Background: an optimization exercise with open tools, aiming at small area, a short achievable clock period and few clock cycles. Do not read the settings as production practice.
At most, simulation tests tie the RTL to the original design; equivalence was not proved.
Not every run is shown, and edits may drop behaviour that the tests do not exercise.
No functional check of the RTL was part of runs 1 to 5, 7, 8 and 11 to 14.

==> flow/design.v, too long to show whole: its modules and the start of the top module <==
// module MyDesign: 2718 lines
module MyDesign (
  input  wire        dut_run,
  output reg         dut_busy,
  input  wire        reset_b,
  input  wire        clk,
  output wire        input_sram_write_enable,
  output wire [11:0] input_sram_write_addresss,
  output wire [15:0] input_sram_write_data,
  output reg  [11:0] input_sram_read_address,
  input  wire [15:0] input_sram_read_data,
  output reg         output_sram_write_enable,
  output reg  [11:0] output_sram_write_addresss,
  output reg  [15:0] output_sram_write_data,
  output wire [11:0] output_sram_read_address,
  input  wire [15:0] output_sram_read_data,
  output wire        scratchpad_sram_write_enable,
  output wire [11:0] scratchpad_sram_write_addresss,
  output wire [15:0] scratchpad_sram_write_data,
  output wire [11:0] scratchpad_sram_read_address,
  input  wire [15:0] scratchpad_sram_read_data,
  output wire        weights_sram_write_enable,
  output wire [11:0] weights_sram_write_addresss,
  output wire [15:0] weights_sram_write_data,
  output wire [11:0] weights_sram_read_address,
  input  wire [15:0] weights_sram_read_data
);
  // ...
==> flow/run.sh <==
#!/bin/bash
# synth_recipe.tcl (not shown) runs the flow's synth.tcl, then flattens the netlist and writes it again
# the make line also repeats each setting of config.mk as NAME=value (left out here)
make -C /OpenROAD-flow-scripts/flow DESIGN_CONFIG=/design/flow/config.mk WORK_HOME=/design/flow/orfs CLKGATE_MAP_FILE= SYNTH_SCRIPT=/design/flow/synth_recipe.tcl finish
==> flow/config.mk <==
export PLATFORM = sky130hd
export DESIGN_NAME = MyDesign
export DESIGN_NICKNAME = MyDesign
export VERILOG_FILES = /design/flow/design.v
export SDC_FILE = /design/flow/constraint.sdc
export NUM_CORES = 4
export LEC_CHECK = 0
export CAP_MARGIN = 20
export CORE_MARGIN = 2
export CORE_UTILIZATION = 40
export PLACE_DENSITY = 0.6
export SLEW_MARGIN = 20
==> flow/constraint.sdc <==
create_clock -name core_clock -period 8.5 [get_ports {clk}]
set_input_delay 1.7000 -clock core_clock [delete_from_list [all_inputs] [get_ports {clk}]]
set_output_delay 1.7000 -clock core_clock [all_outputs]
set_load 0.01 [all_outputs]
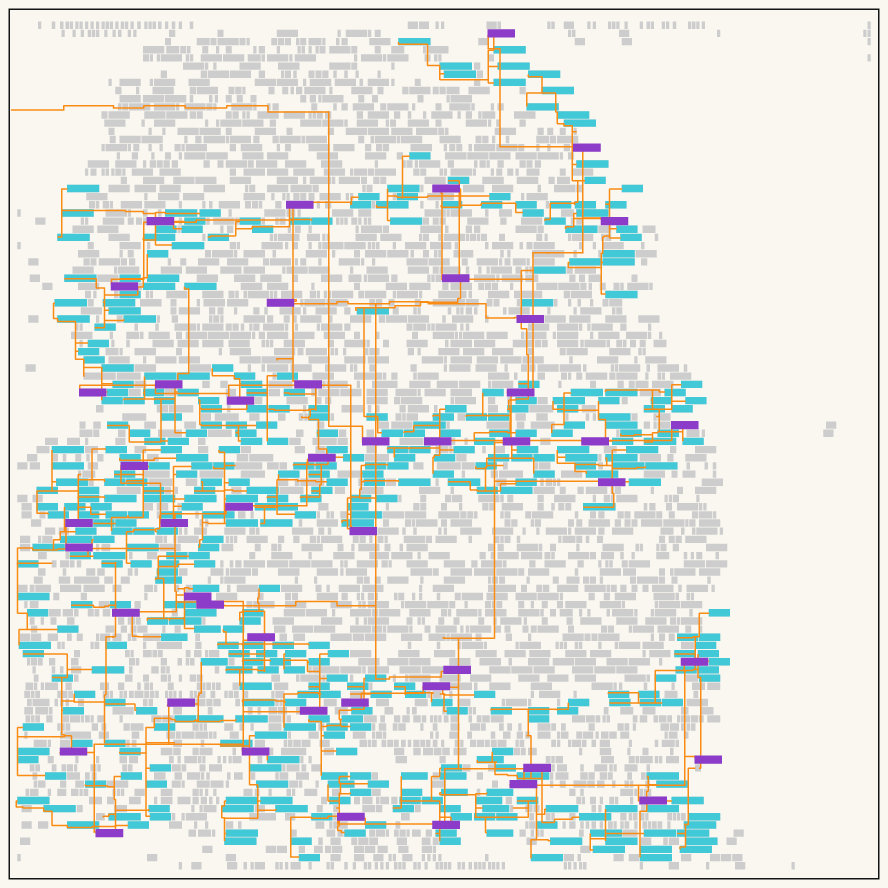
*Clock wires, drivers and flops, run 1*
Scale: 3 px per micron.
Purple stands for clock drivers, count 47. Cyan stands for flip-flops, count 427. Orange stands for clock wires, length 5,820 microns.
There are 48 routed clock nets. Position of the flops: widely spread.
clock latency (worst-skew pair): 610 ps
worst clock skew: 30.1 ps

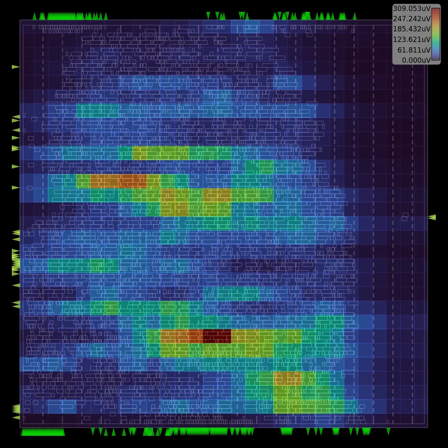
*IR drop over the die, run 1*

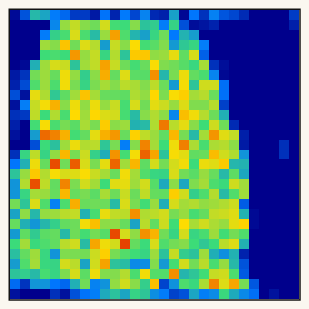
*Placement density heat map, run 1*
Scale: 1 px per micron. The die is cut into 29 by 29 equal tiles; dark blue is low, red is high, 0 to 100% covered.
The emptiest ninth of the die: top right. 23% of the tiles are nearly empty. The fullest tile reaches 93%. The densest ninth of the die: middle. 6.8% of the tiles are over 75% full. The mean over all tiles is 41%.

==> results by group, run 1 <==
Outcome
  • Outcome: finished clean

Clocking
  • Root Buffer: clkbuf_16
  • # resized after CTS: 0
  • Hold buffer count at cts: 0

Routing
  • Met1 WL: 33.1 mm
  • Routed Antenna Nets: 0
  • Met3 Wirelength: 3.82 mm
  • Initial DRC Count: 1,095

Setup path
  • Worst setup path category: reg -> reg
  • Critical Path RT: 8990 ps
  • Cell depth of the worst flop-to-flop path: 11
  • CP startpoint kind: flop
  • CP max stage cell: dfxtp_1

Timing
  • Slew HR: 23.4%
  • Final hold vios: 0
  • # setup viols final: 0

Logic synthesis
  • Synthesized cell area: 32,600 sq um
  • XOR/XNOR Fraction of Synth Area: 1.16%

Placement
  • Placed instance area: 34,200 sq um
  • Post-place setup slack: 2580 ps
  • Cell count after placement: 4,024

Layout
  • Seq_cells: 427
  • Buffering overhead: 2.65%

Die
  • Placeable Area: 80,500 sq um

Global route
  • Largest net degree at the start of global routing: 26
==> run 2, diff against run 1 <==
--- a/flow/design.v
+++ b/flow/design.v
@@ -192,31 +192,32 @@
       endcase
     end
   end
-  reg [15:0] sr0, sr1, sr2, sr3, sr4, sr5, sr6, sr7;
+  reg [15:0] sr0, sr1, sr2, sr3, sr4, sr5;
+  reg [7:0]  sr6;
   always @(posedge clk) begin
     sr0 <= din; sr1 <= sr0; sr2 <= sr1; sr3 <= sr2;
-    sr4 <= sr3; sr5 <= sr4; sr6 <= sr5; sr7 <= sr6;
+    sr4 <= sr3; sr5 <= sr4; sr6 <= sr5[7:0];
   end
   reg s0o, s2o;
   reg [1:0] s1i;
   always @(posedge clk) begin
-    s0o <= p0 | p2;
-    s2o <= p2 | p4;
-    s1i <= {p2 | p3, p1 | p3};
+    s0o <= i_c | p1;
+    s2o <= p1 | p3;
+    s1i <= {p1 | p2, p0 | p2};
   end
-  wire [23:0] opA = {sr6[15:8], sr6[7:0], sr2[15:8]};   
-  wire [23:0] opB = {sr7[7:0],  sr3[15:8], sr3[7:0]};   
-  wire [23:0] opC = {sr5[15:8], sr5[7:0], sr1[15:8]};   
-  wire [23:0] opD = {sr6[7:0],  sr2[15:8], sr2[7:0]};   
-  wire [23:0] xs0 = s0o ? opB : opA;
-  wire [23:0] xs2 = s2o ? opD : opC;
-  reg  [23:0] xs1;
-  always @(*) begin
+  wire [23:0] opA = {sr5[15:8], sr5[7:0], sr1[15:8]};   
+  wire [23:0] opB = {sr6[7:0],  sr2[15:8], sr2[7:0]};   
+  wire [23:0] opC = {sr4[15:8], sr4[7:0], sr0[15:8]};   
+  wire [23:0] opD = {sr5[7:0],  sr1[15:8], sr1[7:0]};   
+  reg  [23:0] xs0, xs1, xs2;
+  always @(posedge clk) begin
+    xs0 <= s0o ? opB : opA;
+    xs2 <= s2o ? opD : opC;
     case (s1i)
-      2'd0: xs1 = opC;
-      2'd1: xs1 = opD;
-      2'd2: xs1 = opA;
-      default: xs1 = opB;
+      2'd0: xs1 <= opC;
+      2'd1: xs1 <= opD;
+      2'd2: xs1 <= opA;
+      default: xs1 <= opB;
     endcase
   end
   always @(posedge clk or negedge reset_b) begin
==> run 2 against run 1 <==
Still clean on timing, DRC and antenna. Cell area rose by 3.1%. Synthesized cell count up 2.0%. Setup slack better by 540 ps. Hold slack better by 1.6 ps. Sequential share of layout area up 2.2 points. Via count is 2.0% higher. Critical path depth is 8 higher. Synthesized area increased by 3.4%.
==> results by group, run 2 <==
Outcome
  • Outcome: finished clean

Global route
  • Largest net degree at the start of global routing: 25
  • Total congestion overflow: 0
  • First-pass GRT wire length: 124 mm
  • Global Route met3 Usage: 2.52%

Setup path
  • CP max stage cell: nor2_2
  • Critical Path RT: 8960 ps
  • Worst setup path category: reg -> reg
  • Cell depth of the worst flop-to-flop path: 19
  • CP startpoint kind: flop

Clocking
  • Hold buffer count at cts: 0
  • CTS Sinks: 483
  • Root Buffer: clkbuf_16
  • Clock latency (worst-skew pair): 620 ps
  • # resized after CTS: 0

Timing
  • RSZ-0062 raised after global routing: no
  • Final slew viol count: 0
  • Slew HR: 35.1%
  • # setup viols final: 0
  • Final hold vios: 0
  • Final Hold Slack: 316 ps
  • Worst clock skew: 29.6 ps
  • Final WS setup: 3120 ps

Routing
  • Vias: 20.3k
  • Routed Antenna Nets: 0
  • Initial DRC Count: 1,302
  • Met1 WL: 34.0 mm
  • Met3 Wirelength: 3.82 mm

Min path
  • Worst hold path class: reg -> reg
  • Hold depth: 0

Die
  • Placeable Area: 83,600 sq um

Placement
  • Hpwl dp: 64.4 mm
  • Post-place setup slack: 2890 ps
  • Placed instance area: 35,200 sq um
  • Gpl congestion: 0.877
  • Cell count after placement: 4,090

Logic synthesis
  • Dominant cells by area after synthesis: fa_1 32%, dfxtp_1 20%, edfxtp_1 11%, and2_1 7.9%, inv_1 5.5%
  • Mux contribution to synthesized area: 3.49%
  • XOR/XNOR Fraction of Synth Area: 1.17%
  • Synthesized cell area: 33,700 sq um
  • EDFF count, synth: 126

Layout
  • Buffering overhead: 2.29%
  • Final clock-cell share: 4.67%
  • Inverters: 490
  • Max-area cell class: multi-input gates
  • Commonest non-fill, non-tap cells in the layout: 544 x fa_1, 489 x inv_1, 425 x and2_1, 339 x dfxtp_1, 234 x nand2_1
  • Multi-input logic area: 20,200 sq um
  • Seq_cells: 483
  • Final core occ: 44.3%
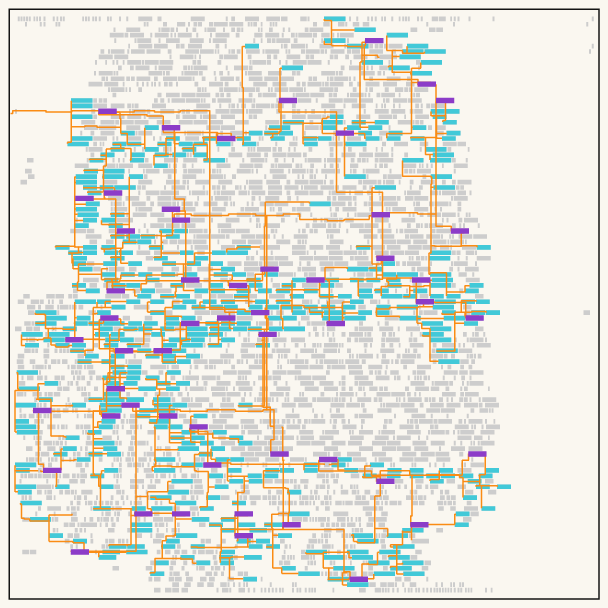
*Clock wires, drivers and flops, run 2*
Scale: 2 px per micron.
Purple stands for clock drivers, count 53. Cyan stands for flip-flops, count 483. Orange stands for clock wires, length 6,460 microns.
There are 54 routed clock nets.

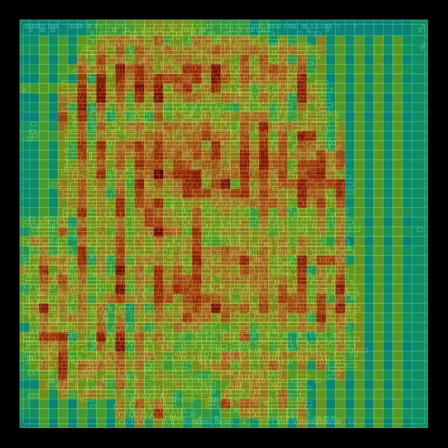
*Congestion heat map, run 2*
routing usage on met2: 31.2%
met1 usage: 25.5%

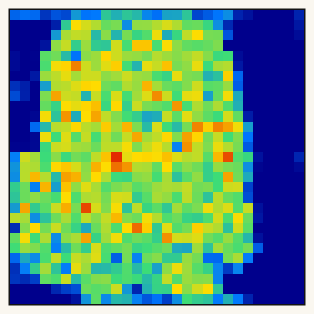
*Placement density heat map, run 2*
Scale: 1 px per micron. The die is cut into 29 by 29 equal tiles; dark blue is low, red is high, 0 to 100% covered.
The emptiest ninth of the die: top right. The mean over all tiles is 41%. 7.4% of the tiles are over 75% full. The fullest tile reaches 95%. 24% of the tiles are nearly empty.

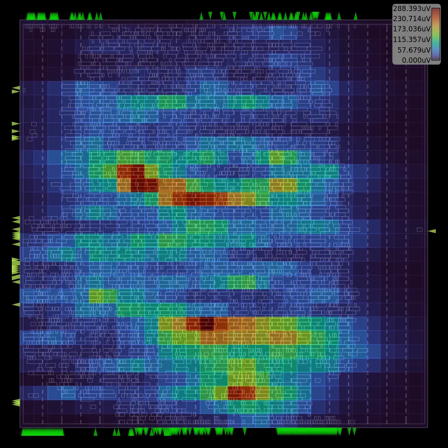
*IR drop over the die, run 2*

==> run 3, diff against run 2 <==
--- a/flow/config.mk
+++ b/flow/config.mk
@@ -9,4 +9,5 @@
 export CORE_MARGIN = 2
 export CORE_UTILIZATION = 40
 export PLACE_DENSITY = 0.6
+export SETUP_SLACK_MARGIN = 4.5
 export SLEW_MARGIN = 20
==> run 3 against run 2 <==
Non-clock buffer count grew 120. Clock skew grew 39 ps. Synthesized area is the same. Via count grew 3.4%. Register-to-register slack gained 1100 ps. First-iteration DRC count grew 4.5%. Final cell count grew 2.8%. Global-route usage grew 0.76 points. Sequential share of layout area shrank 1.5 points. Setup slack gained 1100 ps. Synthesized cell count is the same. Fmax grew 26%. Critical path type unchanged. Critical endpoint is now cs2_1[8]. Highest routed layer unchanged.
==> results by group, run 3 <==
Timing
  • Worst clock skew: 68.7 ps
  • Slew HR: 29.4%
  • Final slew viol count: 0
  • RSZ-0062 raised after global routing: yes
  • Final WS setup: 4230 ps
  • Final Hold Slack: 287 ps
  • # setup viols final: 0
  • Final hold vios: 0

Layout
  • Multi-input gates: 1,951
  • Inverters: 490
  • Final clock-cell share: 4.77%
  • CLK BUF: 59
  • Nets: 3,900
  • Commonest non-fill, non-tap cells in the layout: 471 x inv_1, 447 x fa_1, 399 x and2_1, 323 x dfxtp_1, 232 x nand2_1
  • Buffering overhead: 4.72%
  • Seq_cells: 483
  • Fill cell count: 7,594

Setup path
  • Critical Path RT: 9030 ps
  • CP startpoint kind: flop
  • Cell depth of the worst flop-to-flop path: 11
  • Max incr delay on CP: 550 ps
  • CP max stage cell: fa_2

Clocking
  • # resized after CTS: 158
  • CTS Sinks: 483
  • Max Root-Sink Buffers: 3
  • Clock latency (worst-skew pair): 660 ps
  • Hold buffer count at cts: 0
  • Root Buffer: clkbuf_16

Logic synthesis
  • XOR/XNOR Fraction of Synth Area: 1.17%
  • Mux contribution to synthesized area: 3.49%
  • Dominant cells by area after synthesis: fa_1 32%, dfxtp_1 20%, edfxtp_1 11%, and2_1 7.9%, inv_1 5.5%
  • EDFF count, synth: 126

Routing
  • Met1 WL: 34.9 mm
  • Initial DRC Count: 1,360
  • Routed Antenna Nets: 0
  • Met3 Wirelength: 4.60 mm

Global route
  • First-pass GRT wire length: 128 mm
  • Largest net degree at the start of global routing: 25
  • Total congestion overflow: 0

Placement
  • Post-place setup slack: 3350 ps
  • Hpwl dp: 64.8 mm
  • Gpl congestion: 0.868
  • Placed instance area: 35,300 sq um
  • Cell count after placement: 4,090

Min path
  • Worst hold path class: reg -> reg
  • Hold depth: 0

Outcome
  • Outcome: finished clean
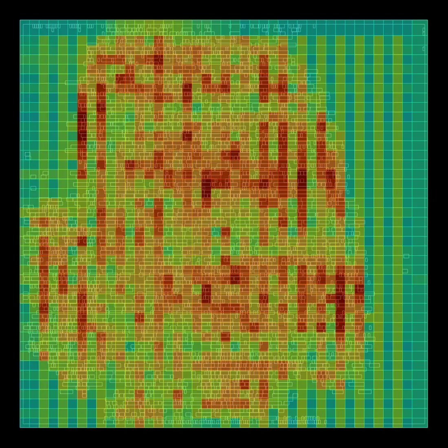
*Congestion heat map, run 3*
post-DR wirelength/cell: 19.3 microns
routing usage on met2: 32.1%
Global Route met3 Usage: 3.01%
met1 usage: 26.3%

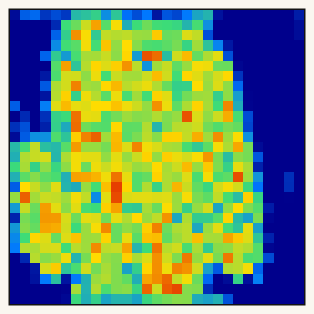
*Placement density heat map, run 3*
Scale: 1 px per micron. The die is cut into 29 by 29 equal tiles; dark blue is low, red is high, 0 to 100% covered.
24% of the tiles are nearly empty. 12% of the tiles are over 75% full. The emptiest ninth of the die: top right. The mean over all tiles is 44%. The fullest tile reaches 93%.
Initial Util: 40.3%
final core occ: 46.7%
Placeable Area: 83,600 sq um

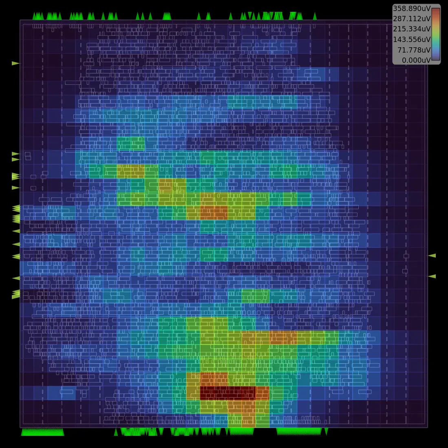
*IR drop over the die, run 3*

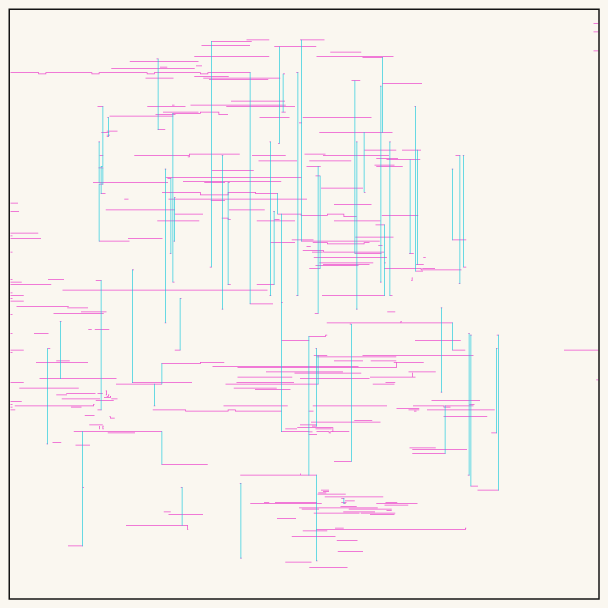
*Signal wires by layer, run 3*
Scale: 2 px per micron. Only two layers are drawn.
Magenta stands for metal 3, wire length 4,600 microns. Cyan stands for metal 4, wire length 3,100 microns.
vias: 21.0k
final WL: 83.3 mm
gr usage total: 19.5%

==> run 4, diff against run 3 <==
--- a/flow/config.mk
+++ b/flow/config.mk
@@ -5,9 +5,10 @@
 export SDC_FILE = /design/flow/constraint.sdc
 export NUM_CORES = 4
 export LEC_CHECK = 0
+export ABC_CLOCK_PERIOD_IN_PS = 3500
 export CAP_MARGIN = 20
 export CORE_MARGIN = 2
 export CORE_UTILIZATION = 40
 export PLACE_DENSITY = 0.6
-export SETUP_SLACK_MARGIN = 4.5
+export SETUP_SLACK_MARGIN = 5.0
 export SLEW_MARGIN = 20
==> run 4 against run 3 <==
Synthesized cell count unchanged. Final cell count increased by 1.1%. Die area unchanged. Still clean. Utilization increased by 0.89 points. Flip-flop and latch count unchanged. Sequential share of layout area decreased by 0.47 points.
==> results by group, run 4 <==
Setup path
  • Critical Path RT: 9010 ps
  • CP startpoint kind: flop
  • CP max stage cell: fa_1
  • Kind of cell adding the most delay to the critical path: adder cells
  • Cell depth of the worst flop-to-flop path: 11
  • Worst setup path category: reg -> reg
  • Max incr delay on CP: 550 ps

Global route
  • Largest net degree at the start of global routing: 25
  • Total congestion overflow: 0
  • First-pass GRT wire length: 134 mm

Layout
  • CLK BUF: 73
  • Max-area cell class: multi-input gates
  • Commonest non-fill, non-tap cells in the layout: 448 x inv_1, 380 x fa_1, 353 x and2_1, 307 x dfxtp_1, 230 x nand2_1
  • Multi-input logic area: 21,400 sq um
  • Inverters: 490
  • Seq area share: 27.8%
  • Seq_cells: 483
  • Nets: 3,944
  • Buffering overhead: 5.66%
  • Fill cell count: 7,695
  • Final clock-cell share: 4.58%

Clocking
  • # resized after CTS: 174
  • CTS Sinks: 483
  • Hold buffer count at cts: 0
  • Clock latency (worst-skew pair): 630 ps
  • Root Buffer: clkbuf_16
  • Max Root-Sink Buffers: 3

Die
  • Initial Util: 40.3%
  • Placeable Area: 83,600 sq um

Placement
  • Cell count after placement: 4,088
  • Hpwl dp: 66.3 mm
  • Placed instance area: 35,700 sq um
  • Post-place setup slack: 3840 ps
  • Gpl congestion: 0.851

Routing
  • Met3 Wirelength: 4.58 mm
  • Routed Antenna Nets: 0
  • Met1 WL: 36.7 mm
  • Initial DRC Count: 1,310

Timing
  • Final hold vios: 0
  • Final WS setup: 4270 ps
  • Final Hold Slack: 319 ps
  • RSZ-0062 raised after global routing: yes
  • Worst clock skew: 40.2 ps
  • Final slew viol count: 0
  • Slew HR: 28.1%

Logic synthesis
  • Mux contribution to synthesized area: 3.49%
  • XOR/XNOR Fraction of Synth Area: 1.17%
  • EDFF count, synth: 126
  • Synthesized cell area: 33,700 sq um

Min path
  • Hold depth: 0
  • Worst hold path class: reg -> reg

Outcome
  • Outcome: finished clean
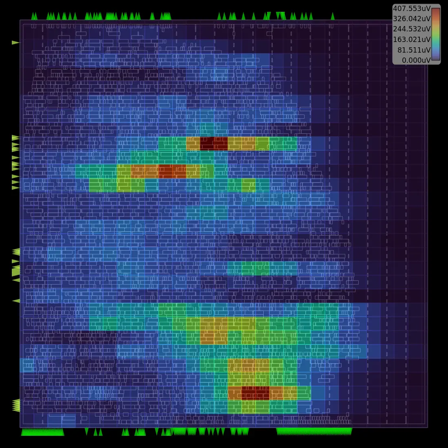
*IR drop over the die, run 4*

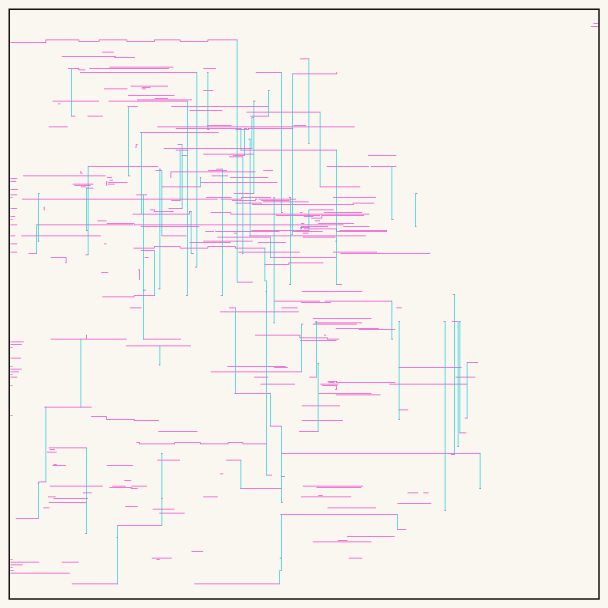
*Signal wires by layer, run 4*
Scale: 2 px per micron. Only two layers are drawn.
Magenta stands for metal 3, wire length 4,580 microns. Cyan stands for metal 4, wire length 2,510 microns.
vias: 21.3k
final WL: 87.0 mm
gr usage total: 20.5%
post-DR wirelength/cell: 20.0 microns

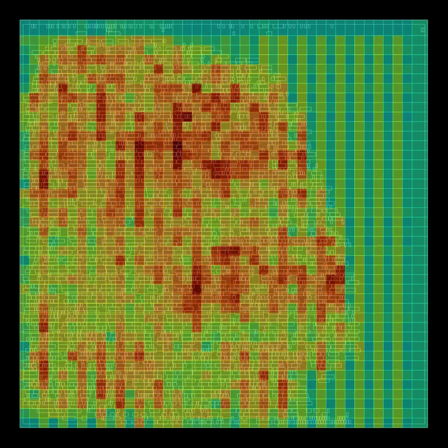
*Congestion heat map, run 4*
final core occ: 47.6%
routing usage on met2: 34.9%
Global Route met3 Usage: 3.04%
met1 usage: 27.3%
busiest grt layer: met2

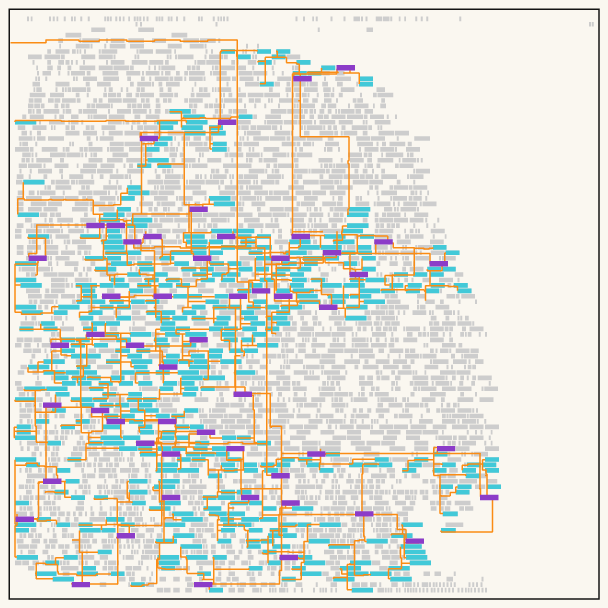
*Clock wires, drivers and flops, run 4*
Scale: 2 px per micron.
Purple stands for clock drivers, count 53. Cyan stands for flip-flops, count 483. Orange stands for clock wires, length 6,500 microns.
There are 54 routed clock nets.

==> run 5, diff against run 4 <==
--- a/flow/design.v
+++ b/flow/design.v
@@ -48,13 +48,13 @@
   reg [4:0]  prd;          
   reg i_n, i_c, i_l;
   reg a_n;
-  reg p0, p1, p2, p3, p4, p5, p6;
-  reg l0, l1, l2, l3, l4, l5, l6;
+  reg p0, p1, p2, p3, p4, p5, p6, p7;
+  reg l0, l1, l2, l3, l4, l5, l6, l7;
   reg [2:0]  wcnt;
   reg        half, wlast;
   wire [5:0] wv = nreg[6:1];
-  wire lastcol = (wd == 5'd0);
-  wire laststrip = (prd == 5'd0);
+  reg  lastcol;            
+  reg  laststrip;          
   wire [15:0] din = input_sram_read_data;
   reg  [1:0] xsel, ysel;
   reg        cin;
@@ -153,7 +153,10 @@
       default: input_sram_read_address <= anext;
     endcase
     case (sl)
-      S_BUB: begin colptr <= sb; wd <= wv - 6'd1; prd <= wv - 6'd2; end
+      S_BUB: begin
+        colptr <= sb; wd <= wv - 6'd1; prd <= wv - 6'd2;
+        lastcol <= 1'b0; laststrip <= (wv == 6'd2);
+      end
       S_P0: begin
         colptr <= colptr + 12'd1;
         if (lastcol && !laststrip) sb <= anext;
@@ -164,8 +167,13 @@
         if (lastcol && laststrip) sb <= anext;
       end
       S_P3: begin
-        if (lastcol) begin wd <= wv - 6'd1; prd <= prd - 5'd1; end
-        else begin wd <= wd - 5'd1; end
+        if (lastcol) begin
+          wd <= wv - 6'd1; prd <= prd - 5'd1;
+          lastcol <= 1'b0; laststrip <= (prd == 5'd1);
+        end else begin
+          wd <= wd - 5'd1;
+          lastcol <= (wd == 5'd1);
+        end
       end
       default: ;
     endcase
@@ -222,13 +230,13 @@
   end
   always @(posedge clk or negedge reset_b) begin
     if (!reset_b) begin
-      p1 <= 1'b0; p2 <= 1'b0; p3 <= 1'b0; p4 <= 1'b0; p5 <= 1'b0; p6 <= 1'b0;
+      p1 <= 1'b0; p2 <= 1'b0; p3 <= 1'b0; p4 <= 1'b0; p5 <= 1'b0; p6 <= 1'b0; p7 <= 1'b0;
     end else begin
-      p1 <= p0; p2 <= p1; p3 <= p2; p4 <= p3; p5 <= p4; p6 <= p5;
+      p1 <= p0; p2 <= p1; p3 <= p2; p4 <= p3; p5 <= p4; p6 <= p5; p7 <= p6;
     end
   end
   always @(posedge clk) begin
-    l1 <= l0; l2 <= l1; l3 <= l2; l4 <= l3; l5 <= l4; l6 <= l5;
+    l1 <= l0; l2 <= l1; l3 <= l2; l4 <= l3; l5 <= l4; l6 <= l5; l7 <= l6;
   end
   reg [18:0] cs0_0, cs0_1;
   reg [18:0] cs1_0, cs1_1;
@@ -2686,27 +2694,29 @@
   assign cs2_1_d[18] = t2_423;
   always @(posedge clk) begin cs2_0 <= cs2_0_d; cs2_1 <= cs2_1_d; end
   wire [18:0] csum = cs2_0 + cs2_1;
-  wire [6:0] v = csum[18] ? 7'd0 : ((|csum[17:7]) ? 7'd127 : csum[6:0]);
+  reg  [6:0] vr;    
+  always @(posedge clk)
+    vr <= csum[18] ? 7'd0 : ((|csum[17:7]) ? 7'd127 : csum[6:0]);
   reg  [6:0] mx;
-  wire [6:0] mxv = (v > mx) ? v : mx;
+  wire [6:0] mxv = (vr > mx) ? vr : mx;
   always @(posedge clk) begin
-    if (p3) mx <= v;
-    else if (p4 || p5) mx <= mxv;
+    if (p4) mx <= vr;
+    else if (p5 || p6) mx <= mxv;
   end
   always @(posedge clk or negedge reset_b) begin
     if (!reset_b) output_sram_write_enable <= 1'b0;
-    else output_sram_write_enable <= p6 && (half || l6);
+    else output_sram_write_enable <= p7 && (half || l7);
   end
   always @(posedge clk) begin
     if (!dut_busy) begin
       half <= 1'b0;
       wlast <= 1'b0;
-    end else if (p6) begin
+    end else if (p7) begin
       if (!half) begin
         output_sram_write_data[15:8] <= {1'b0, mxv};
-        if (l6) output_sram_write_data[7:0] <= 8'd0;
+        if (l7) output_sram_write_data[7:0] <= 8'd0;
         else half <= 1'b1;
-        wlast <= l6;
+        wlast <= l7;
       end else begin
         output_sram_write_data[7:0] <= {1'b0, mxv};
         half <= 1'b0;
==> flow/config.mk (replaced) <==
export PLATFORM = sky130hd
export DESIGN_NAME = MyDesign
export DESIGN_NICKNAME = MyDesign
export VERILOG_FILES = /design/flow/design.v
export SDC_FILE = /design/flow/constraint.sdc
export NUM_CORES = 4
export LEC_CHECK = 0
export CAP_MARGIN = 20
export CORE_MARGIN = 2
export CORE_UTILIZATION = 40
export PLACE_DENSITY = 0.6
export SETUP_SLACK_MARGIN = 4.5
export SLEW_MARGIN = 20
==> run 5 against run 4 <==
Global-route usage shrank 1.1 points. Sequential share of layout area grew 1.5 points. Utilization shrank 1.6 points. Die area grew 0.83%. Register-to-register slack is essentially flat. Final cell count shrank 0.71%. Fmax is essentially flat. Wire length shrank 6.3%. Critical path type unchanged. Highest routed layer unchanged.
==> results by group, run 5 <==
Outcome
  • Outcome: finished clean

Layout
  • Multi-input logic area: 20,600 sq um
  • Max-area cell class: multi-input gates
  • Seq area share: 29.3%
  • Commonest non-fill, non-tap cells in the layout: 478 x inv_1, 442 x fa_1, 406 x and2_1, 334 x dfxtp_1, 213 x nand2_1
  • Final clock-cell share: 4.96%
  • Fill cell count: 7,848

Clocking
  • Hold buffer count at cts: 0
  • CTS Sinks: 494
  • # resized after CTS: 87
  • Root Buffer: clkbuf_16
  • Clock latency (worst-skew pair): 630 ps

Logic synthesis
  • EDFF count, synth: 128
  • Mux contribution to synthesized area: 3.86%
  • XOR/XNOR Fraction of Synth Area: 1.16%

Global route
  • Busiest grt layer: met2
  • Total congestion overflow: 0
  • Global Route met3 Usage: 2.68%
  • Largest net degree at the start of global routing: 26
  • First-pass GRT wire length: 128 mm
  • Routing usage on met2: 31.8%

Placement
  • Placed instance area: 35,600 sq um
  • Cell count after placement: 4,141
  • Post-place setup slack: 4080 ps

Setup path
  • Worst setup path category: reg -> reg
  • Cell depth of the worst flop-to-flop path: 10
  • CP startpoint kind: flop
  • Kind of cell adding the most delay to the critical path: adder cells
  • Critical Path RT: 9010 ps

Min path
  • Hold depth: 0
  • Worst hold path class: reg -> reg

Timing
  • Worst clock skew: 36.3 ps
  • RSZ-0062 raised after global routing: yes
  • # setup viols final: 0
  • Final WS setup: 4260 ps
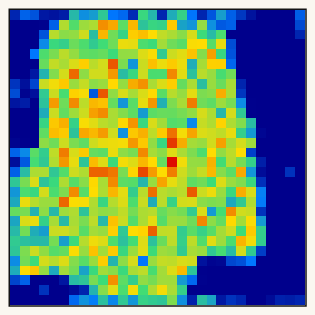
*Placement density heat map, run 5*
Scale: 1 px per micron. The die is cut into 30 by 30 equal tiles; dark blue is low, red is high, 0 to 100% covered.
11% of the tiles are over 75% full. 24% of the tiles are nearly empty. The mean over all tiles is 43%.
Initial Util: 40.5%
Placeable Area: 83,800 sq um
final core occ: 46.0%

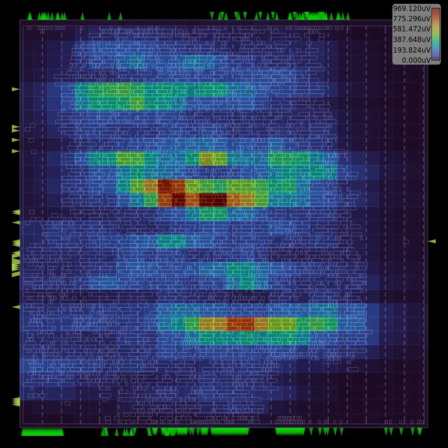
*IR drop over the die, run 5*

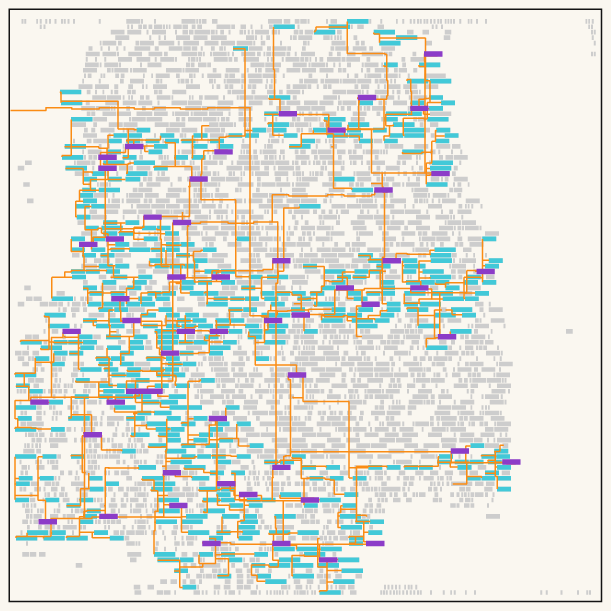
*Clock wires, drivers and flops, run 5*
Scale: 2 px per micron.
Cyan stands for flip-flops, count 494. Orange stands for clock wires, length 6,630 microns. Purple stands for clock drivers, count 54.
There are 55 routed clock nets.

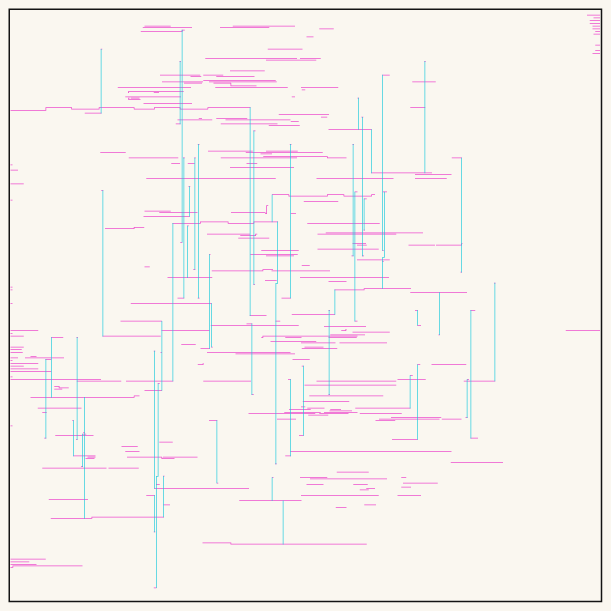
*Signal wires by layer, run 5*
Scale: 2 px per micron. Only two layers are drawn.
Cyan stands for metal 4, wire length 2,420 microns. Magenta stands for metal 3, wire length 4,250 microns.
gr usage total: 19.4%
post-DR wirelength/cell: 18.8 microns
vias: 20.7k
final WL: 81.5 mm

## Run 6: large edit since run 5, in outline
flow/design.v: 2729 -> 2088 lines; modules unchanged: 0
  MyDesign: edited, 2729 -> 2088 lines
--- a/flow/config.mk
+++ b/flow/config.mk
@@ -10,4 +10,3 @@
 export CORE_UTILIZATION = 40
 export PLACE_DENSITY = 0.6
-export SETUP_SLACK_MARGIN = 4.5
 export SLEW_MARGIN = 20
==> run 6 against run 5 <==
Sequential share of layout area grew 0.26 points. Cell area shrank 4.1%. Utilization fell by 1.7 points. Die area shrank 0.84%. Non-clock buffer count shrank 72. Setup slack worse by 2100 ps. Wire length rose by 4.2%. Hold slack better by 0.86 ps. Synthesized cell count up 6.9%. Flip-flop and latch count is 82 lower. Critical endpoint is now cs1_0[8].
==> results by group, run 6 <==
Outcome
  • Outcome: finished clean

Setup path
  • Worst setup path category: reg -> reg
  • Critical Path RT: 8940 ps
  • Kind of cell adding the most delay to the critical path: adder cells
  • CP startpoint kind: flop
  • Cell depth of the worst flop-to-flop path: 17

Placement
  • Cell count after placement: 4,279
  • Gpl congestion: 0.880
  • Post-place setup slack: 2250 ps
  • Hpwl dp: 68.4 mm

Global route
  • First-pass GRT wire length: 134 mm
  • Busiest grt layer: met2
  • Total congestion overflow: 0

Layout
  • Fill cell count: 7,905
  • Commonest non-fill, non-tap cells in the layout: 638 x inv_1, 551 x fa_1, 388 x nand2_1, 356 x and2_1, 254 x edfxtp_1
  • Multi-input logic area: 19,700 sq um
  • CLK BUF: 67
  • Max-area cell class: multi-input gates
  • Nets: 3,923
  • Seq area share: 29.5%
  • Final clock-cell share: 4.65%
  • Inverters: 639
  • Buffering overhead: 2.41%
  • Final core occ: 44.3%

Routing
  • Vias: 21.7k
  • Initial DRC Count: 1,741
  • Met1 WL: 37.8 mm
  • Met3 Wirelength: 5.08 mm
  • Routed Antenna Nets: 0

Timing
  • RSZ-0062 raised after global routing: no
  • Worst clock skew: 72.3 ps
  • Final slew viol count: 0
  • Final WS setup: 2210 ps
  • Final Hold Slack: 323 ps
  • Final hold vios: 0

Clocking
  • Max Root-Sink Buffers: 3
  • CTS Sinks: 412
  • Root Buffer: clkbuf_16
  • # resized after CTS: 0
  • Hold buffer count at cts: 0
  • Clock latency (worst-skew pair): 630 ps

Logic synthesis
  • XOR/XNOR Fraction of Synth Area: 1.17%
  • Synthesized cell area: 33,700 sq um
  • EDFF count, synth: 254
  • Mux contribution to synthesized area: 0.212%

Die
  • Placeable Area: 83,400 sq um
  • Initial Util: 40.4%

Min path
  • Worst hold path class: reg -> reg
Testbench counts for the RTL of run 6, summed over its fixed seeds: cycles 100,565.
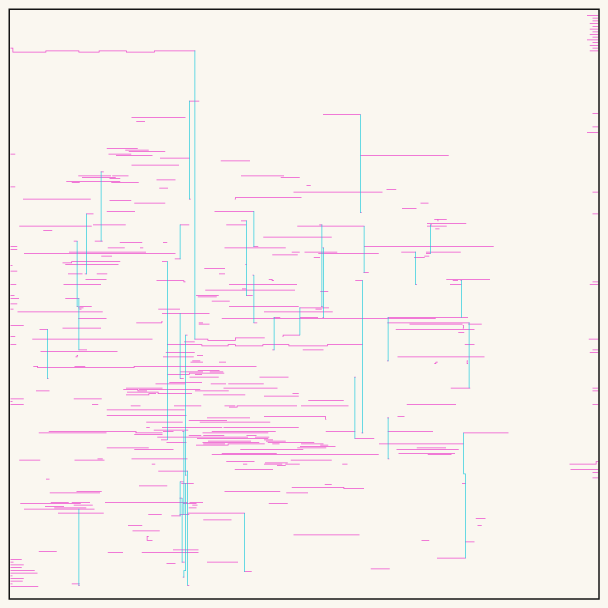
*Signal wires by layer, run 6*
Scale: 2 px per micron. Only two layers are drawn.
Magenta stands for metal 3, wire length 5,080 microns. Cyan stands for metal 4, wire length 1,360 microns.

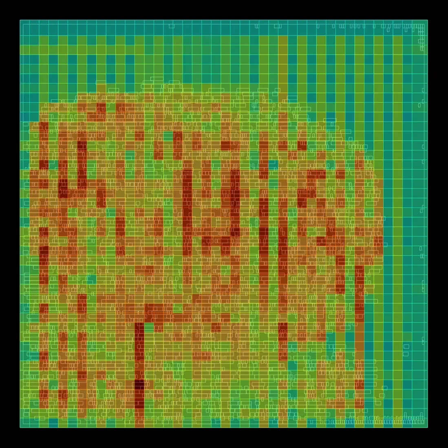
*Congestion heat map, run 6*
Global Route met3 Usage: 2.54%
gr usage total: 20.2%
met1 usage: 28.4%
post-DR wirelength/cell: 19.4 microns

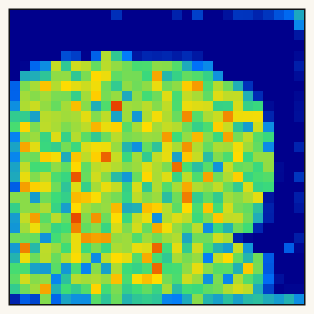
*Placement density heat map, run 6*
Scale: 1 px per micron. The die is cut into 29 by 29 equal tiles; dark blue is low, red is high, 0 to 100% covered.
The mean over all tiles is 41%. The fullest tile reaches 92%. 24% of the tiles are nearly empty.

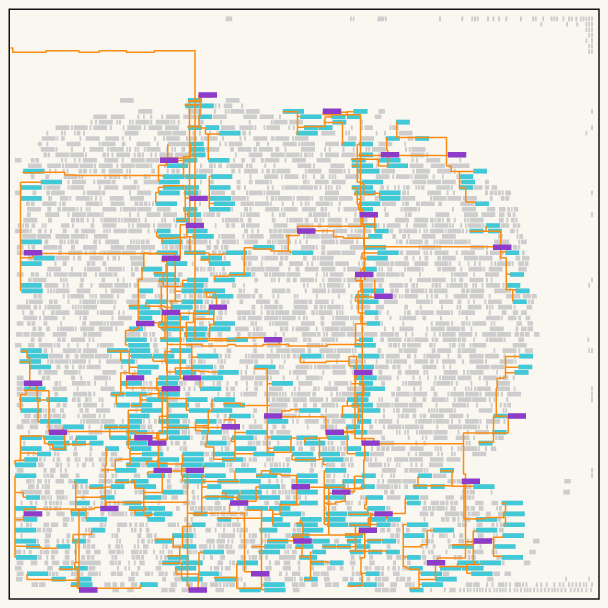
*Clock wires, drivers and flops, run 6*
Scale: 2 px per micron.
Cyan stands for flip-flops, count 412. Purple stands for clock drivers, count 47. Orange stands for clock wires, length 5,740 microns.
There are 48 routed clock nets.

--- run 7: outline of the changes from run 6 ---
flow/design.v: 2088 -> 1947 lines; modules unchanged: 0
  MyDesign: edited, 2088 -> 1947 lines
--- a/flow/config.mk
+++ b/flow/config.mk
@@ -10,3 +10,4 @@
 export CORE_UTILIZATION = 40
 export PLACE_DENSITY = 0.6
+export SETUP_SLACK_MARGIN = 4.5
 export SLEW_MARGIN = 20
==> run 7 against run 6 <==
Via count down 7.1%. Sequential share of layout area up 4.2 points. Still clean on timing, DRC and antenna. Largest cell class unchanged. First-iteration DRC count down 19%.
==> results by group, run 7 <==
Layout
  • Final clock-cell share: 4.99%
  • Commonest non-fill, non-tap cells in the layout: 364 x inv_1, 349 x fa_1, 344 x dfxtp_1, 258 x a22oi_1, 235 x xor2_1
  • Inverters: 367
  • Multi-input logic area: 18,500 sq um
  • Fill cell count: 7,648
  • Buffering overhead: 3.46%
  • Seq area share: 33.7%

Timing
  • Final slew viol count: 0
  • RSZ-0062 raised after global routing: yes
  • Final Hold Slack: 303 ps
  • Final WS setup: 4460 ps

Routing
  • Met3 Wirelength: 4.62 mm

Global route
  • Total congestion overflow: 0
  • First-pass GRT wire length: 125 mm

Clocking
  • Clock latency (worst-skew pair): 650 ps
  • Root Buffer: clkbuf_16
  • Max Root-Sink Buffers: 3

Outcome
  • Outcome: finished clean

Placement
  • Post-place setup slack: 3830 ps
  • Placed instance area: 34,300 sq um

Min path
  • Worst hold path class: reg -> reg

Logic synthesis
  • Synthesized cell area: 33,400 sq um
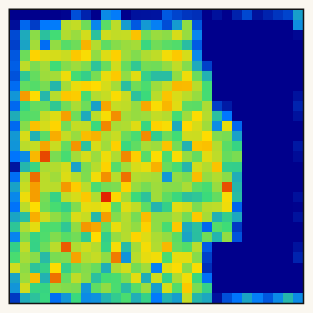
*Placement density heat map, run 7*
Scale: 1 px per micron. The die is cut into 29 by 29 equal tiles; dark blue is low, red is high, 0 to 100% covered.
25% of the tiles are nearly empty. 8.6% of the tiles are over 75% full. The mean over all tiles is 41%. The fullest tile reaches 96%. The emptiest ninth of the die: top right.
Initial Util: 40.5%
final core occ: 44.5%
Placeable Area: 82,400 sq um

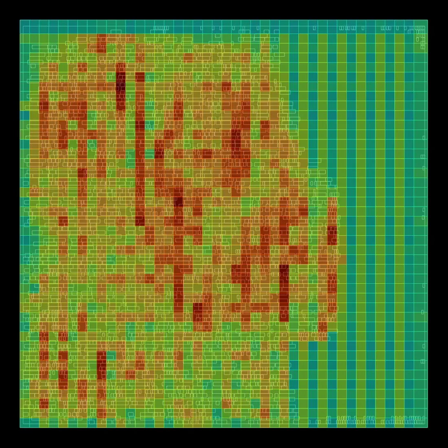
*Congestion heat map, run 7*
routing usage on met2: 32.1%
met1 usage: 26.0%
gr usage total: 19.1%
Global Route met3 Usage: 2.72%
post-DR wirelength/cell: 20.3 microns

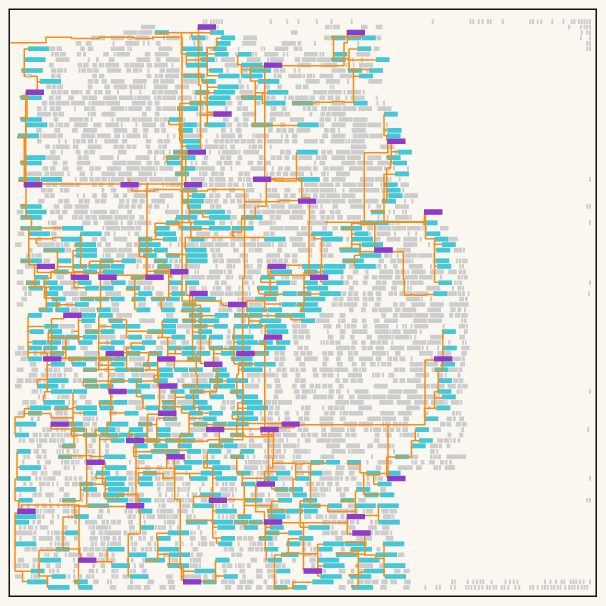
*Clock wires, drivers and flops, run 7*
Scale: 2 px per micron.
Purple stands for clock drivers, count 52. Orange stands for clock wires, length 6,640 microns. Cyan stands for flip-flops, count 530.
There are 53 routed clock nets.

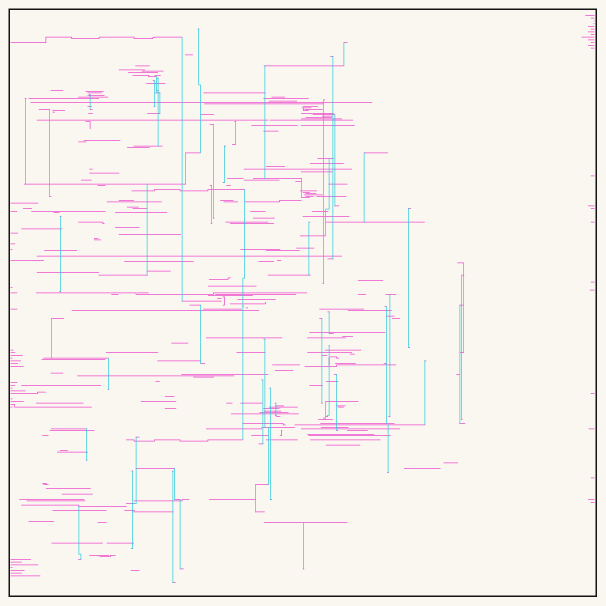
*Signal wires by layer, run 7*
Scale: 2 px per micron. Only two layers are drawn.
Magenta stands for metal 3, wire length 4,620 microns. Cyan stands for metal 4, wire length 2,130 microns.
vias: 20.2k
final WL: 81.7 mm

==> run 8, diff against run 7 <==
--- a/flow/config.mk
+++ b/flow/config.mk
@@ -9,5 +9,5 @@
 export CORE_MARGIN = 2
 export CORE_UTILIZATION = 40
 export PLACE_DENSITY = 0.6
-export SETUP_SLACK_MARGIN = 4.5
+export SETUP_SLACK_MARGIN = 5.0
 export SLEW_MARGIN = 20
==> run 8 against run 7 <==
Still clean. Via count increased by 7.6%. Fmax increased by 3.7%. Final cell count increased by 4.6%. Synthesized area unchanged. Hold slack improved by 11 ps. First-iteration DRC count increased by 8.6%. Cell area increased by 6.4%. Global-route usage increased by 1.6 points.
==> results by group, run 8 <==
Clocking
  • Hold buffer count at cts: 0
  • Root Buffer: clkbuf_16
  • CTS Sinks: 530
  • # resized after CTS: 163
  • Htree depth: 2

Logic synthesis
  • Asr flop ratio synth: 3.40%
  • Mux contribution to synthesized area: 3.96%
  • Synth top area share: 21.7%
  • Synthesized cell area: 33,400 sq um
  • XOR/XNOR Fraction of Synth Area: 9.87%
  • EDFF count, synth: 164
  • Dominant cells by area after synthesis: fa_1 22%, dfxtp_1 21%, edfxtp_1 15%, xor2_1 6.3%, a22oi_1 5.9%

Setup path
  • Worst setup path category: reg -> reg
  • CP max stage cell: fa_2
  • Cell depth of the worst flop-to-flop path: 11
  • CP startpoint kind: flop
  • Kind of cell adding the most delay to the critical path: adder cells
  • Critical Path RT: 9050 ps

Routing
  • Routed Antenna Nets: 0
  • Met3 Wirelength: 4.89 mm
  • Initial DRC Count: 1,526

Placement
  • Gpl congestion: 0.942
  • Cell count after placement: 3,878
  • Hpwl dp: 67.1 mm
  • Placed instance area: 34,400 sq um

Min path
  • Worst hold path class: reg -> reg
  • Hold depth: 0

Layout
  • Multi-input logic area: 19,200 sq um
  • Nets: 3,615
  • CLK BUF: 72
  • Inverters: 367
  • Buffering overhead: 7.04%
  • Fill cell count: 7,289
  • Final clock-cell share: 4.86%
  • Multi-input gates: 1,821
  • Seq_cells: 530

Die
  • Initial Util: 40.5%
  • Placeable Area: 82,400 sq um

Timing
  • Final hold vios: 0
  • Worst clock skew: 43.3 ps
  • # setup viols final: 0
  • Slew HR: 18.9%
  • Final Hold Slack: 314 ps
  • Final WS setup: 4610 ps
  • Final slew viol count: 0

Outcome
  • Outcome: finished clean

Global route
  • Busiest grt layer: met2
  • First-pass GRT wire length: 136 mm
  • Total congestion overflow: 0
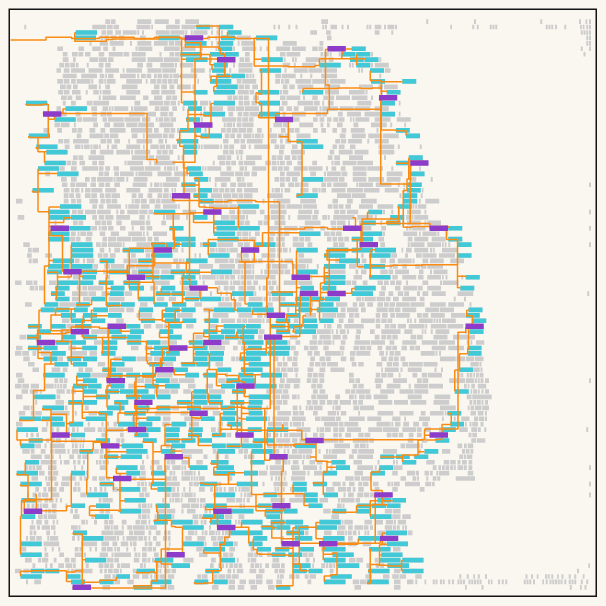
*Clock wires, drivers and flops, run 8*
Scale: 2 px per micron.
Purple stands for clock drivers, count 54. Orange stands for clock wires, length 6,710 microns. Cyan stands for flip-flops, count 530.
There are 55 routed clock nets.
clock latency (worst-skew pair): 640 ps

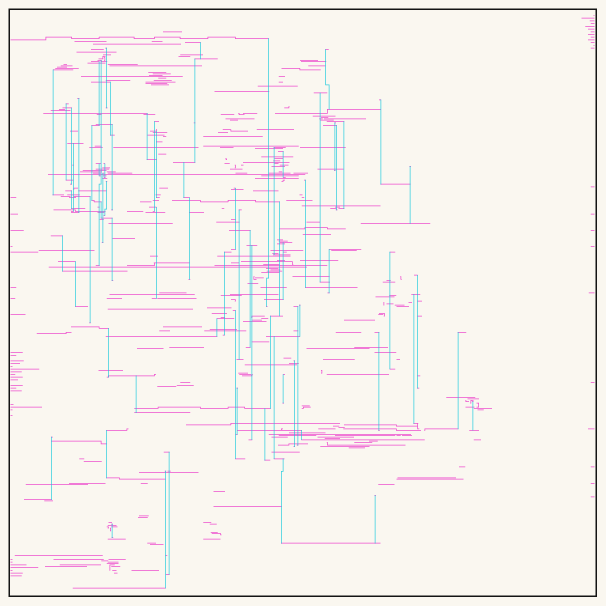
*Signal wires by layer, run 8*
Scale: 2 px per micron. Only two layers are drawn.
Cyan stands for metal 4, wire length 2,920 microns. Magenta stands for metal 3, wire length 4,890 microns.
gr usage total: 20.7%
vias: 21.7k
final WL: 89.9 mm
post-DR wirelength/cell: 21.3 microns

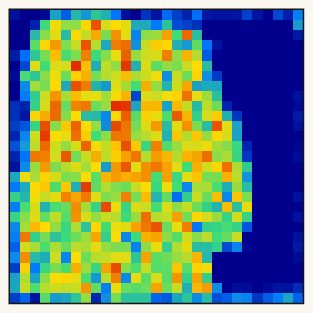
*Placement density heat map, run 8*
Scale: 1 px per micron. The die is cut into 29 by 29 equal tiles; dark blue is low, red is high, 0 to 100% covered.
The emptiest ninth of the die: top right. 22% of the tiles are nearly empty. 18% of the tiles are over 75% full. The fullest tile reaches 95%. The mean over all tiles is 44%. The densest ninth of the die: middle.

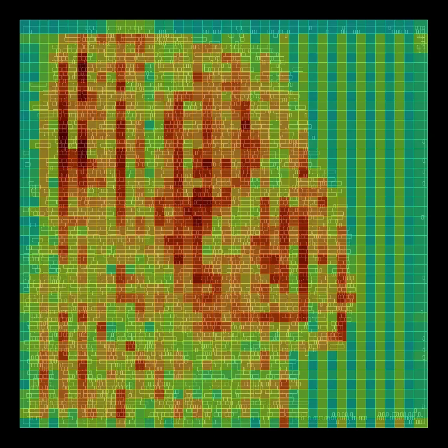
*Congestion heat map, run 8*
routing usage on met2: 35.5%
Global Route met3 Usage: 2.83%
final core occ: 47.3%
met1 usage: 27.0%

## Run 9: large edit since run 8, in outline
flow/design.v: 1947 -> 1947 lines; modules unchanged: 0
  MyDesign: edited, 1947 -> 1947 lines
--- a/flow/config.mk
+++ b/flow/config.mk
@@ -8,6 +8,6 @@
 export CAP_MARGIN = 20
 export CORE_MARGIN = 2
-export CORE_UTILIZATION = 40
-export PLACE_DENSITY = 0.6
-export SETUP_SLACK_MARGIN = 5.0
+export CORE_UTILIZATION = 55
+export PLACE_DENSITY = 0.75
+export SETUP_SLACK_MARGIN = 4.5
 export SLEW_MARGIN = 20
==> run 9 against run 8 <==
Wire length fell by 7.6%. Via count fell by 3.8%. Fmax fell by 1.0%. Sequential share of layout area rose by 2.5 points. Critical path depth fell by 3.
==> results by group, run 9 <==
Layout
  • CLK BUF: 71
  • Seq area share: 34.3%
  • Multi-input gates: 1,840
  • Fill cell count: 4,689
  • Final clock-cell share: 5.21%
  • Seq_cells: 530
  • Buffering overhead: 3.34%
  • Max-area cell class: multi-input gates
  • Multi-input logic area: 18,500 sq um
  • Commonest non-fill, non-tap cells in the layout: 351 x fa_1, 345 x dfxtp_1, 293 x inv_1, 251 x a22oi_1, 238 x xor2_1

Setup path
  • Worst setup path category: reg -> reg
  • Cell depth of the worst flop-to-flop path: 8
  • CP max stage cell: fa_1
  • Max incr delay on CP: 540 ps
  • Kind of cell adding the most delay to the critical path: adder cells
  • CP startpoint kind: flop

Timing
  • Final hold vios: 0
  • Final slew viol count: 0
  • Slew HR: 30.9%
  • Worst clock skew: 50.4 ps
  • # setup viols final: 0

Placement
  • Cell count after placement: 3,527
  • Post-place setup slack: 4150 ps
  • Gpl congestion: 0.990
  • Placed instance area: 33,700 sq um
  • Hpwl dp: 64.5 mm

Min path
  • Hold depth: 0

Logic synthesis
  • Synthesized cell area: 33,100 sq um
  • EDFF count, synth: 164
  • Synth top area share: 21.9%
  • Register area share after synthesis: 37.3%
  • Mux contribution to synthesized area: 3.92%
  • XOR/XNOR Fraction of Synth Area: 9.84%
  • Dominant cells by area after synthesis: fa_1 22%, dfxtp_1 21%, edfxtp_1 15%, xor2_1 6.4%, a22oi_1 5.8%
  • Asr flop ratio synth: 3.40%

Routing
  • Met1 WL: 34.5 mm
  • Met3 Wirelength: 5.82 mm
  • Routed Antenna Nets: 0

Global route
  • Total congestion overflow: 0
  • Largest net degree at the start of global routing: 25
  • First-pass GRT wire length: 128 mm

Clocking
  • Clock latency (worst-skew pair): 640 ps
  • # resized after CTS: 12
  • Max Root-Sink Buffers: 3
  • Root Buffer: clkbuf_16
  • Hold buffer count at cts: 0
  • CTS tree: built

Outcome
  • Outcome: finished clean
Testbench counts for the RTL of run 9, summed over its fixed seeds: cycles 100,730.
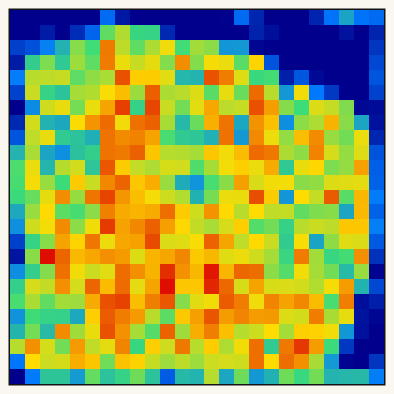
*Placement density heat map, run 9*
Scale: 1.5 px per micron. The die is cut into 25 by 25 equal tiles; dark blue is low, red is high, 0 to 100% covered.
29% of the tiles are over 75% full. The fullest tile reaches 99%. The emptiest ninth of the die: top right. 9.4% of the tiles are nearly empty.
final core occ: 60.8%
Placeable Area: 59,200 sq um
Initial Util: 55.9%

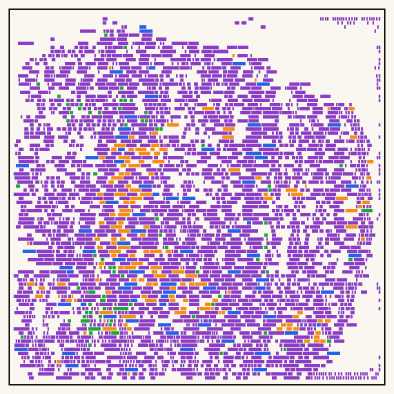
*Sizing map, run 9*
Scale: 1.5 px per micron.
Purple stands for _0 and _1 cells, cells 2,608, share 90%. Green stands for _3 and _4 cells, cells 73, share 2.5%. Orange stands for _2 cells, cells 145, share 5.0%. Blue stands for _6 and larger, cells 74, share 2.6%.
Final WS setup: 4570 ps
synthesis-to-layout area growth: 8.82%
bufs w/o clock: 133
post-route cell area: 36,000 sq um

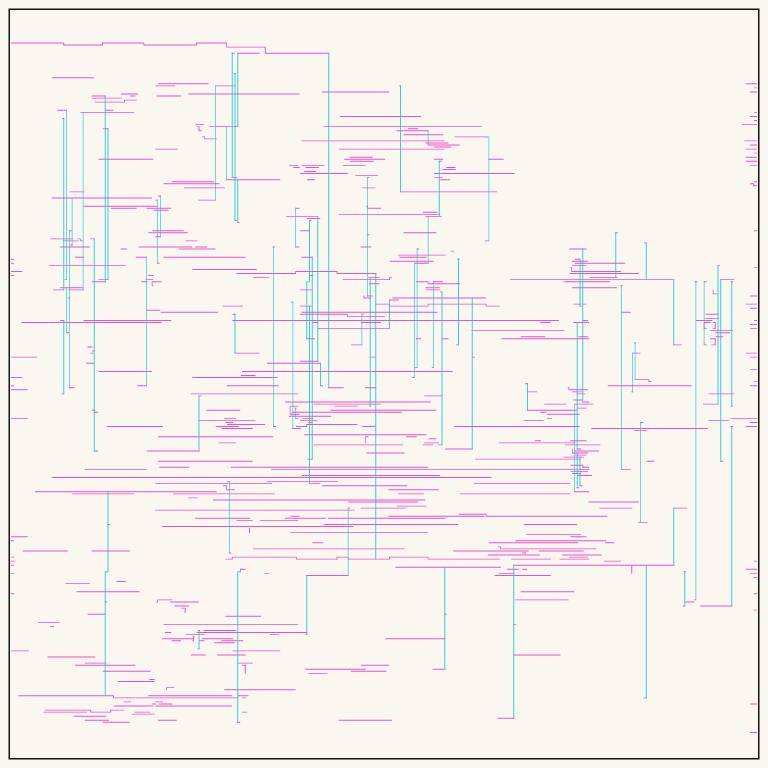
*Signal wires by layer, run 9*
Scale: 3 px per micron. Only two layers are drawn.
Magenta stands for metal 3, wire length 5,820 microns. Cyan stands for metal 4, wire length 2,770 microns.
gr usage total: 26.6%
post-DR wirelength/cell: 22.6 microns
final WL: 83.0 mm
vias: 20.9k

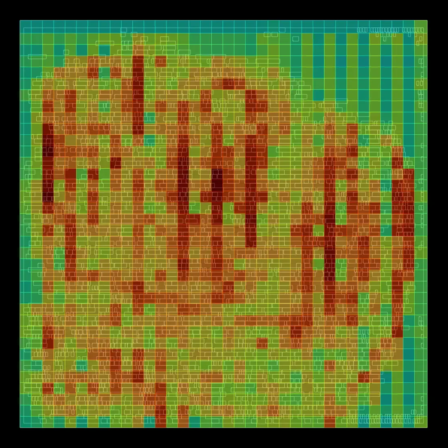
*Congestion heat map, run 9*
met1 usage: 35.5%
Global Route met3 Usage: 4.43%
routing usage on met2: 44.3%

==> run 10, diff against run 9 <==
--- a/flow/config.mk
+++ b/flow/config.mk
@@ -7,7 +7,7 @@
 export LEC_CHECK = 0
 export CAP_MARGIN = 20
 export CORE_MARGIN = 2
-export CORE_UTILIZATION = 55
-export PLACE_DENSITY = 0.75
+export CORE_UTILIZATION = 40
+export PLACE_DENSITY = 0.6
 export SETUP_SLACK_MARGIN = 4.5
 export SLEW_MARGIN = 20
==> run 10 against run 9 <==
Critical path depth unchanged. Clock-buffer cell count decreased by 4. Utilization decreased by 17 points. Register-to-register slack got worse by 20 ps.
==> results by group, run 10 <==
Routing
  • Vias: 20.5k
  • Met1 WL: 36.4 mm
  • Initial DRC Count: 1,521

Placement
  • Placed instance area: 34,100 sq um
  • Gpl congestion: 0.909
  • Hpwl dp: 67.0 mm

Min path
  • Worst hold path class: reg -> reg

Clocking
  • Root Buffer: clkbuf_16
  • Max Root-Sink Buffers: 3
  • # resized after CTS: 17
  • CTS Sinks: 530

Setup path
  • Kind of cell adding the most delay to the critical path: adder cells
  • Worst setup path category: reg -> reg
  • CP startpoint kind: flop

Global route
  • Met1 usage: 26.1%
  • Busiest grt layer: met2
  • Largest net degree at the start of global routing: 25
  • Total congestion overflow: 0

Logic synthesis
  • Register area share after synthesis: 37.3%
  • Asr flop ratio synth: 3.40%
  • Dominant cells by area after synthesis: fa_1 22%, dfxtp_1 21%, edfxtp_1 15%, xor2_1 6.4%, a22oi_1 5.8%
  • Mux contribution to synthesized area: 3.92%
  • EDFF count, synth: 164

Layout
  • Seq area share: 34.1%
  • Buffering overhead: 2.94%
  • Fill cell count: 7,570
  • Synthesis-to-layout area growth: 9.43%
  • Multi-input logic area: 18,500 sq um
  • Seq_cells: 530
  • Inverters: 295
  • Bufs w/o clock: 116

Die
  • Placeable Area: 82,000 sq um
  • Initial Util: 40.4%

Timing
  • Worst clock skew: 53.6 ps
  • Final WS setup: 4550 ps
  • Slew HR: 23.6%
  • Final hold vios: 0

Outcome
  • Outcome: finished clean
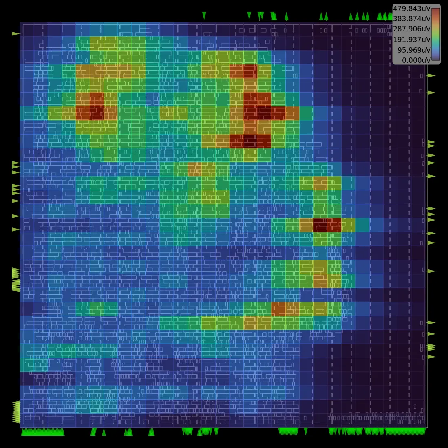
*IR drop over the die, run 10*

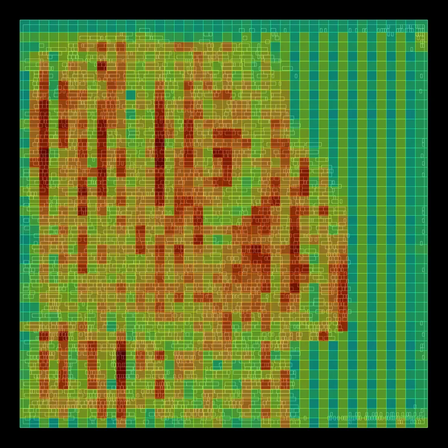
*Congestion heat map, run 10*
final core occ: 44.2%
gr usage total: 19.6%
Global Route met3 Usage: 2.18%

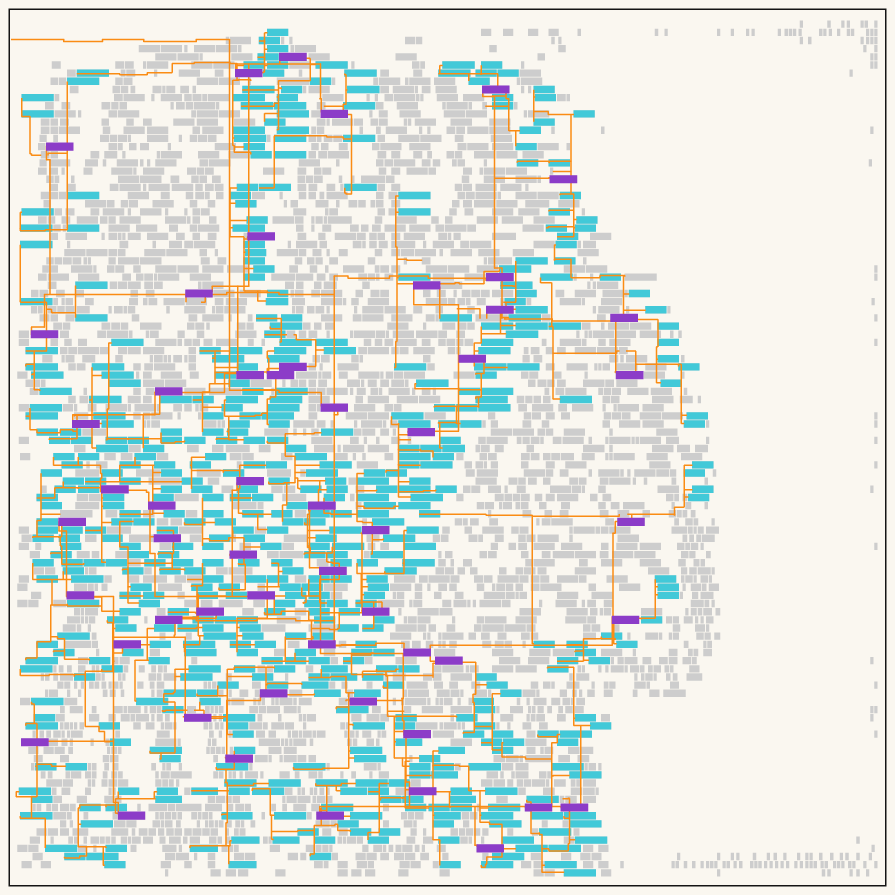
*Clock wires, drivers and flops, run 10*
Scale: 3 px per micron.
Orange stands for clock wires, length 6,620 microns. Cyan stands for flip-flops, count 530. Purple stands for clock drivers, count 54.
There are 55 routed clock nets.

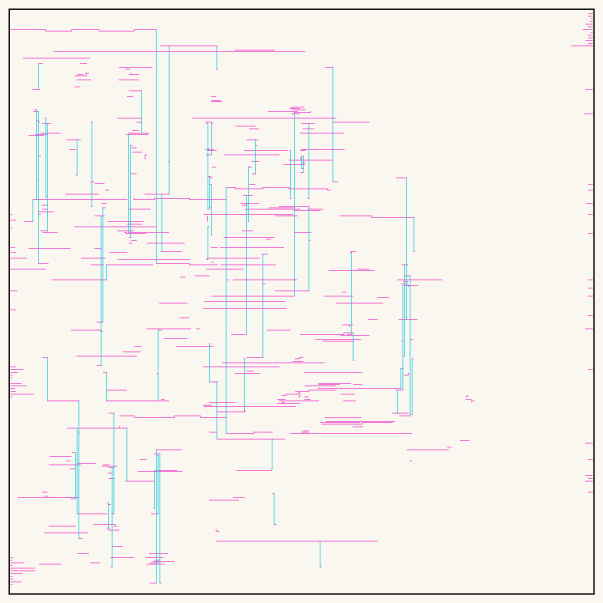
*Signal wires by layer, run 10*
Scale: 2 px per micron. Only two layers are drawn.
Magenta stands for metal 3, wire length 3,780 microns. Cyan stands for metal 4, wire length 2,450 microns.

==> run 11: too many edits to list; what changed since run 10 <==
flow/design.v: 1947 -> 1930 lines; modules unchanged: 0
  MyDesign: edited, 1947 -> 1930 lines
--- a/flow/config.mk
+++ b/flow/config.mk
@@ -9,4 +9,5 @@
 export CORE_MARGIN = 2
 export CORE_UTILIZATION = 40
+export CTS_BUF_LIST = sky130_fd_sc_hd__clkbuf_4
 export PLACE_DENSITY = 0.6
 export SETUP_SLACK_MARGIN = 4.5
==> run 11 against run 10 <==
Register-to-register slack is essentially flat. Final cell count grew 4.0%. Synthesized cell count shrank 1.3%. Setup slack lost 4.4 ps. Critical path depth grew 2. Fmax shrank 0.11%. Critical path type unchanged.
==> results by group, run 11 <==
Global route
  • Global Route met3 Usage: 4.07%
  • Largest net degree at the start of global routing: 25
  • Gr usage total: 20.1%
  • Total congestion overflow: 0
  • First-pass GRT wire length: 130 mm
  • Routing usage on met2: 34.0%

Timing
  • Final WS setup: 4540 ps
  • Final Hold Slack: 318 ps
  • Final slew viol count: 0
  • Final hold vios: 0
  • RSZ-0062 raised after global routing: yes

Layout
  • Buffering overhead: 3.99%
  • Seq_cells: 527
  • Inverters: 297
  • Final clock-cell share: 5.05%
  • Bufs w/o clock: 167
  • Fill cell count: 7,463
  • Multi-input gates: 1,803
  • Seq area share: 33.9%
  • Nets: 3,443
  • Post-route cell area: 36,300 sq um

Clocking
  • Hold buffer count at cts: 0
  • # resized after CTS: 21
  • CTS tree: built
  • Root Buffer: clkbuf_4
  • Htree depth: 4

Setup path
  • Max incr delay on CP: 610 ps
  • Worst setup path category: reg -> reg
  • CP startpoint kind: flop
  • Kind of cell adding the most delay to the critical path: adder cells

Logic synthesis
  • Synthesized cell area: 32,700 sq um
  • EDFF count, synth: 164
  • Asr flop ratio synth: 3.42%
  • Mux contribution to synthesized area: 3.97%
  • XOR/XNOR Fraction of Synth Area: 10.1%

Placement
  • Placed instance area: 33,700 sq um
  • Hpwl dp: 65.5 mm
  • Gpl congestion: 0.939

Die
  • Initial Util: 40.5%
  • Placeable Area: 80,800 sq um

Min path
  • Worst hold path class: reg -> reg
  • Hold depth: 0

Routing
  • Met3 Wirelength: 4.92 mm
  • Final WL: 85.0 mm
  • Routed Antenna Nets: 0
  • Initial DRC Count: 1,627

Outcome
  • Outcome: finished clean
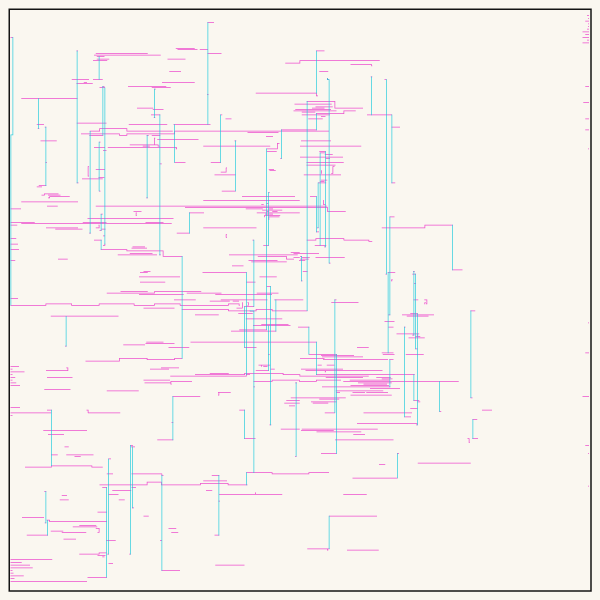
*Signal wires by layer, run 11*
Scale: 2 px per micron. Only two layers are drawn.
Magenta stands for metal 3, wire length 4,920 microns. Cyan stands for metal 4, wire length 2,630 microns.

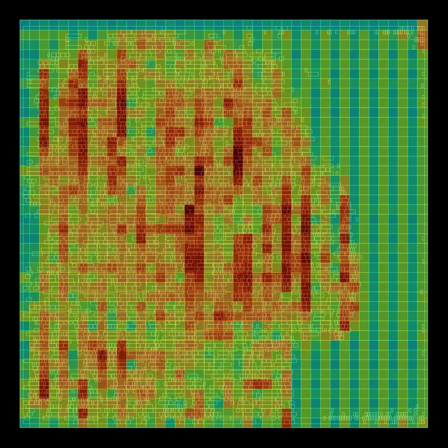
*Congestion heat map, run 11*
final core occ: 44.9%
met1 usage: 25.3%

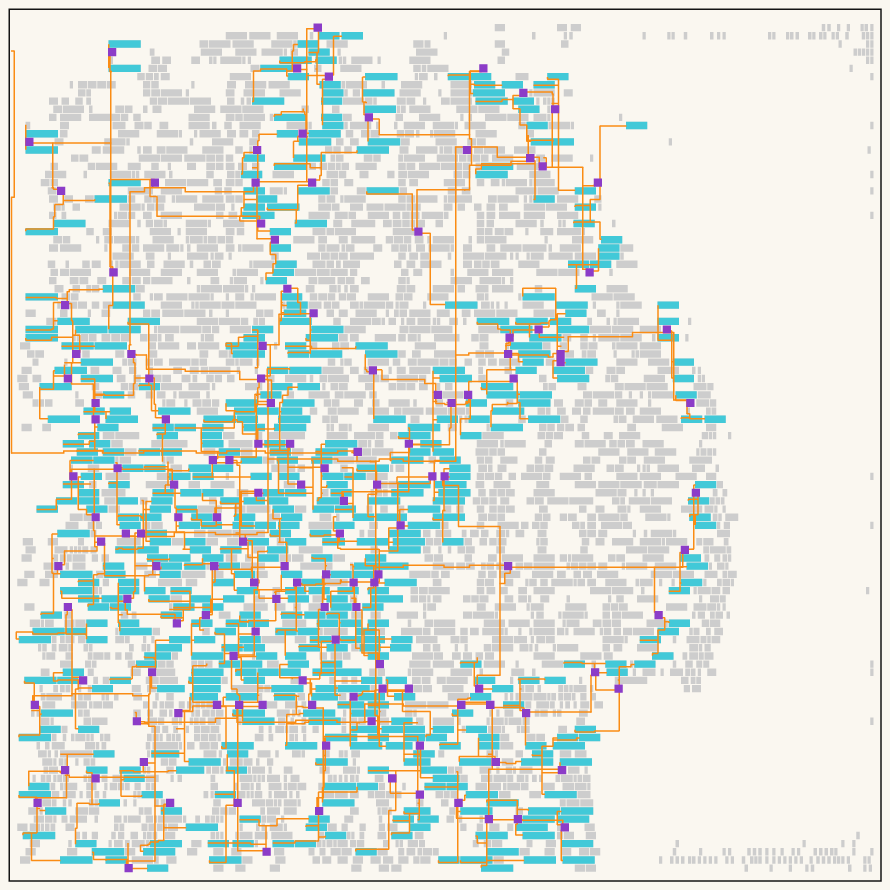
*Clock wires, drivers and flops, run 11*
Scale: 3 px per micron.
Purple stands for clock drivers, count 138. Orange stands for clock wires, length 7,790 microns. Cyan stands for flip-flops, count 527.
There are 139 routed clock nets.
worst clock skew: 80.0 ps

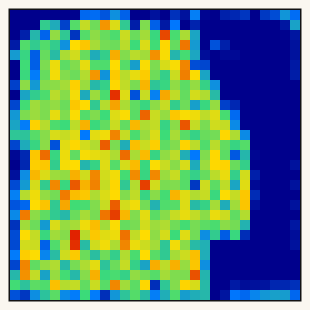
*Placement density heat map, run 11*
Scale: 1 px per micron. The die is cut into 29 by 29 equal tiles; dark blue is low, red is high, 0 to 100% covered.
23% of the tiles are nearly empty. 11% of the tiles are over 75% full. The emptiest ninth of the die: top right. The fullest tile reaches 96%.

==> run 12, diff against run 11 <==
--- a/flow/config.mk
+++ b/flow/config.mk
@@ -8,7 +8,7 @@
 export CAP_MARGIN = 20
 export CORE_MARGIN = 2
 export CORE_UTILIZATION = 40
-export CTS_BUF_LIST = sky130_fd_sc_hd__clkbuf_4
+export CTS_BUF_LIST = sky130_fd_sc_hd__clkbuf_8
 export PLACE_DENSITY = 0.6
 export SETUP_SLACK_MARGIN = 4.5
 export SLEW_MARGIN = 20
==> run 12 against run 11 <==
Critical endpoint is now cs2_1[9]. Still clean on timing, DRC and antenna. Highest routed layer unchanged. Synthesized area stayed put. Global-route usage is 0.31 points lower.
==> results by group, run 12 <==
Outcome
  • Outcome: finished clean

Clocking
  • # resized after CTS: 25
  • Max Root-Sink Buffers: 3
  • CTS Sinks: 527
  • CTS tree: built

Layout
  • Seq area share: 33.8%
  • Synthesis-to-layout area growth: 11.2%
  • Post-route cell area: 36,400 sq um
  • Seq_cells: 527
  • Commonest non-fill, non-tap cells in the layout: 352 x fa_1, 338 x dfxtp_1, 316 x inv_1, 299 x xor2_1, 251 x a22oi_1
  • Multi-input logic area: 18,300 sq um
  • Nets: 3,398

Logic synthesis
  • Synth top area share: 22.1%
  • Dominant cells by area after synthesis: fa_1 22%, dfxtp_1 21%, edfxtp_1 15%, xor2_1 8.1%, a22oi_1 5.9%
  • Register area share after synthesis: 37.5%
  • Synthesized cell area: 32,700 sq um
  • Mux contribution to synthesized area: 3.97%

Timing
  • # setup viols final: 0
  • Final slew viol count: 0
  • Worst clock skew: 62.0 ps
  • RSZ-0062 raised after global routing: no

Global route
  • First-pass GRT wire length: 129 mm
  • Met1 usage: 25.4%
  • Busiest grt layer: met2

Routing
  • Met3 Wirelength: 4.61 mm
  • Met1 WL: 35.4 mm
  • Initial DRC Count: 1,490

Setup path
  • Max incr delay on CP: 520 ps
  • Critical Path RT: 9050 ps

Min path
  • Hold depth: 0
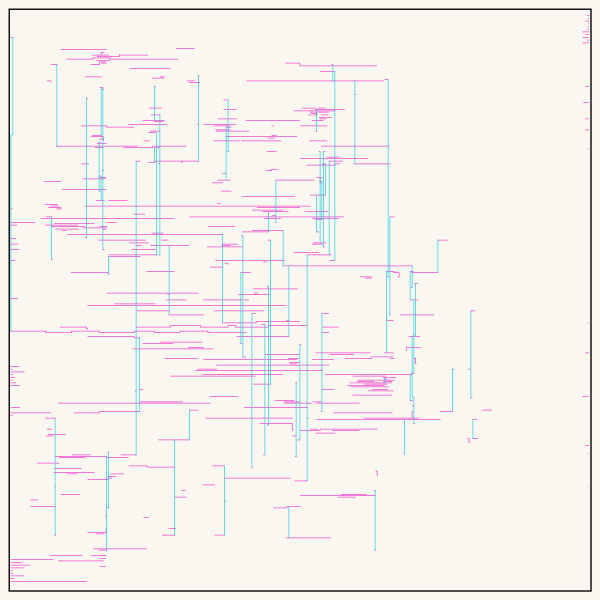
*Signal wires by layer, run 12*
Scale: 2 px per micron. Only two layers are drawn.
Magenta stands for metal 3, wire length 4,610 microns. Cyan stands for metal 4, wire length 2,720 microns.
gr usage total: 19.8%
final WL: 84.2 mm
post-DR wirelength/cell: 20.9 microns
vias: 20.6k

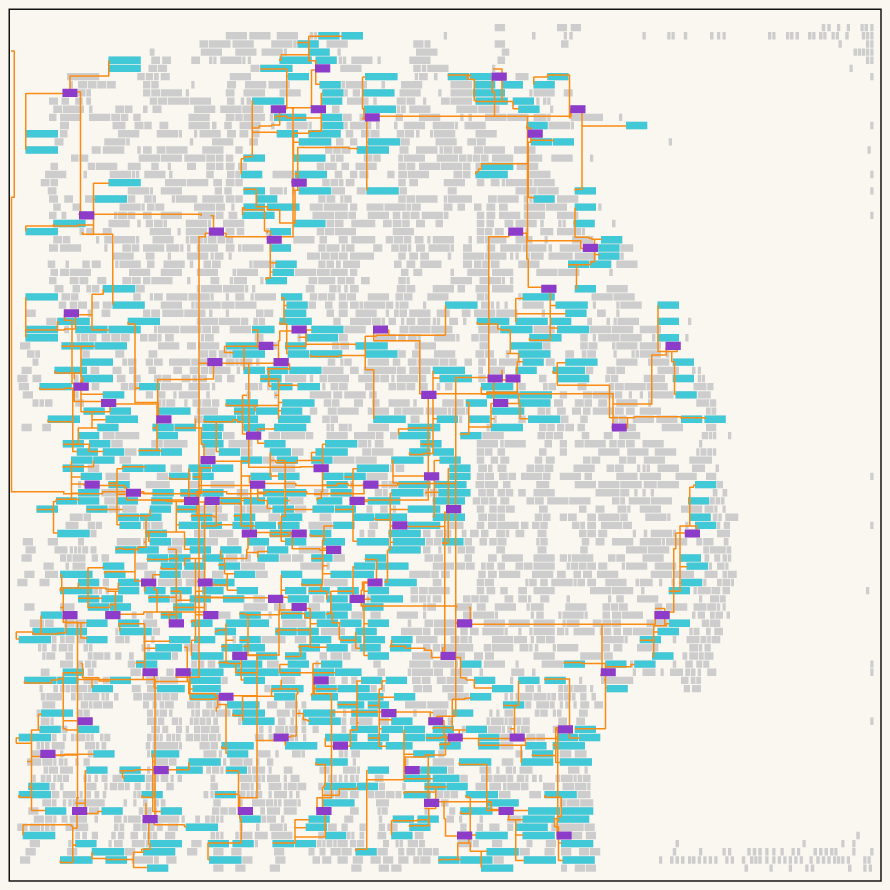
*Clock wires, drivers and flops, run 12*
Scale: 3 px per micron.
Purple stands for clock drivers, count 85. Cyan stands for flip-flops, count 527. Orange stands for clock wires, length 7,070 microns.
There are 86 routed clock nets.

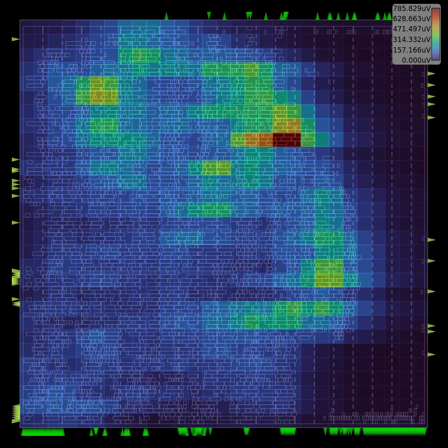
*IR drop over the die, run 12*

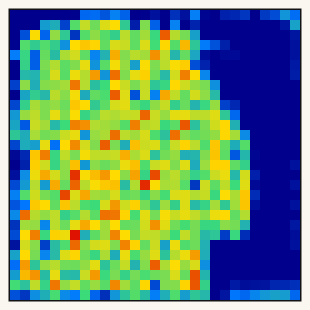
*Placement density heat map, run 12*
Scale: 1 px per micron. The die is cut into 29 by 29 equal tiles; dark blue is low, red is high, 0 to 100% covered.
The mean over all tiles is 42%. The emptiest ninth of the die: top right. 23% of the tiles are nearly empty. The fullest tile reaches 98%.
final core occ: 45.1%
Placeable Area: 80,800 sq um
Initial Util: 40.5%

## Run 13: large edit since run 12, in outline
flow/design.v: 1930 -> 1922 lines; modules unchanged: 0
  MyDesign: edited, 1930 -> 1922 lines
--- a/flow/config.mk
+++ b/flow/config.mk
@@ -9,5 +9,4 @@
 export CORE_MARGIN = 2
 export CORE_UTILIZATION = 40
-export CTS_BUF_LIST = sky130_fd_sc_hd__clkbuf_8
 export PLACE_DENSITY = 0.6
 export SETUP_SLACK_MARGIN = 4.5
==> run 13 against run 12 <==
Die area grew 2.6%. Cell area is 1.8% higher. Critical path depth rose by 7. Clock-buffer cell count shrank 23. Register-to-register slack worse by 30 ps. Wire length shrank 1.2%. Via count is 0.51% higher.
==> results by group, run 13 <==
Placement
  • Cell count after placement: 3,890
  • Placed instance area: 34,700 sq um

Timing
  • RSZ-0062 raised after global routing: yes
  • Worst clock skew: 54.3 ps
  • Final WS setup: 4530 ps
  • Final hold vios: 0
  • Slew HR: 27.3%

Layout
  • Post-route cell area: 37,100 sq um
  • Synthesis-to-layout area growth: 10.2%
  • Nets: 3,381
  • Bufs w/o clock: 107
  • Inverters: 301
  • Seq_cells: 562
  • Max-area cell class: multi-input gates

Routing
  • Final WL: 83.2 mm
  • Routed Antenna Nets: 0
  • Vias: 20.7k

Clocking
  • CTS Sinks: 562
  • # resized after CTS: 33
  • Htree depth: 2

Min path
  • Hold depth: 0
  • Worst hold path class: reg -> reg

Global route
  • Busiest grt layer: met2
  • Total congestion overflow: 0
  • Largest net degree at the start of global routing: 25

Logic synthesis
  • XOR/XNOR Fraction of Synth Area: 10.2%
  • Mux contribution to synthesized area: 4.37%
  • Synthesized cell area: 33,600 sq um

Setup path
  • CP startpoint kind: flop
  • Max incr delay on CP: 530 ps

Outcome
  • Outcome: finished clean
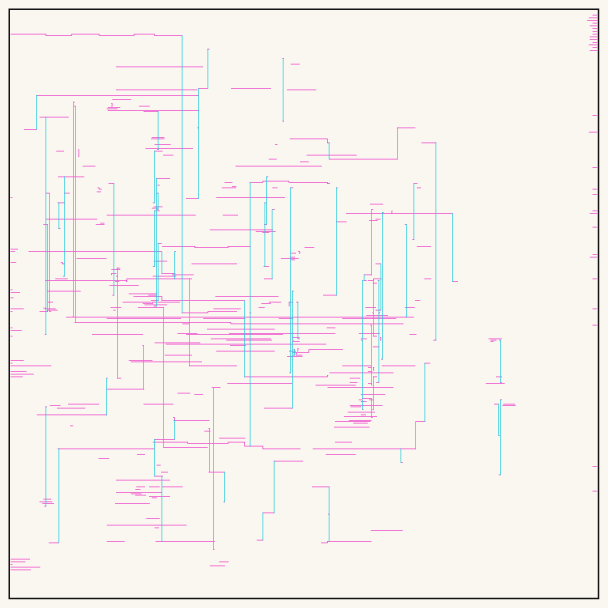
*Signal wires by layer, run 13*
Scale: 2 px per micron. Only two layers are drawn.
Cyan stands for metal 4, wire length 2,720 microns. Magenta stands for metal 3, wire length 3,900 microns.
gr usage total: 19.3%
post-DR wirelength/cell: 20.8 microns

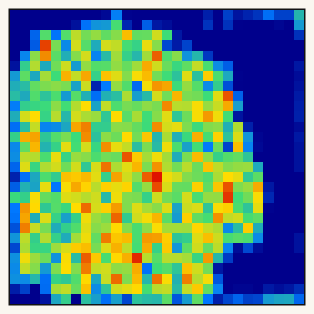
*Placement density heat map, run 13*
Scale: 1 px per micron. The die is cut into 29 by 29 equal tiles; dark blue is low, red is high, 0 to 100% covered.
The fullest tile reaches 98%. 22% of the tiles are nearly empty. The mean over all tiles is 41%. 12% of the tiles are over 75% full. The emptiest ninth of the die: top right.
Placeable Area: 83,400 sq um
final core occ: 44.4%
Initial Util: 40.3%

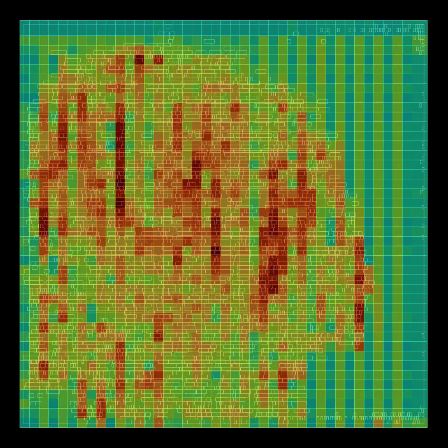
*Congestion heat map, run 13*
routing usage on met2: 33.7%
met1 usage: 24.6%

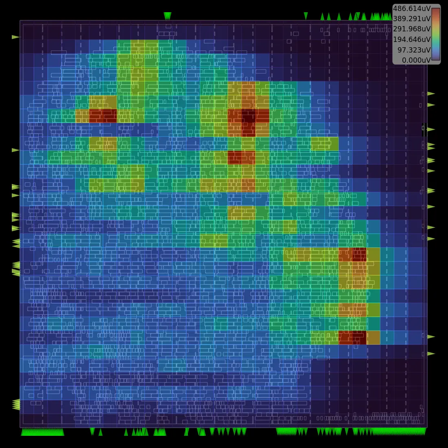
*IR drop over the die, run 13*

==> run 14, diff against run 13 <==
--- a/flow/config.mk
+++ b/flow/config.mk
@@ -9,5 +9,5 @@
 export CORE_MARGIN = 2
 export CORE_UTILIZATION = 40
 export PLACE_DENSITY = 0.6
-export SETUP_SLACK_MARGIN = 4.5
+export SETUP_SLACK_MARGIN = 5.0
 export SLEW_MARGIN = 20
==> run 14 against run 13 <==
Synthesized cell count did not move. First-iteration DRC count rose by 4.2%. Largest cell class unchanged. Final cell count rose by 4.2%. Highest routed layer unchanged. Global-route usage rose by 0.37 points. Hold slack barely moved. Via count rose by 3.7%.
==> results by group, run 14 <==
Outcome
  • Outcome: finished clean

Setup path
  • CP startpoint kind: flop
  • Critical Path RT: 8980 ps
  • CP max stage cell: fa_1
  • Worst setup path category: reg -> reg
  • Cell depth of the worst flop-to-flop path: 14

Logic synthesis
  • Synth top area share: 22.3%
  • XOR/XNOR Fraction of Synth Area: 10.2%
  • Register area share after synthesis: 38.8%
  • Synthesized cell area: 33,600 sq um
  • EDFF count, synth: 169

Clocking
  • Hold buffer count at cts: 0
  • # resized after CTS: 141

Layout
  • Final core occ: 47.2%
  • Multi-input logic area: 19,300 sq um
  • Inverters: 301
  • Bufs w/o clock: 280
  • Synthesis-to-layout area growth: 17.1%
  • Post-route cell area: 39,400 sq um
  • Seq area share: 33.3%

Die
  • Initial Util: 40.3%

Global route
  • Total congestion overflow: 0
  • First-pass GRT wire length: 131 mm
  • Busiest grt layer: met2
  • Global Route met3 Usage: 2.45%

Routing
  • Initial DRC Count: 1,408
  • Met1 WL: 35.3 mm

Timing
  • Final Hold Slack: 321 ps
  • Slew HR: 32.0%
  • # setup viols final: 0
  • Worst clock skew: 18.6 ps

Min path
  • Hold depth: 0
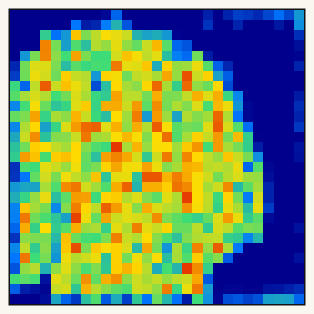
*Placement density heat map, run 14*
Scale: 1 px per micron. The die is cut into 29 by 29 equal tiles; dark blue is low, red is high, 0 to 100% covered.
23% of the tiles are nearly empty. The mean over all tiles is 44%. The emptiest ninth of the die: top right. The fullest tile reaches 94%. The densest ninth of the die: middle.

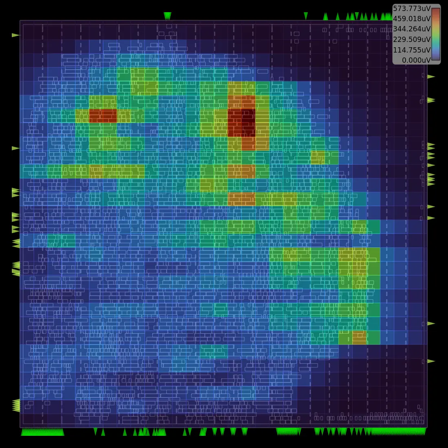
*IR drop over the die, run 14*

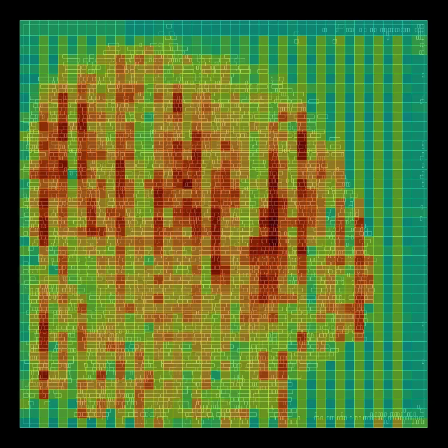
*Congestion heat map, run 14*
gr usage total: 19.7%
routing usage on met2: 35.0%
met1 usage: 24.7%
post-DR wirelength/cell: 20.7 microns

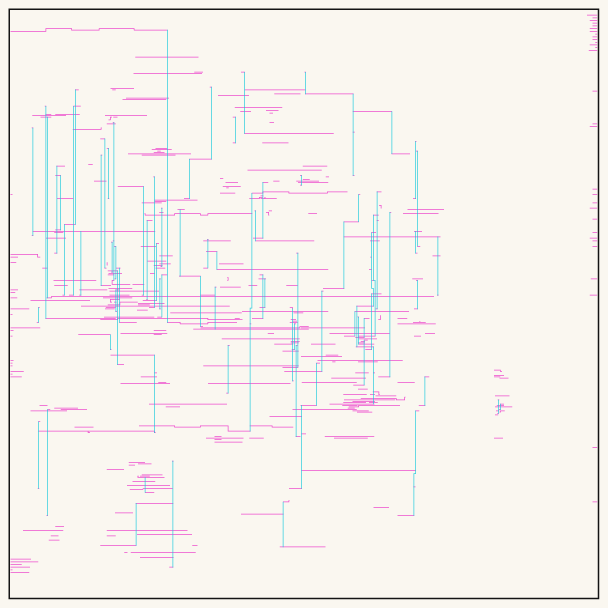
*Signal wires by layer, run 14*
Scale: 2 px per micron. Only two layers are drawn.
Magenta stands for metal 3, wire length 4,170 microns. Cyan stands for metal 4, wire length 2,930 microns.
vias: 21.5k
final WL: 86.3 mm

==> run 15, diff against run 14 <==
--- a/flow/design.v
+++ b/flow/design.v
@@ -184,6 +184,8 @@
   end
   reg [11:0] k0, k1, k2, k3, k4, k5, k6, k7, k8;
   reg [11:0] negc;
+  reg [3:0]  nsh, nsl;
+  reg        nsv;
   wire [7:0] wh = weights_sram_read_data[15:8];
   wire [7:0] wl = weights_sram_read_data[7:0];
   wire [11:0] rh, rl;
@@ -215,10 +217,13 @@
         default: ;
       endcase
     end
+    nsh <= {wh[7], wh[5], wh[3], wh[1]};
+    nsl <= (wcnt == 3'd5) ? 4'd0 : {wl[7], wl[5], wl[3], wl[1]};
+    nsv <= (sl != S_IDLE) && (wcnt >= 3'd1) && (wcnt <= 3'd5);
     if (sl == S_IDLE) negc <= 12'd1536;
-    else if (wcnt >= 3'd1 && wcnt <= 3'd5)
-      negc <= negc + {5'd0, wh[7], 1'b0, wh[5], 1'b0, wh[3], 1'b0, wh[1]}
-                   + ((wcnt == 3'd5) ? 12'd0 : {5'd0, wl[7], 1'b0, wl[5], 1'b0, wl[3], 1'b0, wl[1]});
+    else if (nsv)
+      negc <= negc + {5'd0, nsh[3], 1'b0, nsh[2], 1'b0, nsh[1], 1'b0, nsh[0]}
+                   + {5'd0, nsl[3], 1'b0, nsl[2], 1'b0, nsl[1], 1'b0, nsl[0]};
   end
   reg [15:0] sr0, sr1, sr2, sr3, sr4, sr5;
   reg [7:0]  sr6;
@@ -261,8 +266,72 @@
   reg [18:0] cs0_0, cs0_1;
   reg [18:0] cs1_0, cs1_1;
   reg [18:0] cs2_0, cs2_1;
-  reg [7:0] xd1, xd2;    
-  always @(posedge clk) begin xd1 <= xs1[7:0]; xd2 <= xs2[7:0]; end
+  reg [7:0] xd1;    
+  always @(posedge clk) xd1 <= xs1[7:0];
+  wire [7:0] op3_0 = xs2[7:0];
+  wire pp3_0_2_0 = (k8[6] & op3_0[0]) ^ k8[8];
+  wire pp3_0_2_1 = ((k8[6] & op3_0[1]) | (k8[7] & op3_0[0])) ^ k8[8];
+  wire pp3_0_2_2 = ((k8[6] & op3_0[2]) | (k8[7] & op3_0[1])) ^ k8[8];
+  wire pp3_0_2_3 = ((k8[6] & op3_0[3]) | (k8[7] & op3_0[2])) ^ k8[8];
+  wire pp3_0_2_4 = ((k8[6] & op3_0[4]) | (k8[7] & op3_0[3])) ^ k8[8];
+  wire pp3_0_2_5 = ((k8[6] & op3_0[5]) | (k8[7] & op3_0[4])) ^ k8[8];
+  wire pp3_0_2_6 = ((k8[6] & op3_0[6]) | (k8[7] & op3_0[5])) ^ k8[8];
+  wire pp3_0_2_7 = ((k8[6] & op3_0[7]) | (k8[7] & op3_0[6])) ^ k8[8];
+  wire pp3_0_2_8 = ((k8[6] & op3_0[7]) | (k8[7] & op3_0[7])) ^ k8[8];
+  wire pp3_0_2_9 = ~(((k8[6] & op3_0[7]) | (k8[7] & op3_0[7])) ^ k8[8]);
+  wire [7:0] op3_1 = xs2[7:0];
+  wire pp3_1_3_0 = (k8[9] & op3_1[0]) ^ k8[11];
+  wire pp3_1_3_1 = ((k8[9] & op3_1[1]) | (k8[10] & op3_1[0])) ^ k8[11];
+  wire pp3_1_3_2 = ((k8[9] & op3_1[2]) | (k8[10] & op3_1[1])) ^ k8[11];
+  wire pp3_1_3_3 = ((k8[9] & op3_1[3]) | (k8[10] & op3_1[2])) ^ k8[11];
+  wire pp3_1_3_4 = ((k8[9] & op3_1[4]) | (k8[10] & op3_1[3])) ^ k8[11];
+  wire pp3_1_3_5 = ((k8[9] & op3_1[5]) | (k8[10] & op3_1[4])) ^ k8[11];
+  wire pp3_1_3_6 = ((k8[9] & op3_1[6]) | (k8[10] & op3_1[5])) ^ k8[11];
+  wire pp3_1_3_7 = ((k8[9] & op3_1[7]) | (k8[10] & op3_1[6])) ^ k8[11];
+  wire pp3_1_3_8 = ((k8[9] & op3_1[7]) | (k8[10] & op3_1[7])) ^ k8[11];
+  wire pp3_1_3_9 = ~(((k8[9] & op3_1[7]) | (k8[10] & op3_1[7])) ^ k8[11]);
+  reg r_pp3_0_2_0;
+  reg r_pp3_0_2_1;
+  reg r_pp3_0_2_2;
+  reg r_pp3_0_2_3;
+  reg r_pp3_0_2_4;
+  reg r_pp3_0_2_5;
+  reg r_pp3_0_2_6;
+  reg r_pp3_0_2_7;
+  reg r_pp3_0_2_8;
+  reg r_pp3_0_2_9;
+  reg r_pp3_1_3_0;
+  reg r_pp3_1_3_1;
+  reg r_pp3_1_3_2;
+  reg r_pp3_1_3_3;
+  reg r_pp3_1_3_4;
+  reg r_pp3_1_3_5;
+  reg r_pp3_1_3_6;
+  reg r_pp3_1_3_7;
+  reg r_pp3_1_3_8;
+  reg r_pp3_1_3_9;
+  always @(posedge clk) begin
+    r_pp3_0_2_0 <= pp3_0_2_0;
+    r_pp3_0_2_1 <= pp3_0_2_1;
+    r_pp3_0_2_2 <= pp3_0_2_2;
+    r_pp3_0_2_3 <= pp3_0_2_3;
+    r_pp3_0_2_4 <= pp3_0_2_4;
+    r_pp3_0_2_5 <= pp3_0_2_5;
+    r_pp3_0_2_6 <= pp3_0_2_6;
+    r_pp3_0_2_7 <= pp3_0_2_7;
+    r_pp3_0_2_8 <= pp3_0_2_8;
+    r_pp3_0_2_9 <= pp3_0_2_9;
+    r_pp3_1_3_0 <= pp3_1_3_0;
+    r_pp3_1_3_1 <= pp3_1_3_1;
+    r_pp3_1_3_2 <= pp3_1_3_2;
+    r_pp3_1_3_3 <= pp3_1_3_3;
+    r_pp3_1_3_4 <= pp3_1_3_4;
+    r_pp3_1_3_5 <= pp3_1_3_5;
+    r_pp3_1_3_6 <= pp3_1_3_6;
+    r_pp3_1_3_7 <= pp3_1_3_7;
+    r_pp3_1_3_8 <= pp3_1_3_8;
+    r_pp3_1_3_9 <= pp3_1_3_9;
+  end
   wire [7:0] op0_0 = xs0[23:16];
   wire pp0_0_0_0 = (k0[0] & op0_0[0]) ^ k0[2];
   wire pp0_0_0_1 = ((k0[0] & op0_0[1]) | (k0[1] & op0_0[0])) ^ k0[2];
@@ -1755,87 +1824,65 @@
   assign cs2_1_d[18] = ~(~cs1_0[18]);
   assign cs2_1_d[3] = 1'b1;
   always @(posedge clk) begin cs2_0 <= cs2_0_d; cs2_1 <= cs2_1_d; end
-  wire [7:0] op3_0 = xd2;
-  wire pp3_0_2_0 = (k8[6] & op3_0[0]) ^ k8[8];
-  wire pp3_0_2_1 = ((k8[6] & op3_0[1]) | (k8[7] & op3_0[0])) ^ k8[8];
-  wire pp3_0_2_2 = ((k8[6] & op3_0[2]) | (k8[7] & op3_0[1])) ^ k8[8];
-  wire pp3_0_2_3 = ((k8[6] & op3_0[3]) | (k8[7] & op3_0[2])) ^ k8[8];
-  wire pp3_0_2_4 = ((k8[6] & op3_0[4]) | (k8[7] & op3_0[3])) ^ k8[8];
-  wire pp3_0_2_5 = ((k8[6] & op3_0[5]) | (k8[7] & op3_0[4])) ^ k8[8];
-  wire pp3_0_2_6 = ((k8[6] & op3_0[6]) | (k8[7] & op3_0[5])) ^ k8[8];
-  wire pp3_0_2_7 = ((k8[6] & op3_0[7]) | (k8[7] & op3_0[6])) ^ k8[8];
-  wire pp3_0_2_8 = ((k8[6] & op3_0[7]) | (k8[7] & op3_0[7])) ^ k8[8];
-  wire pp3_0_2_9 = ~(((k8[6] & op3_0[7]) | (k8[7] & op3_0[7])) ^ k8[8]);
-  wire [7:0] op3_1 = xd2;
-  wire pp3_1_3_0 = (k8[9] & op3_1[0]) ^ k8[11];
-  wire pp3_1_3_1 = ((k8[9] & op3_1[1]) | (k8[10] & op3_1[0])) ^ k8[11];
-  wire pp3_1_3_2 = ((k8[9] & op3_1[2]) | (k8[10] & op3_1[1])) ^ k8[11];
-  wire pp3_1_3_3 = ((k8[9] & op3_1[3]) | (k8[10] & op3_1[2])) ^ k8[11];
-  wire pp3_1_3_4 = ((k8[9] & op3_1[4]) | (k8[10] & op3_1[3])) ^ k8[11];
-  wire pp3_1_3_5 = ((k8[9] & op3_1[5]) | (k8[10] & op3_1[4])) ^ k8[11];
-  wire pp3_1_3_6 = ((k8[9] & op3_1[6]) | (k8[10] & op3_1[5])) ^ k8[11];
-  wire pp3_1_3_7 = ((k8[9] & op3_1[7]) | (k8[10] & op3_1[6])) ^ k8[11];
-  wire pp3_1_3_8 = ((k8[9] & op3_1[7]) | (k8[10] & op3_1[7])) ^ k8[11];
-  wire pp3_1_3_9 = ~(((k8[9] & op3_1[7]) | (k8[10] & op3_1[7])) ^ k8[11]);
-  wire t3_1_x = ~cs2_0[6] ^ ~cs2_1[6];
-  wire t3_1 = t3_1_x ^ pp3_0_2_2;
-  wire t3_2 = (~cs2_0[6] & ~cs2_1[6]) | (t3_1_x & pp3_0_2_2);
-  wire t3_3_x = ~cs2_0[7] ^ ~cs2_1[7];
-  wire t3_3 = t3_3_x ^ pp3_0_2_3;
-  wire t3_4 = (~cs2_0[7] & ~cs2_1[7]) | (t3_3_x & pp3_0_2_3);
-  wire t3_5_x = ~cs2_0[8] ^ ~cs2_1[8];
-  wire t3_5 = t3_5_x ^ pp3_0_2_4;
-  wire t3_6 = (~cs2_0[8] & ~cs2_1[8]) | (t3_5_x & pp3_0_2_4);
-  wire t3_7_x = ~cs2_0[9] ^ ~cs2_1[9];
-  wire t3_7 = t3_7_x ^ pp3_0_2_5;
-  wire t3_8 = (~cs2_0[9] & ~cs2_1[9]) | (t3_7_x & pp3_0_2_5);
-  wire t3_9_x = ~cs2_0[10] ^ ~cs2_1[10];
-  wire t3_9 = t3_9_x ^ pp3_0_2_6;
-  wire t3_10 = (~cs2_0[10] & ~cs2_1[10]) | (t3_9_x & pp3_0_2_6);
-  wire t3_11_x = ~cs2_0[11] ^ ~cs2_1[11];
-  wire t3_11 = t3_11_x ^ pp3_0_2_7;
-  wire t3_12 = (~cs2_0[11] & ~cs2_1[11]) | (t3_11_x & pp3_0_2_7);
-  wire t3_13_x = ~cs2_0[12] ^ ~cs2_1[12];
-  wire t3_13 = t3_13_x ^ pp3_0_2_8;
-  wire t3_14 = (~cs2_0[12] & ~cs2_1[12]) | (t3_13_x & pp3_0_2_8);
-  wire t3_15_x = ~cs2_0[13] ^ ~cs2_1[13];
-  wire t3_15 = t3_15_x ^ pp3_0_2_9;
-  wire t3_16 = (~cs2_0[13] & ~cs2_1[13]) | (t3_15_x & pp3_0_2_9);
-  wire t3_17_x = ~cs2_0[14] ^ ~cs2_1[14];
-  wire t3_17 = t3_17_x ^ pp3_1_3_8;
-  wire t3_18 = (~cs2_0[14] & ~cs2_1[14]) | (t3_17_x & pp3_1_3_8);
-  wire t3_19_x = ~cs2_0[15] ^ ~cs2_1[15];
-  wire t3_19 = t3_19_x ^ pp3_1_3_9;
-  wire t3_20 = (~cs2_0[15] & ~cs2_1[15]) | (t3_19_x & pp3_1_3_9);
-  wire t3_21_x = ~cs2_0[4] ^ ~cs2_1[4];
-  wire t3_21 = t3_21_x ^ pp3_0_2_0;
-  wire t3_22 = (~cs2_0[4] & ~cs2_1[4]) | (t3_21_x & pp3_0_2_0);
-  wire t3_23_x = ~cs2_0[5] ^ ~cs2_1[5];
-  wire t3_23 = t3_23_x ^ pp3_0_2_1;
-  wire t3_24 = (~cs2_0[5] & ~cs2_1[5]) | (t3_23_x & pp3_0_2_1);
-  wire t3_25 = pp3_1_3_0 ^ t3_1;
-  wire t3_26 = pp3_1_3_0 & t3_1;
-  wire t3_27_x = pp3_1_3_1 ^ t3_2;
+  wire t3_1_x = r_pp3_0_2_2 ^ r_pp3_1_3_0;
+  wire t3_1 = t3_1_x ^ ~cs2_0[6];
+  wire t3_2 = (r_pp3_0_2_2 & r_pp3_1_3_0) | (t3_1_x & ~cs2_0[6]);
+  wire t3_3_x = r_pp3_0_2_3 ^ r_pp3_1_3_1;
+  wire t3_3 = t3_3_x ^ ~cs2_0[7];
+  wire t3_4 = (r_pp3_0_2_3 & r_pp3_1_3_1) | (t3_3_x & ~cs2_0[7]);
+  wire t3_5_x = r_pp3_0_2_4 ^ r_pp3_1_3_2;
+  wire t3_5 = t3_5_x ^ ~cs2_0[8];
+  wire t3_6 = (r_pp3_0_2_4 & r_pp3_1_3_2) | (t3_5_x & ~cs2_0[8]);
+  wire t3_7_x = r_pp3_0_2_5 ^ r_pp3_1_3_3;
+  wire t3_7 = t3_7_x ^ ~cs2_0[9];
+  wire t3_8 = (r_pp3_0_2_5 & r_pp3_1_3_3) | (t3_7_x & ~cs2_0[9]);
+  wire t3_9_x = r_pp3_0_2_6 ^ r_pp3_1_3_4;
+  wire t3_9 = t3_9_x ^ ~cs2_0[10];
+  wire t3_10 = (r_pp3_0_2_6 & r_pp3_1_3_4) | (t3_9_x & ~cs2_0[10]);
+  wire t3_11_x = r_pp3_0_2_7 ^ r_pp3_1_3_5;
+  wire t3_11 = t3_11_x ^ ~cs2_0[11];
+  wire t3_12 = (r_pp3_0_2_7 & r_pp3_1_3_5) | (t3_11_x & ~cs2_0[11]);
+  wire t3_13_x = r_pp3_0_2_8 ^ r_pp3_1_3_6;
+  wire t3_13 = t3_13_x ^ ~cs2_0[12];
+  wire t3_14 = (r_pp3_0_2_8 & r_pp3_1_3_6) | (t3_13_x & ~cs2_0[12]);
+  wire t3_15_x = r_pp3_0_2_9 ^ r_pp3_1_3_7;
+  wire t3_15 = t3_15_x ^ ~cs2_0[13];
+  wire t3_16 = (r_pp3_0_2_9 & r_pp3_1_3_7) | (t3_15_x & ~cs2_0[13]);
+  wire t3_17_x = r_pp3_1_3_8 ^ ~cs2_0[14];
+  wire t3_17 = t3_17_x ^ ~cs2_1[14];
+  wire t3_18 = (r_pp3_1_3_8 & ~cs2_0[14]) | (t3_17_x & ~cs2_1[14]);
+  wire t3_19_x = r_pp3_1_3_9 ^ ~cs2_0[15];
+  wire t3_19 = t3_19_x ^ ~cs2_1[15];
+  wire t3_20 = (r_pp3_1_3_9 & ~cs2_0[15]) | (t3_19_x & ~cs2_1[15]);
+  wire t3_21_x = r_pp3_0_2_0 ^ ~cs2_0[4];
+  wire t3_21 = t3_21_x ^ ~cs2_1[4];
+  wire t3_22 = (r_pp3_0_2_0 & ~cs2_0[4]) | (t3_21_x & ~cs2_1[4]);
+  wire t3_23_x = r_pp3_0_2_1 ^ ~cs2_0[5];
+  wire t3_23 = t3_23_x ^ ~cs2_1[5];
+  wire t3_24 = (r_pp3_0_2_1 & ~cs2_0[5]) | (t3_23_x & ~cs2_1[5]);
+  wire t3_25 = ~cs2_1[6] ^ t3_1;
+  wire t3_26 = ~cs2_1[6] & t3_1;
+  wire t3_27_x = ~cs2_1[7] ^ t3_2;
   wire t3_27 = t3_27_x ^ t3_3;
-  wire t3_28 = (pp3_1_3_1 & t3_2) | (t3_27_x & t3_3);
-  wire t3_29_x = pp3_1_3_2 ^ t3_4;
+  wire t3_28 = (~cs2_1[7] & t3_2) | (t3_27_x & t3_3);
+  wire t3_29_x = ~cs2_1[8] ^ t3_4;
   wire t3_29 = t3_29_x ^ t3_5;
-  wire t3_30 = (pp3_1_3_2 & t3_4) | (t3_29_x & t3_5);
-  wire t3_31_x = pp3_1_3_3 ^ t3_6;
+  wire t3_30 = (~cs2_1[8] & t3_4) | (t3_29_x & t3_5);
+  wire t3_31_x = ~cs2_1[9] ^ t3_6;
   wire t3_31 = t3_31_x ^ t3_7;
-  wire t3_32 = (pp3_1_3_3 & t3_6) | (t3_31_x & t3_7);
-  wire t3_33_x = pp3_1_3_4 ^ t3_8;
+  wire t3_32 = (~cs2_1[9] & t3_6) | (t3_31_x & t3_7);
+  wire t3_33_x = ~cs2_1[10] ^ t3_8;
   wire t3_33 = t3_33_x ^ t3_9;
-  wire t3_34 = (pp3_1_3_4 & t3_8) | (t3_33_x & t3_9);
-  wire t3_35_x = pp3_1_3_5 ^ t3_10;
+  wire t3_34 = (~cs2_1[10] & t3_8) | (t3_33_x & t3_9);
+  wire t3_35_x = ~cs2_1[11] ^ t3_10;
   wire t3_35 = t3_35_x ^ t3_11;
-  wire t3_36 = (pp3_1_3_5 & t3_10) | (t3_35_x & t3_11);
-  wire t3_37_x = pp3_1_3_6 ^ t3_12;
+  wire t3_36 = (~cs2_1[11] & t3_10) | (t3_35_x & t3_11);
+  wire t3_37_x = ~cs2_1[12] ^ t3_12;
   wire t3_37 = t3_37_x ^ t3_13;
-  wire t3_38 = (pp3_1_3_6 & t3_12) | (t3_37_x & t3_13);
-  wire t3_39_x = pp3_1_3_7 ^ t3_14;
+  wire t3_38 = (~cs2_1[12] & t3_12) | (t3_37_x & t3_13);
+  wire t3_39_x = ~cs2_1[13] ^ t3_14;
   wire t3_39 = t3_39_x ^ t3_15;
-  wire t3_40 = (pp3_1_3_7 & t3_14) | (t3_39_x & t3_15);
+  wire t3_40 = (~cs2_1[13] & t3_14) | (t3_39_x & t3_15);
   wire t3_41 = t3_16 ^ t3_17;
   wire t3_42 = t3_16 & t3_17;
   wire t3_43 = t3_18 ^ t3_19;
==> run 15 against run 14 <==
Synthesized cell count is 2.1% higher. Synthesized area up 1.6%. Setup slack improved by 340 ps. Wire length is 1.8% lower. Hold slack gained 4.5 ps. Cell area up 1.3%. Global-route usage fell by 0.60 points. Clock-buffer cell count rose by 3. Critical endpoint is now cs1_1[10]. Largest cell class unchanged.
==> results by group, run 15 <==
Outcome
  • Outcome: finished clean

Placement
  • Gpl congestion: 0.893
  • Cell count after placement: 4,004
  • Hpwl dp: 63.3 mm

Timing
  • Final Hold Slack: 325 ps
  • # setup viols final: 0
  • RSZ-0062 raised after global routing: yes
  • Slew HR: 31.7%
  • Final hold vios: 0
  • Final slew viol count: 0
  • Final WS setup: 4910 ps

Clocking
  • CTS tree: built
  • Htree depth: 2
  • # resized after CTS: 135
  • CTS Sinks: 583
  • Hold buffer count at cts: 0
  • Max Root-Sink Buffers: 3

Setup path
  • Kind of cell adding the most delay to the critical path: adder cells
  • Critical Path RT: 9000 ps
  • Max incr delay on CP: 590 ps
  • Cell depth of the worst flop-to-flop path: 8

Global route
  • Busiest grt layer: met2
  • First-pass GRT wire length: 127 mm
  • Global Route met3 Usage: 2.13%
  • Largest net degree at the start of global routing: 25
  • Total congestion overflow: 0

Layout
  • Fill cell count: 7,649
  • Final clock-cell share: 5.47%
  • Buffering overhead: 5.93%
  • Post-route cell area: 39,900 sq um
  • Seq_cells: 583
  • Multi-input logic area: 19,200 sq um
  • Max-area cell class: multi-input gates
  • Multi-input gates: 1,866
  • Commonest non-fill, non-tap cells in the layout: 339 x dfxtp_1, 307 x inv_1, 280 x fa_1, 257 x xor2_1, 197 x a22oi_1
  • Nets: 3,608
  • CLK BUF: 80
  • Seq area share: 34.0%
  • Bufs w/o clock: 281

Routing
  • Vias: 21.4k
  • Met1 WL: 36.6 mm
  • Routed Antenna Nets: 0
  • Initial DRC Count: 1,560

Min path
  • Worst hold path class: reg -> reg
  • Hold depth: 0

Logic synthesis
  • Synthesized cell area: 34,200 sq um
  • Synth top area share: 23.2%
  • XOR/XNOR Fraction of Synth Area: 10.0%
  • Dominant cells by area after synthesis: dfxtp_1 23%, fa_1 20%, edfxtp_1 15%, xor2_1 7.0%, a22oi_1 5.7%
  • Mux contribution to synthesized area: 4.27%

Die
  • Placeable Area: 84,900 sq um
Testbench counts for the RTL of run 15, summed over its fixed seeds: cycles 100,730.
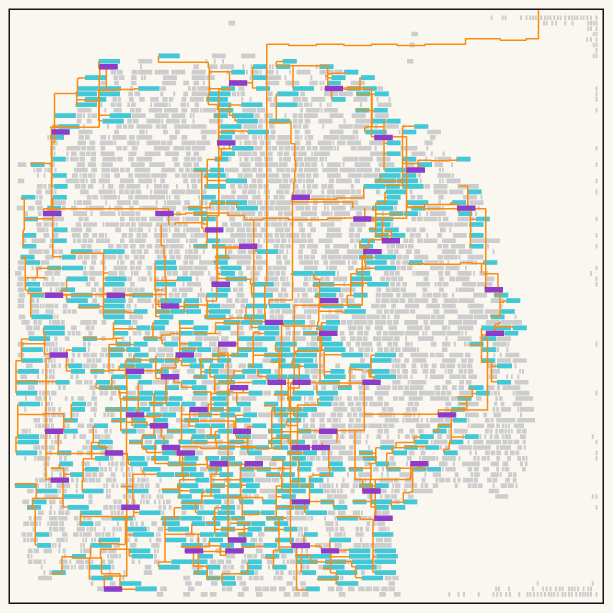
*Clock wires, drivers and flops, run 15*
Scale: 2 px per micron.
Purple stands for clock drivers, count 60. Orange stands for clock wires, length 7,320 microns. Cyan stands for flip-flops, count 583.
There are 61 routed clock nets.
clock latency (worst-skew pair): 680 ps
worst clock skew: 66.3 ps

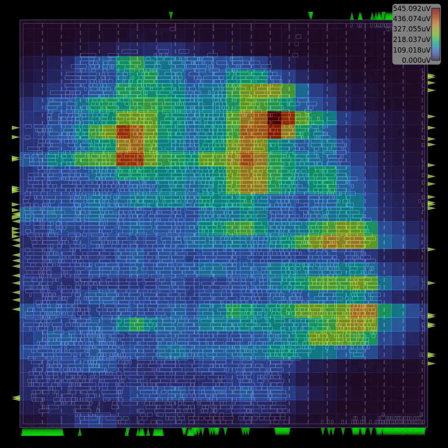
*IR drop over the die, run 15*

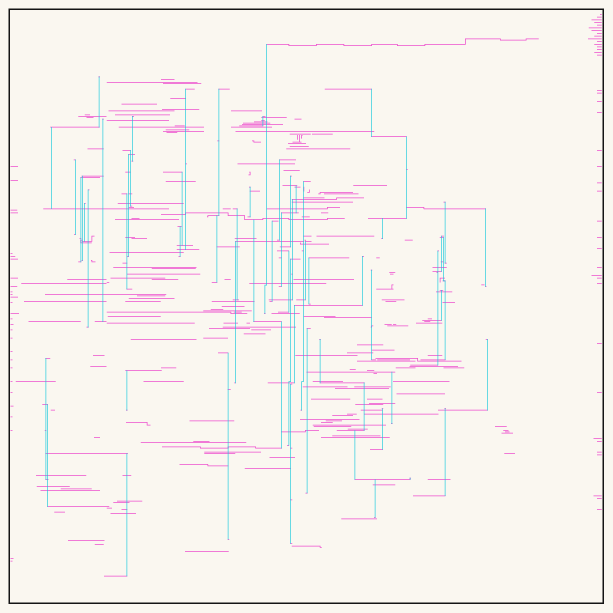
*Signal wires by layer, run 15*
Scale: 2 px per micron. Only two layers are drawn.
Magenta stands for metal 3, wire length 4,400 microns. Cyan stands for metal 4, wire length 2,710 microns.

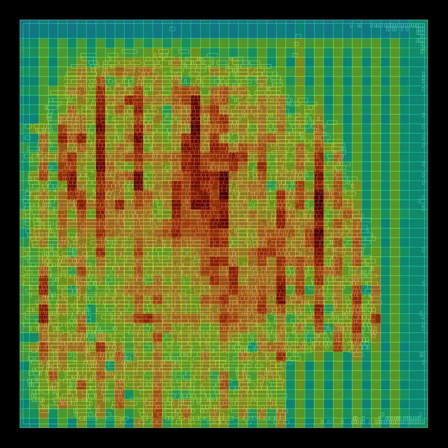
*Congestion heat map, run 15*
met1 usage: 26.0%
post-DR wirelength/cell: 19.7 microns
final core occ: 47.0%
routing usage on met2: 31.9%
gr usage total: 19.1%

==> run 16, diff against run 15 <==
--- a/flow/config.mk
+++ b/flow/config.mk
@@ -8,6 +8,8 @@
 export CAP_MARGIN = 20
 export CORE_MARGIN = 2
 export CORE_UTILIZATION = 40
+export CTS_CLUSTER_DIAMETER = 60
+export CTS_CLUSTER_SIZE = 30
 export PLACE_DENSITY = 0.6
-export SETUP_SLACK_MARGIN = 5.0
+export SETUP_SLACK_MARGIN = 4.75
 export SLEW_MARGIN = 20
==> run 16 against run 15 <==
Still clean. Flip-flop and latch count unchanged. Via count is 5.3% lower. Synthesized area unchanged. Highest routed layer unchanged.
==> results by group, run 16 <==
Outcome
  • Outcome: finished clean

Setup path
  • Kind of cell adding the most delay to the critical path: adder cells
  • Cell depth of the worst flop-to-flop path: 8
  • Worst setup path category: reg -> reg
  • CP max stage cell: edfxtp_1
  • Critical Path RT: 8960 ps

Timing
  • Final slew viol count: 0
  • Slew HR: 30.6%
  • RSZ-0062 raised after global routing: yes
  • Worst clock skew: 65.8 ps
  • Final Hold Slack: 330 ps

Logic synthesis
  • Mux contribution to synthesized area: 4.27%
  • Dominant cells by area after synthesis: dfxtp_1 23%, fa_1 20%, edfxtp_1 15%, xor2_1 7.0%, a22oi_1 5.7%
  • Asr flop ratio synth: 3.09%
  • EDFF count, synth: 169
  • Synthesized cell area: 34,200 sq um
  • Synth top area share: 23.2%
  • XOR/XNOR Fraction of Synth Area: 10.0%

Global route
  • Routing usage on met2: 31.0%
  • Met1 usage: 25.6%
  • Largest net degree at the start of global routing: 32
  • Busiest grt layer: met2
  • Gr usage total: 18.5%
  • Total congestion overflow: 0

Layout
  • Synthesis-to-layout area growth: 8.91%
  • Bufs w/o clock: 137
  • Multi-input logic area: 18,400 sq um
  • Post-route cell area: 37,200 sq um
  • Max-area cell class: multi-input gates
  • Fill cell count: 7,892
  • Nets: 3,446
  • Buffering overhead: 3.31%
  • Seq area share: 36.2%
  • CLK BUF: 50
  • Inverters: 317
  • Multi-input gates: 1,866
  • Seq_cells: 583
  • Commonest non-fill, non-tap cells in the layout: 384 x dfxtp_1, 342 x fa_1, 317 x inv_1, 272 x xor2_1, 261 x a22oi_1

Clocking
  • Clock latency (worst-skew pair): 650 ps
  • Htree depth: 2
  • CTS tree: built
  • Max Root-Sink Buffers: 3
  • Hold buffer count at cts: 0

Routing
  • Met3 Wirelength: 3.56 mm
  • Vias: 20.3k
  • Final WL: 80.2 mm

Placement
  • Hpwl dp: 63.1 mm
  • Placed instance area: 35,300 sq um
  • Gpl congestion: 0.881

Min path
  • Hold depth: 0
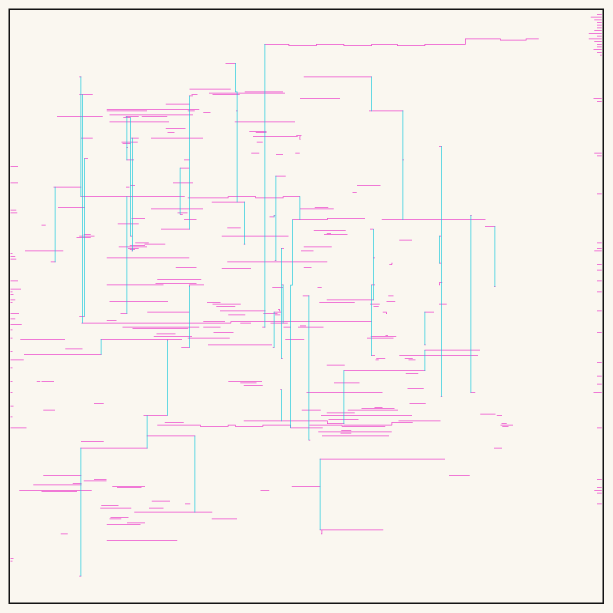
*Signal wires by layer, run 16*
Scale: 2 px per micron. Only two layers are drawn.
Magenta stands for metal 3, wire length 3,560 microns. Cyan stands for metal 4, wire length 1,830 microns.

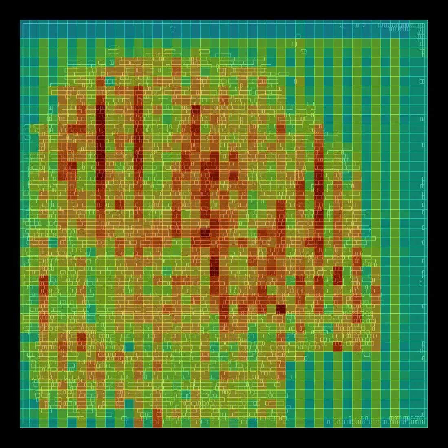
*Congestion heat map, run 16*
Global Route met3 Usage: 2.02%
post-DR wirelength/cell: 19.4 microns

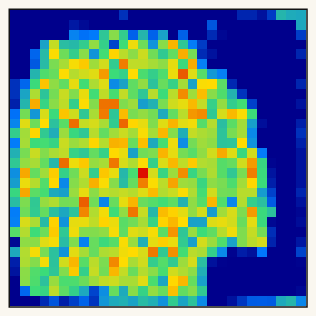
*Placement density heat map, run 16*
Scale: 1 px per micron. The die is cut into 30 by 30 equal tiles; dark blue is low, red is high, 0 to 100% covered.
The emptiest ninth of the die: top right. 24% of the tiles are nearly empty. The fullest tile reaches 99%. The mean over all tiles is 41%. 9.0% of the tiles are over 75% full.
Initial Util: 40.3%
final core occ: 43.8%
Placeable Area: 84,900 sq um

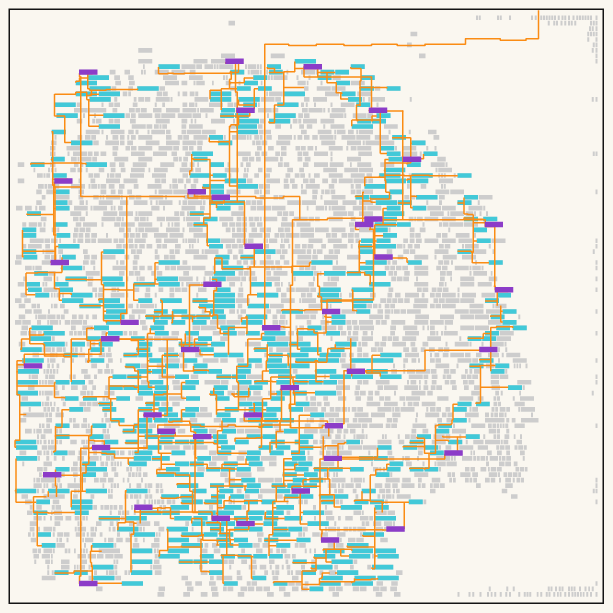
*Clock wires, drivers and flops, run 16*
Scale: 2 px per micron.
Purple stands for clock drivers, count 42. Cyan stands for flip-flops, count 583. Orange stands for clock wires, length 6,880 microns.
There are 43 routed clock nets.

afterwards: timing with drivers on the ports:
In the flow no input, the clock included, has a driving cell. The finished layouts below were timed again as built, in two steps.
Step 1: set_driving_cell puts a clkbuf_16 on clk and a buf_2 on each other input, an assumption about the parent block.
Step 2 moves the port delays by t, midway between the first and last clock arrival at a register: inputs arrive t later, outputs are due t later. That takes back most of the time a late clock gives input paths.
Slacks: no drivers / after step 1 / after step 2; pairs: no drivers / after step 1.
| run | shift t [ns] | slack for setup (ns) | latest minus earliest clock arrival (ns) |
|---|---|---|---|
| run 1 | 0.659 | 2.578 / 2.578 / 2.578 | 0.031 / 0.031 |
| run 2 | 0.663 | 3.121 / 3.121 / 3.121 | 0.032 / 0.032 |
| run 3 | 0.686 | 4.229 / 4.229 / 4.229 | 0.070 / 0.070 |
| run 4 | 0.679 | 4.269 / 4.269 / 4.269 | 0.042 / 0.042 |
| run 5 | 0.668 | 4.265 / 4.265 / 4.265 | 0.040 / 0.040 |
| run 6 | 0.653 | 2.211 / 2.211 / 2.211 | 0.074 / 0.073 |
| run 7 | 0.685 | 4.463 / 4.463 / 4.433 | 0.059 / 0.060 |
| run 8 | 0.686 | 4.609 / 4.609 / 4.525 | 0.044 / 0.045 |
| run 9 | 0.669 | 4.568 / 4.568 / 4.547 | 0.053 / 0.054 |
| run 10 | 0.655 | 4.549 / 4.549 / 4.549 | 0.056 / 0.055 |
| run 11 | 1.014 | 4.544 / 4.544 / 4.544 | 0.085 / 0.085 |
| run 12 | 0.732 | 4.551 / 4.551 / 4.551 | 0.065 / 0.065 |
| run 13 | 0.672 | 4.525 / 4.525 / 4.034 | 0.057 / 0.057 |
| run 14 | 0.684 | 4.572 / 4.572 / 4.416 | 0.019 / 0.019 |
| run 15 | 0.716 | 4.913 / 4.913 / 4.564 | 0.067 / 0.067 |
| run 16 | 0.679 | 4.818 / 4.818 / 4.361 | 0.066 / 0.066 |
After both steps setup and hold are still met in every run listed. For run 13, which loses most, drivers alone change the setup slack by 0.000 ns; drivers and shift together by -0.491 ns.
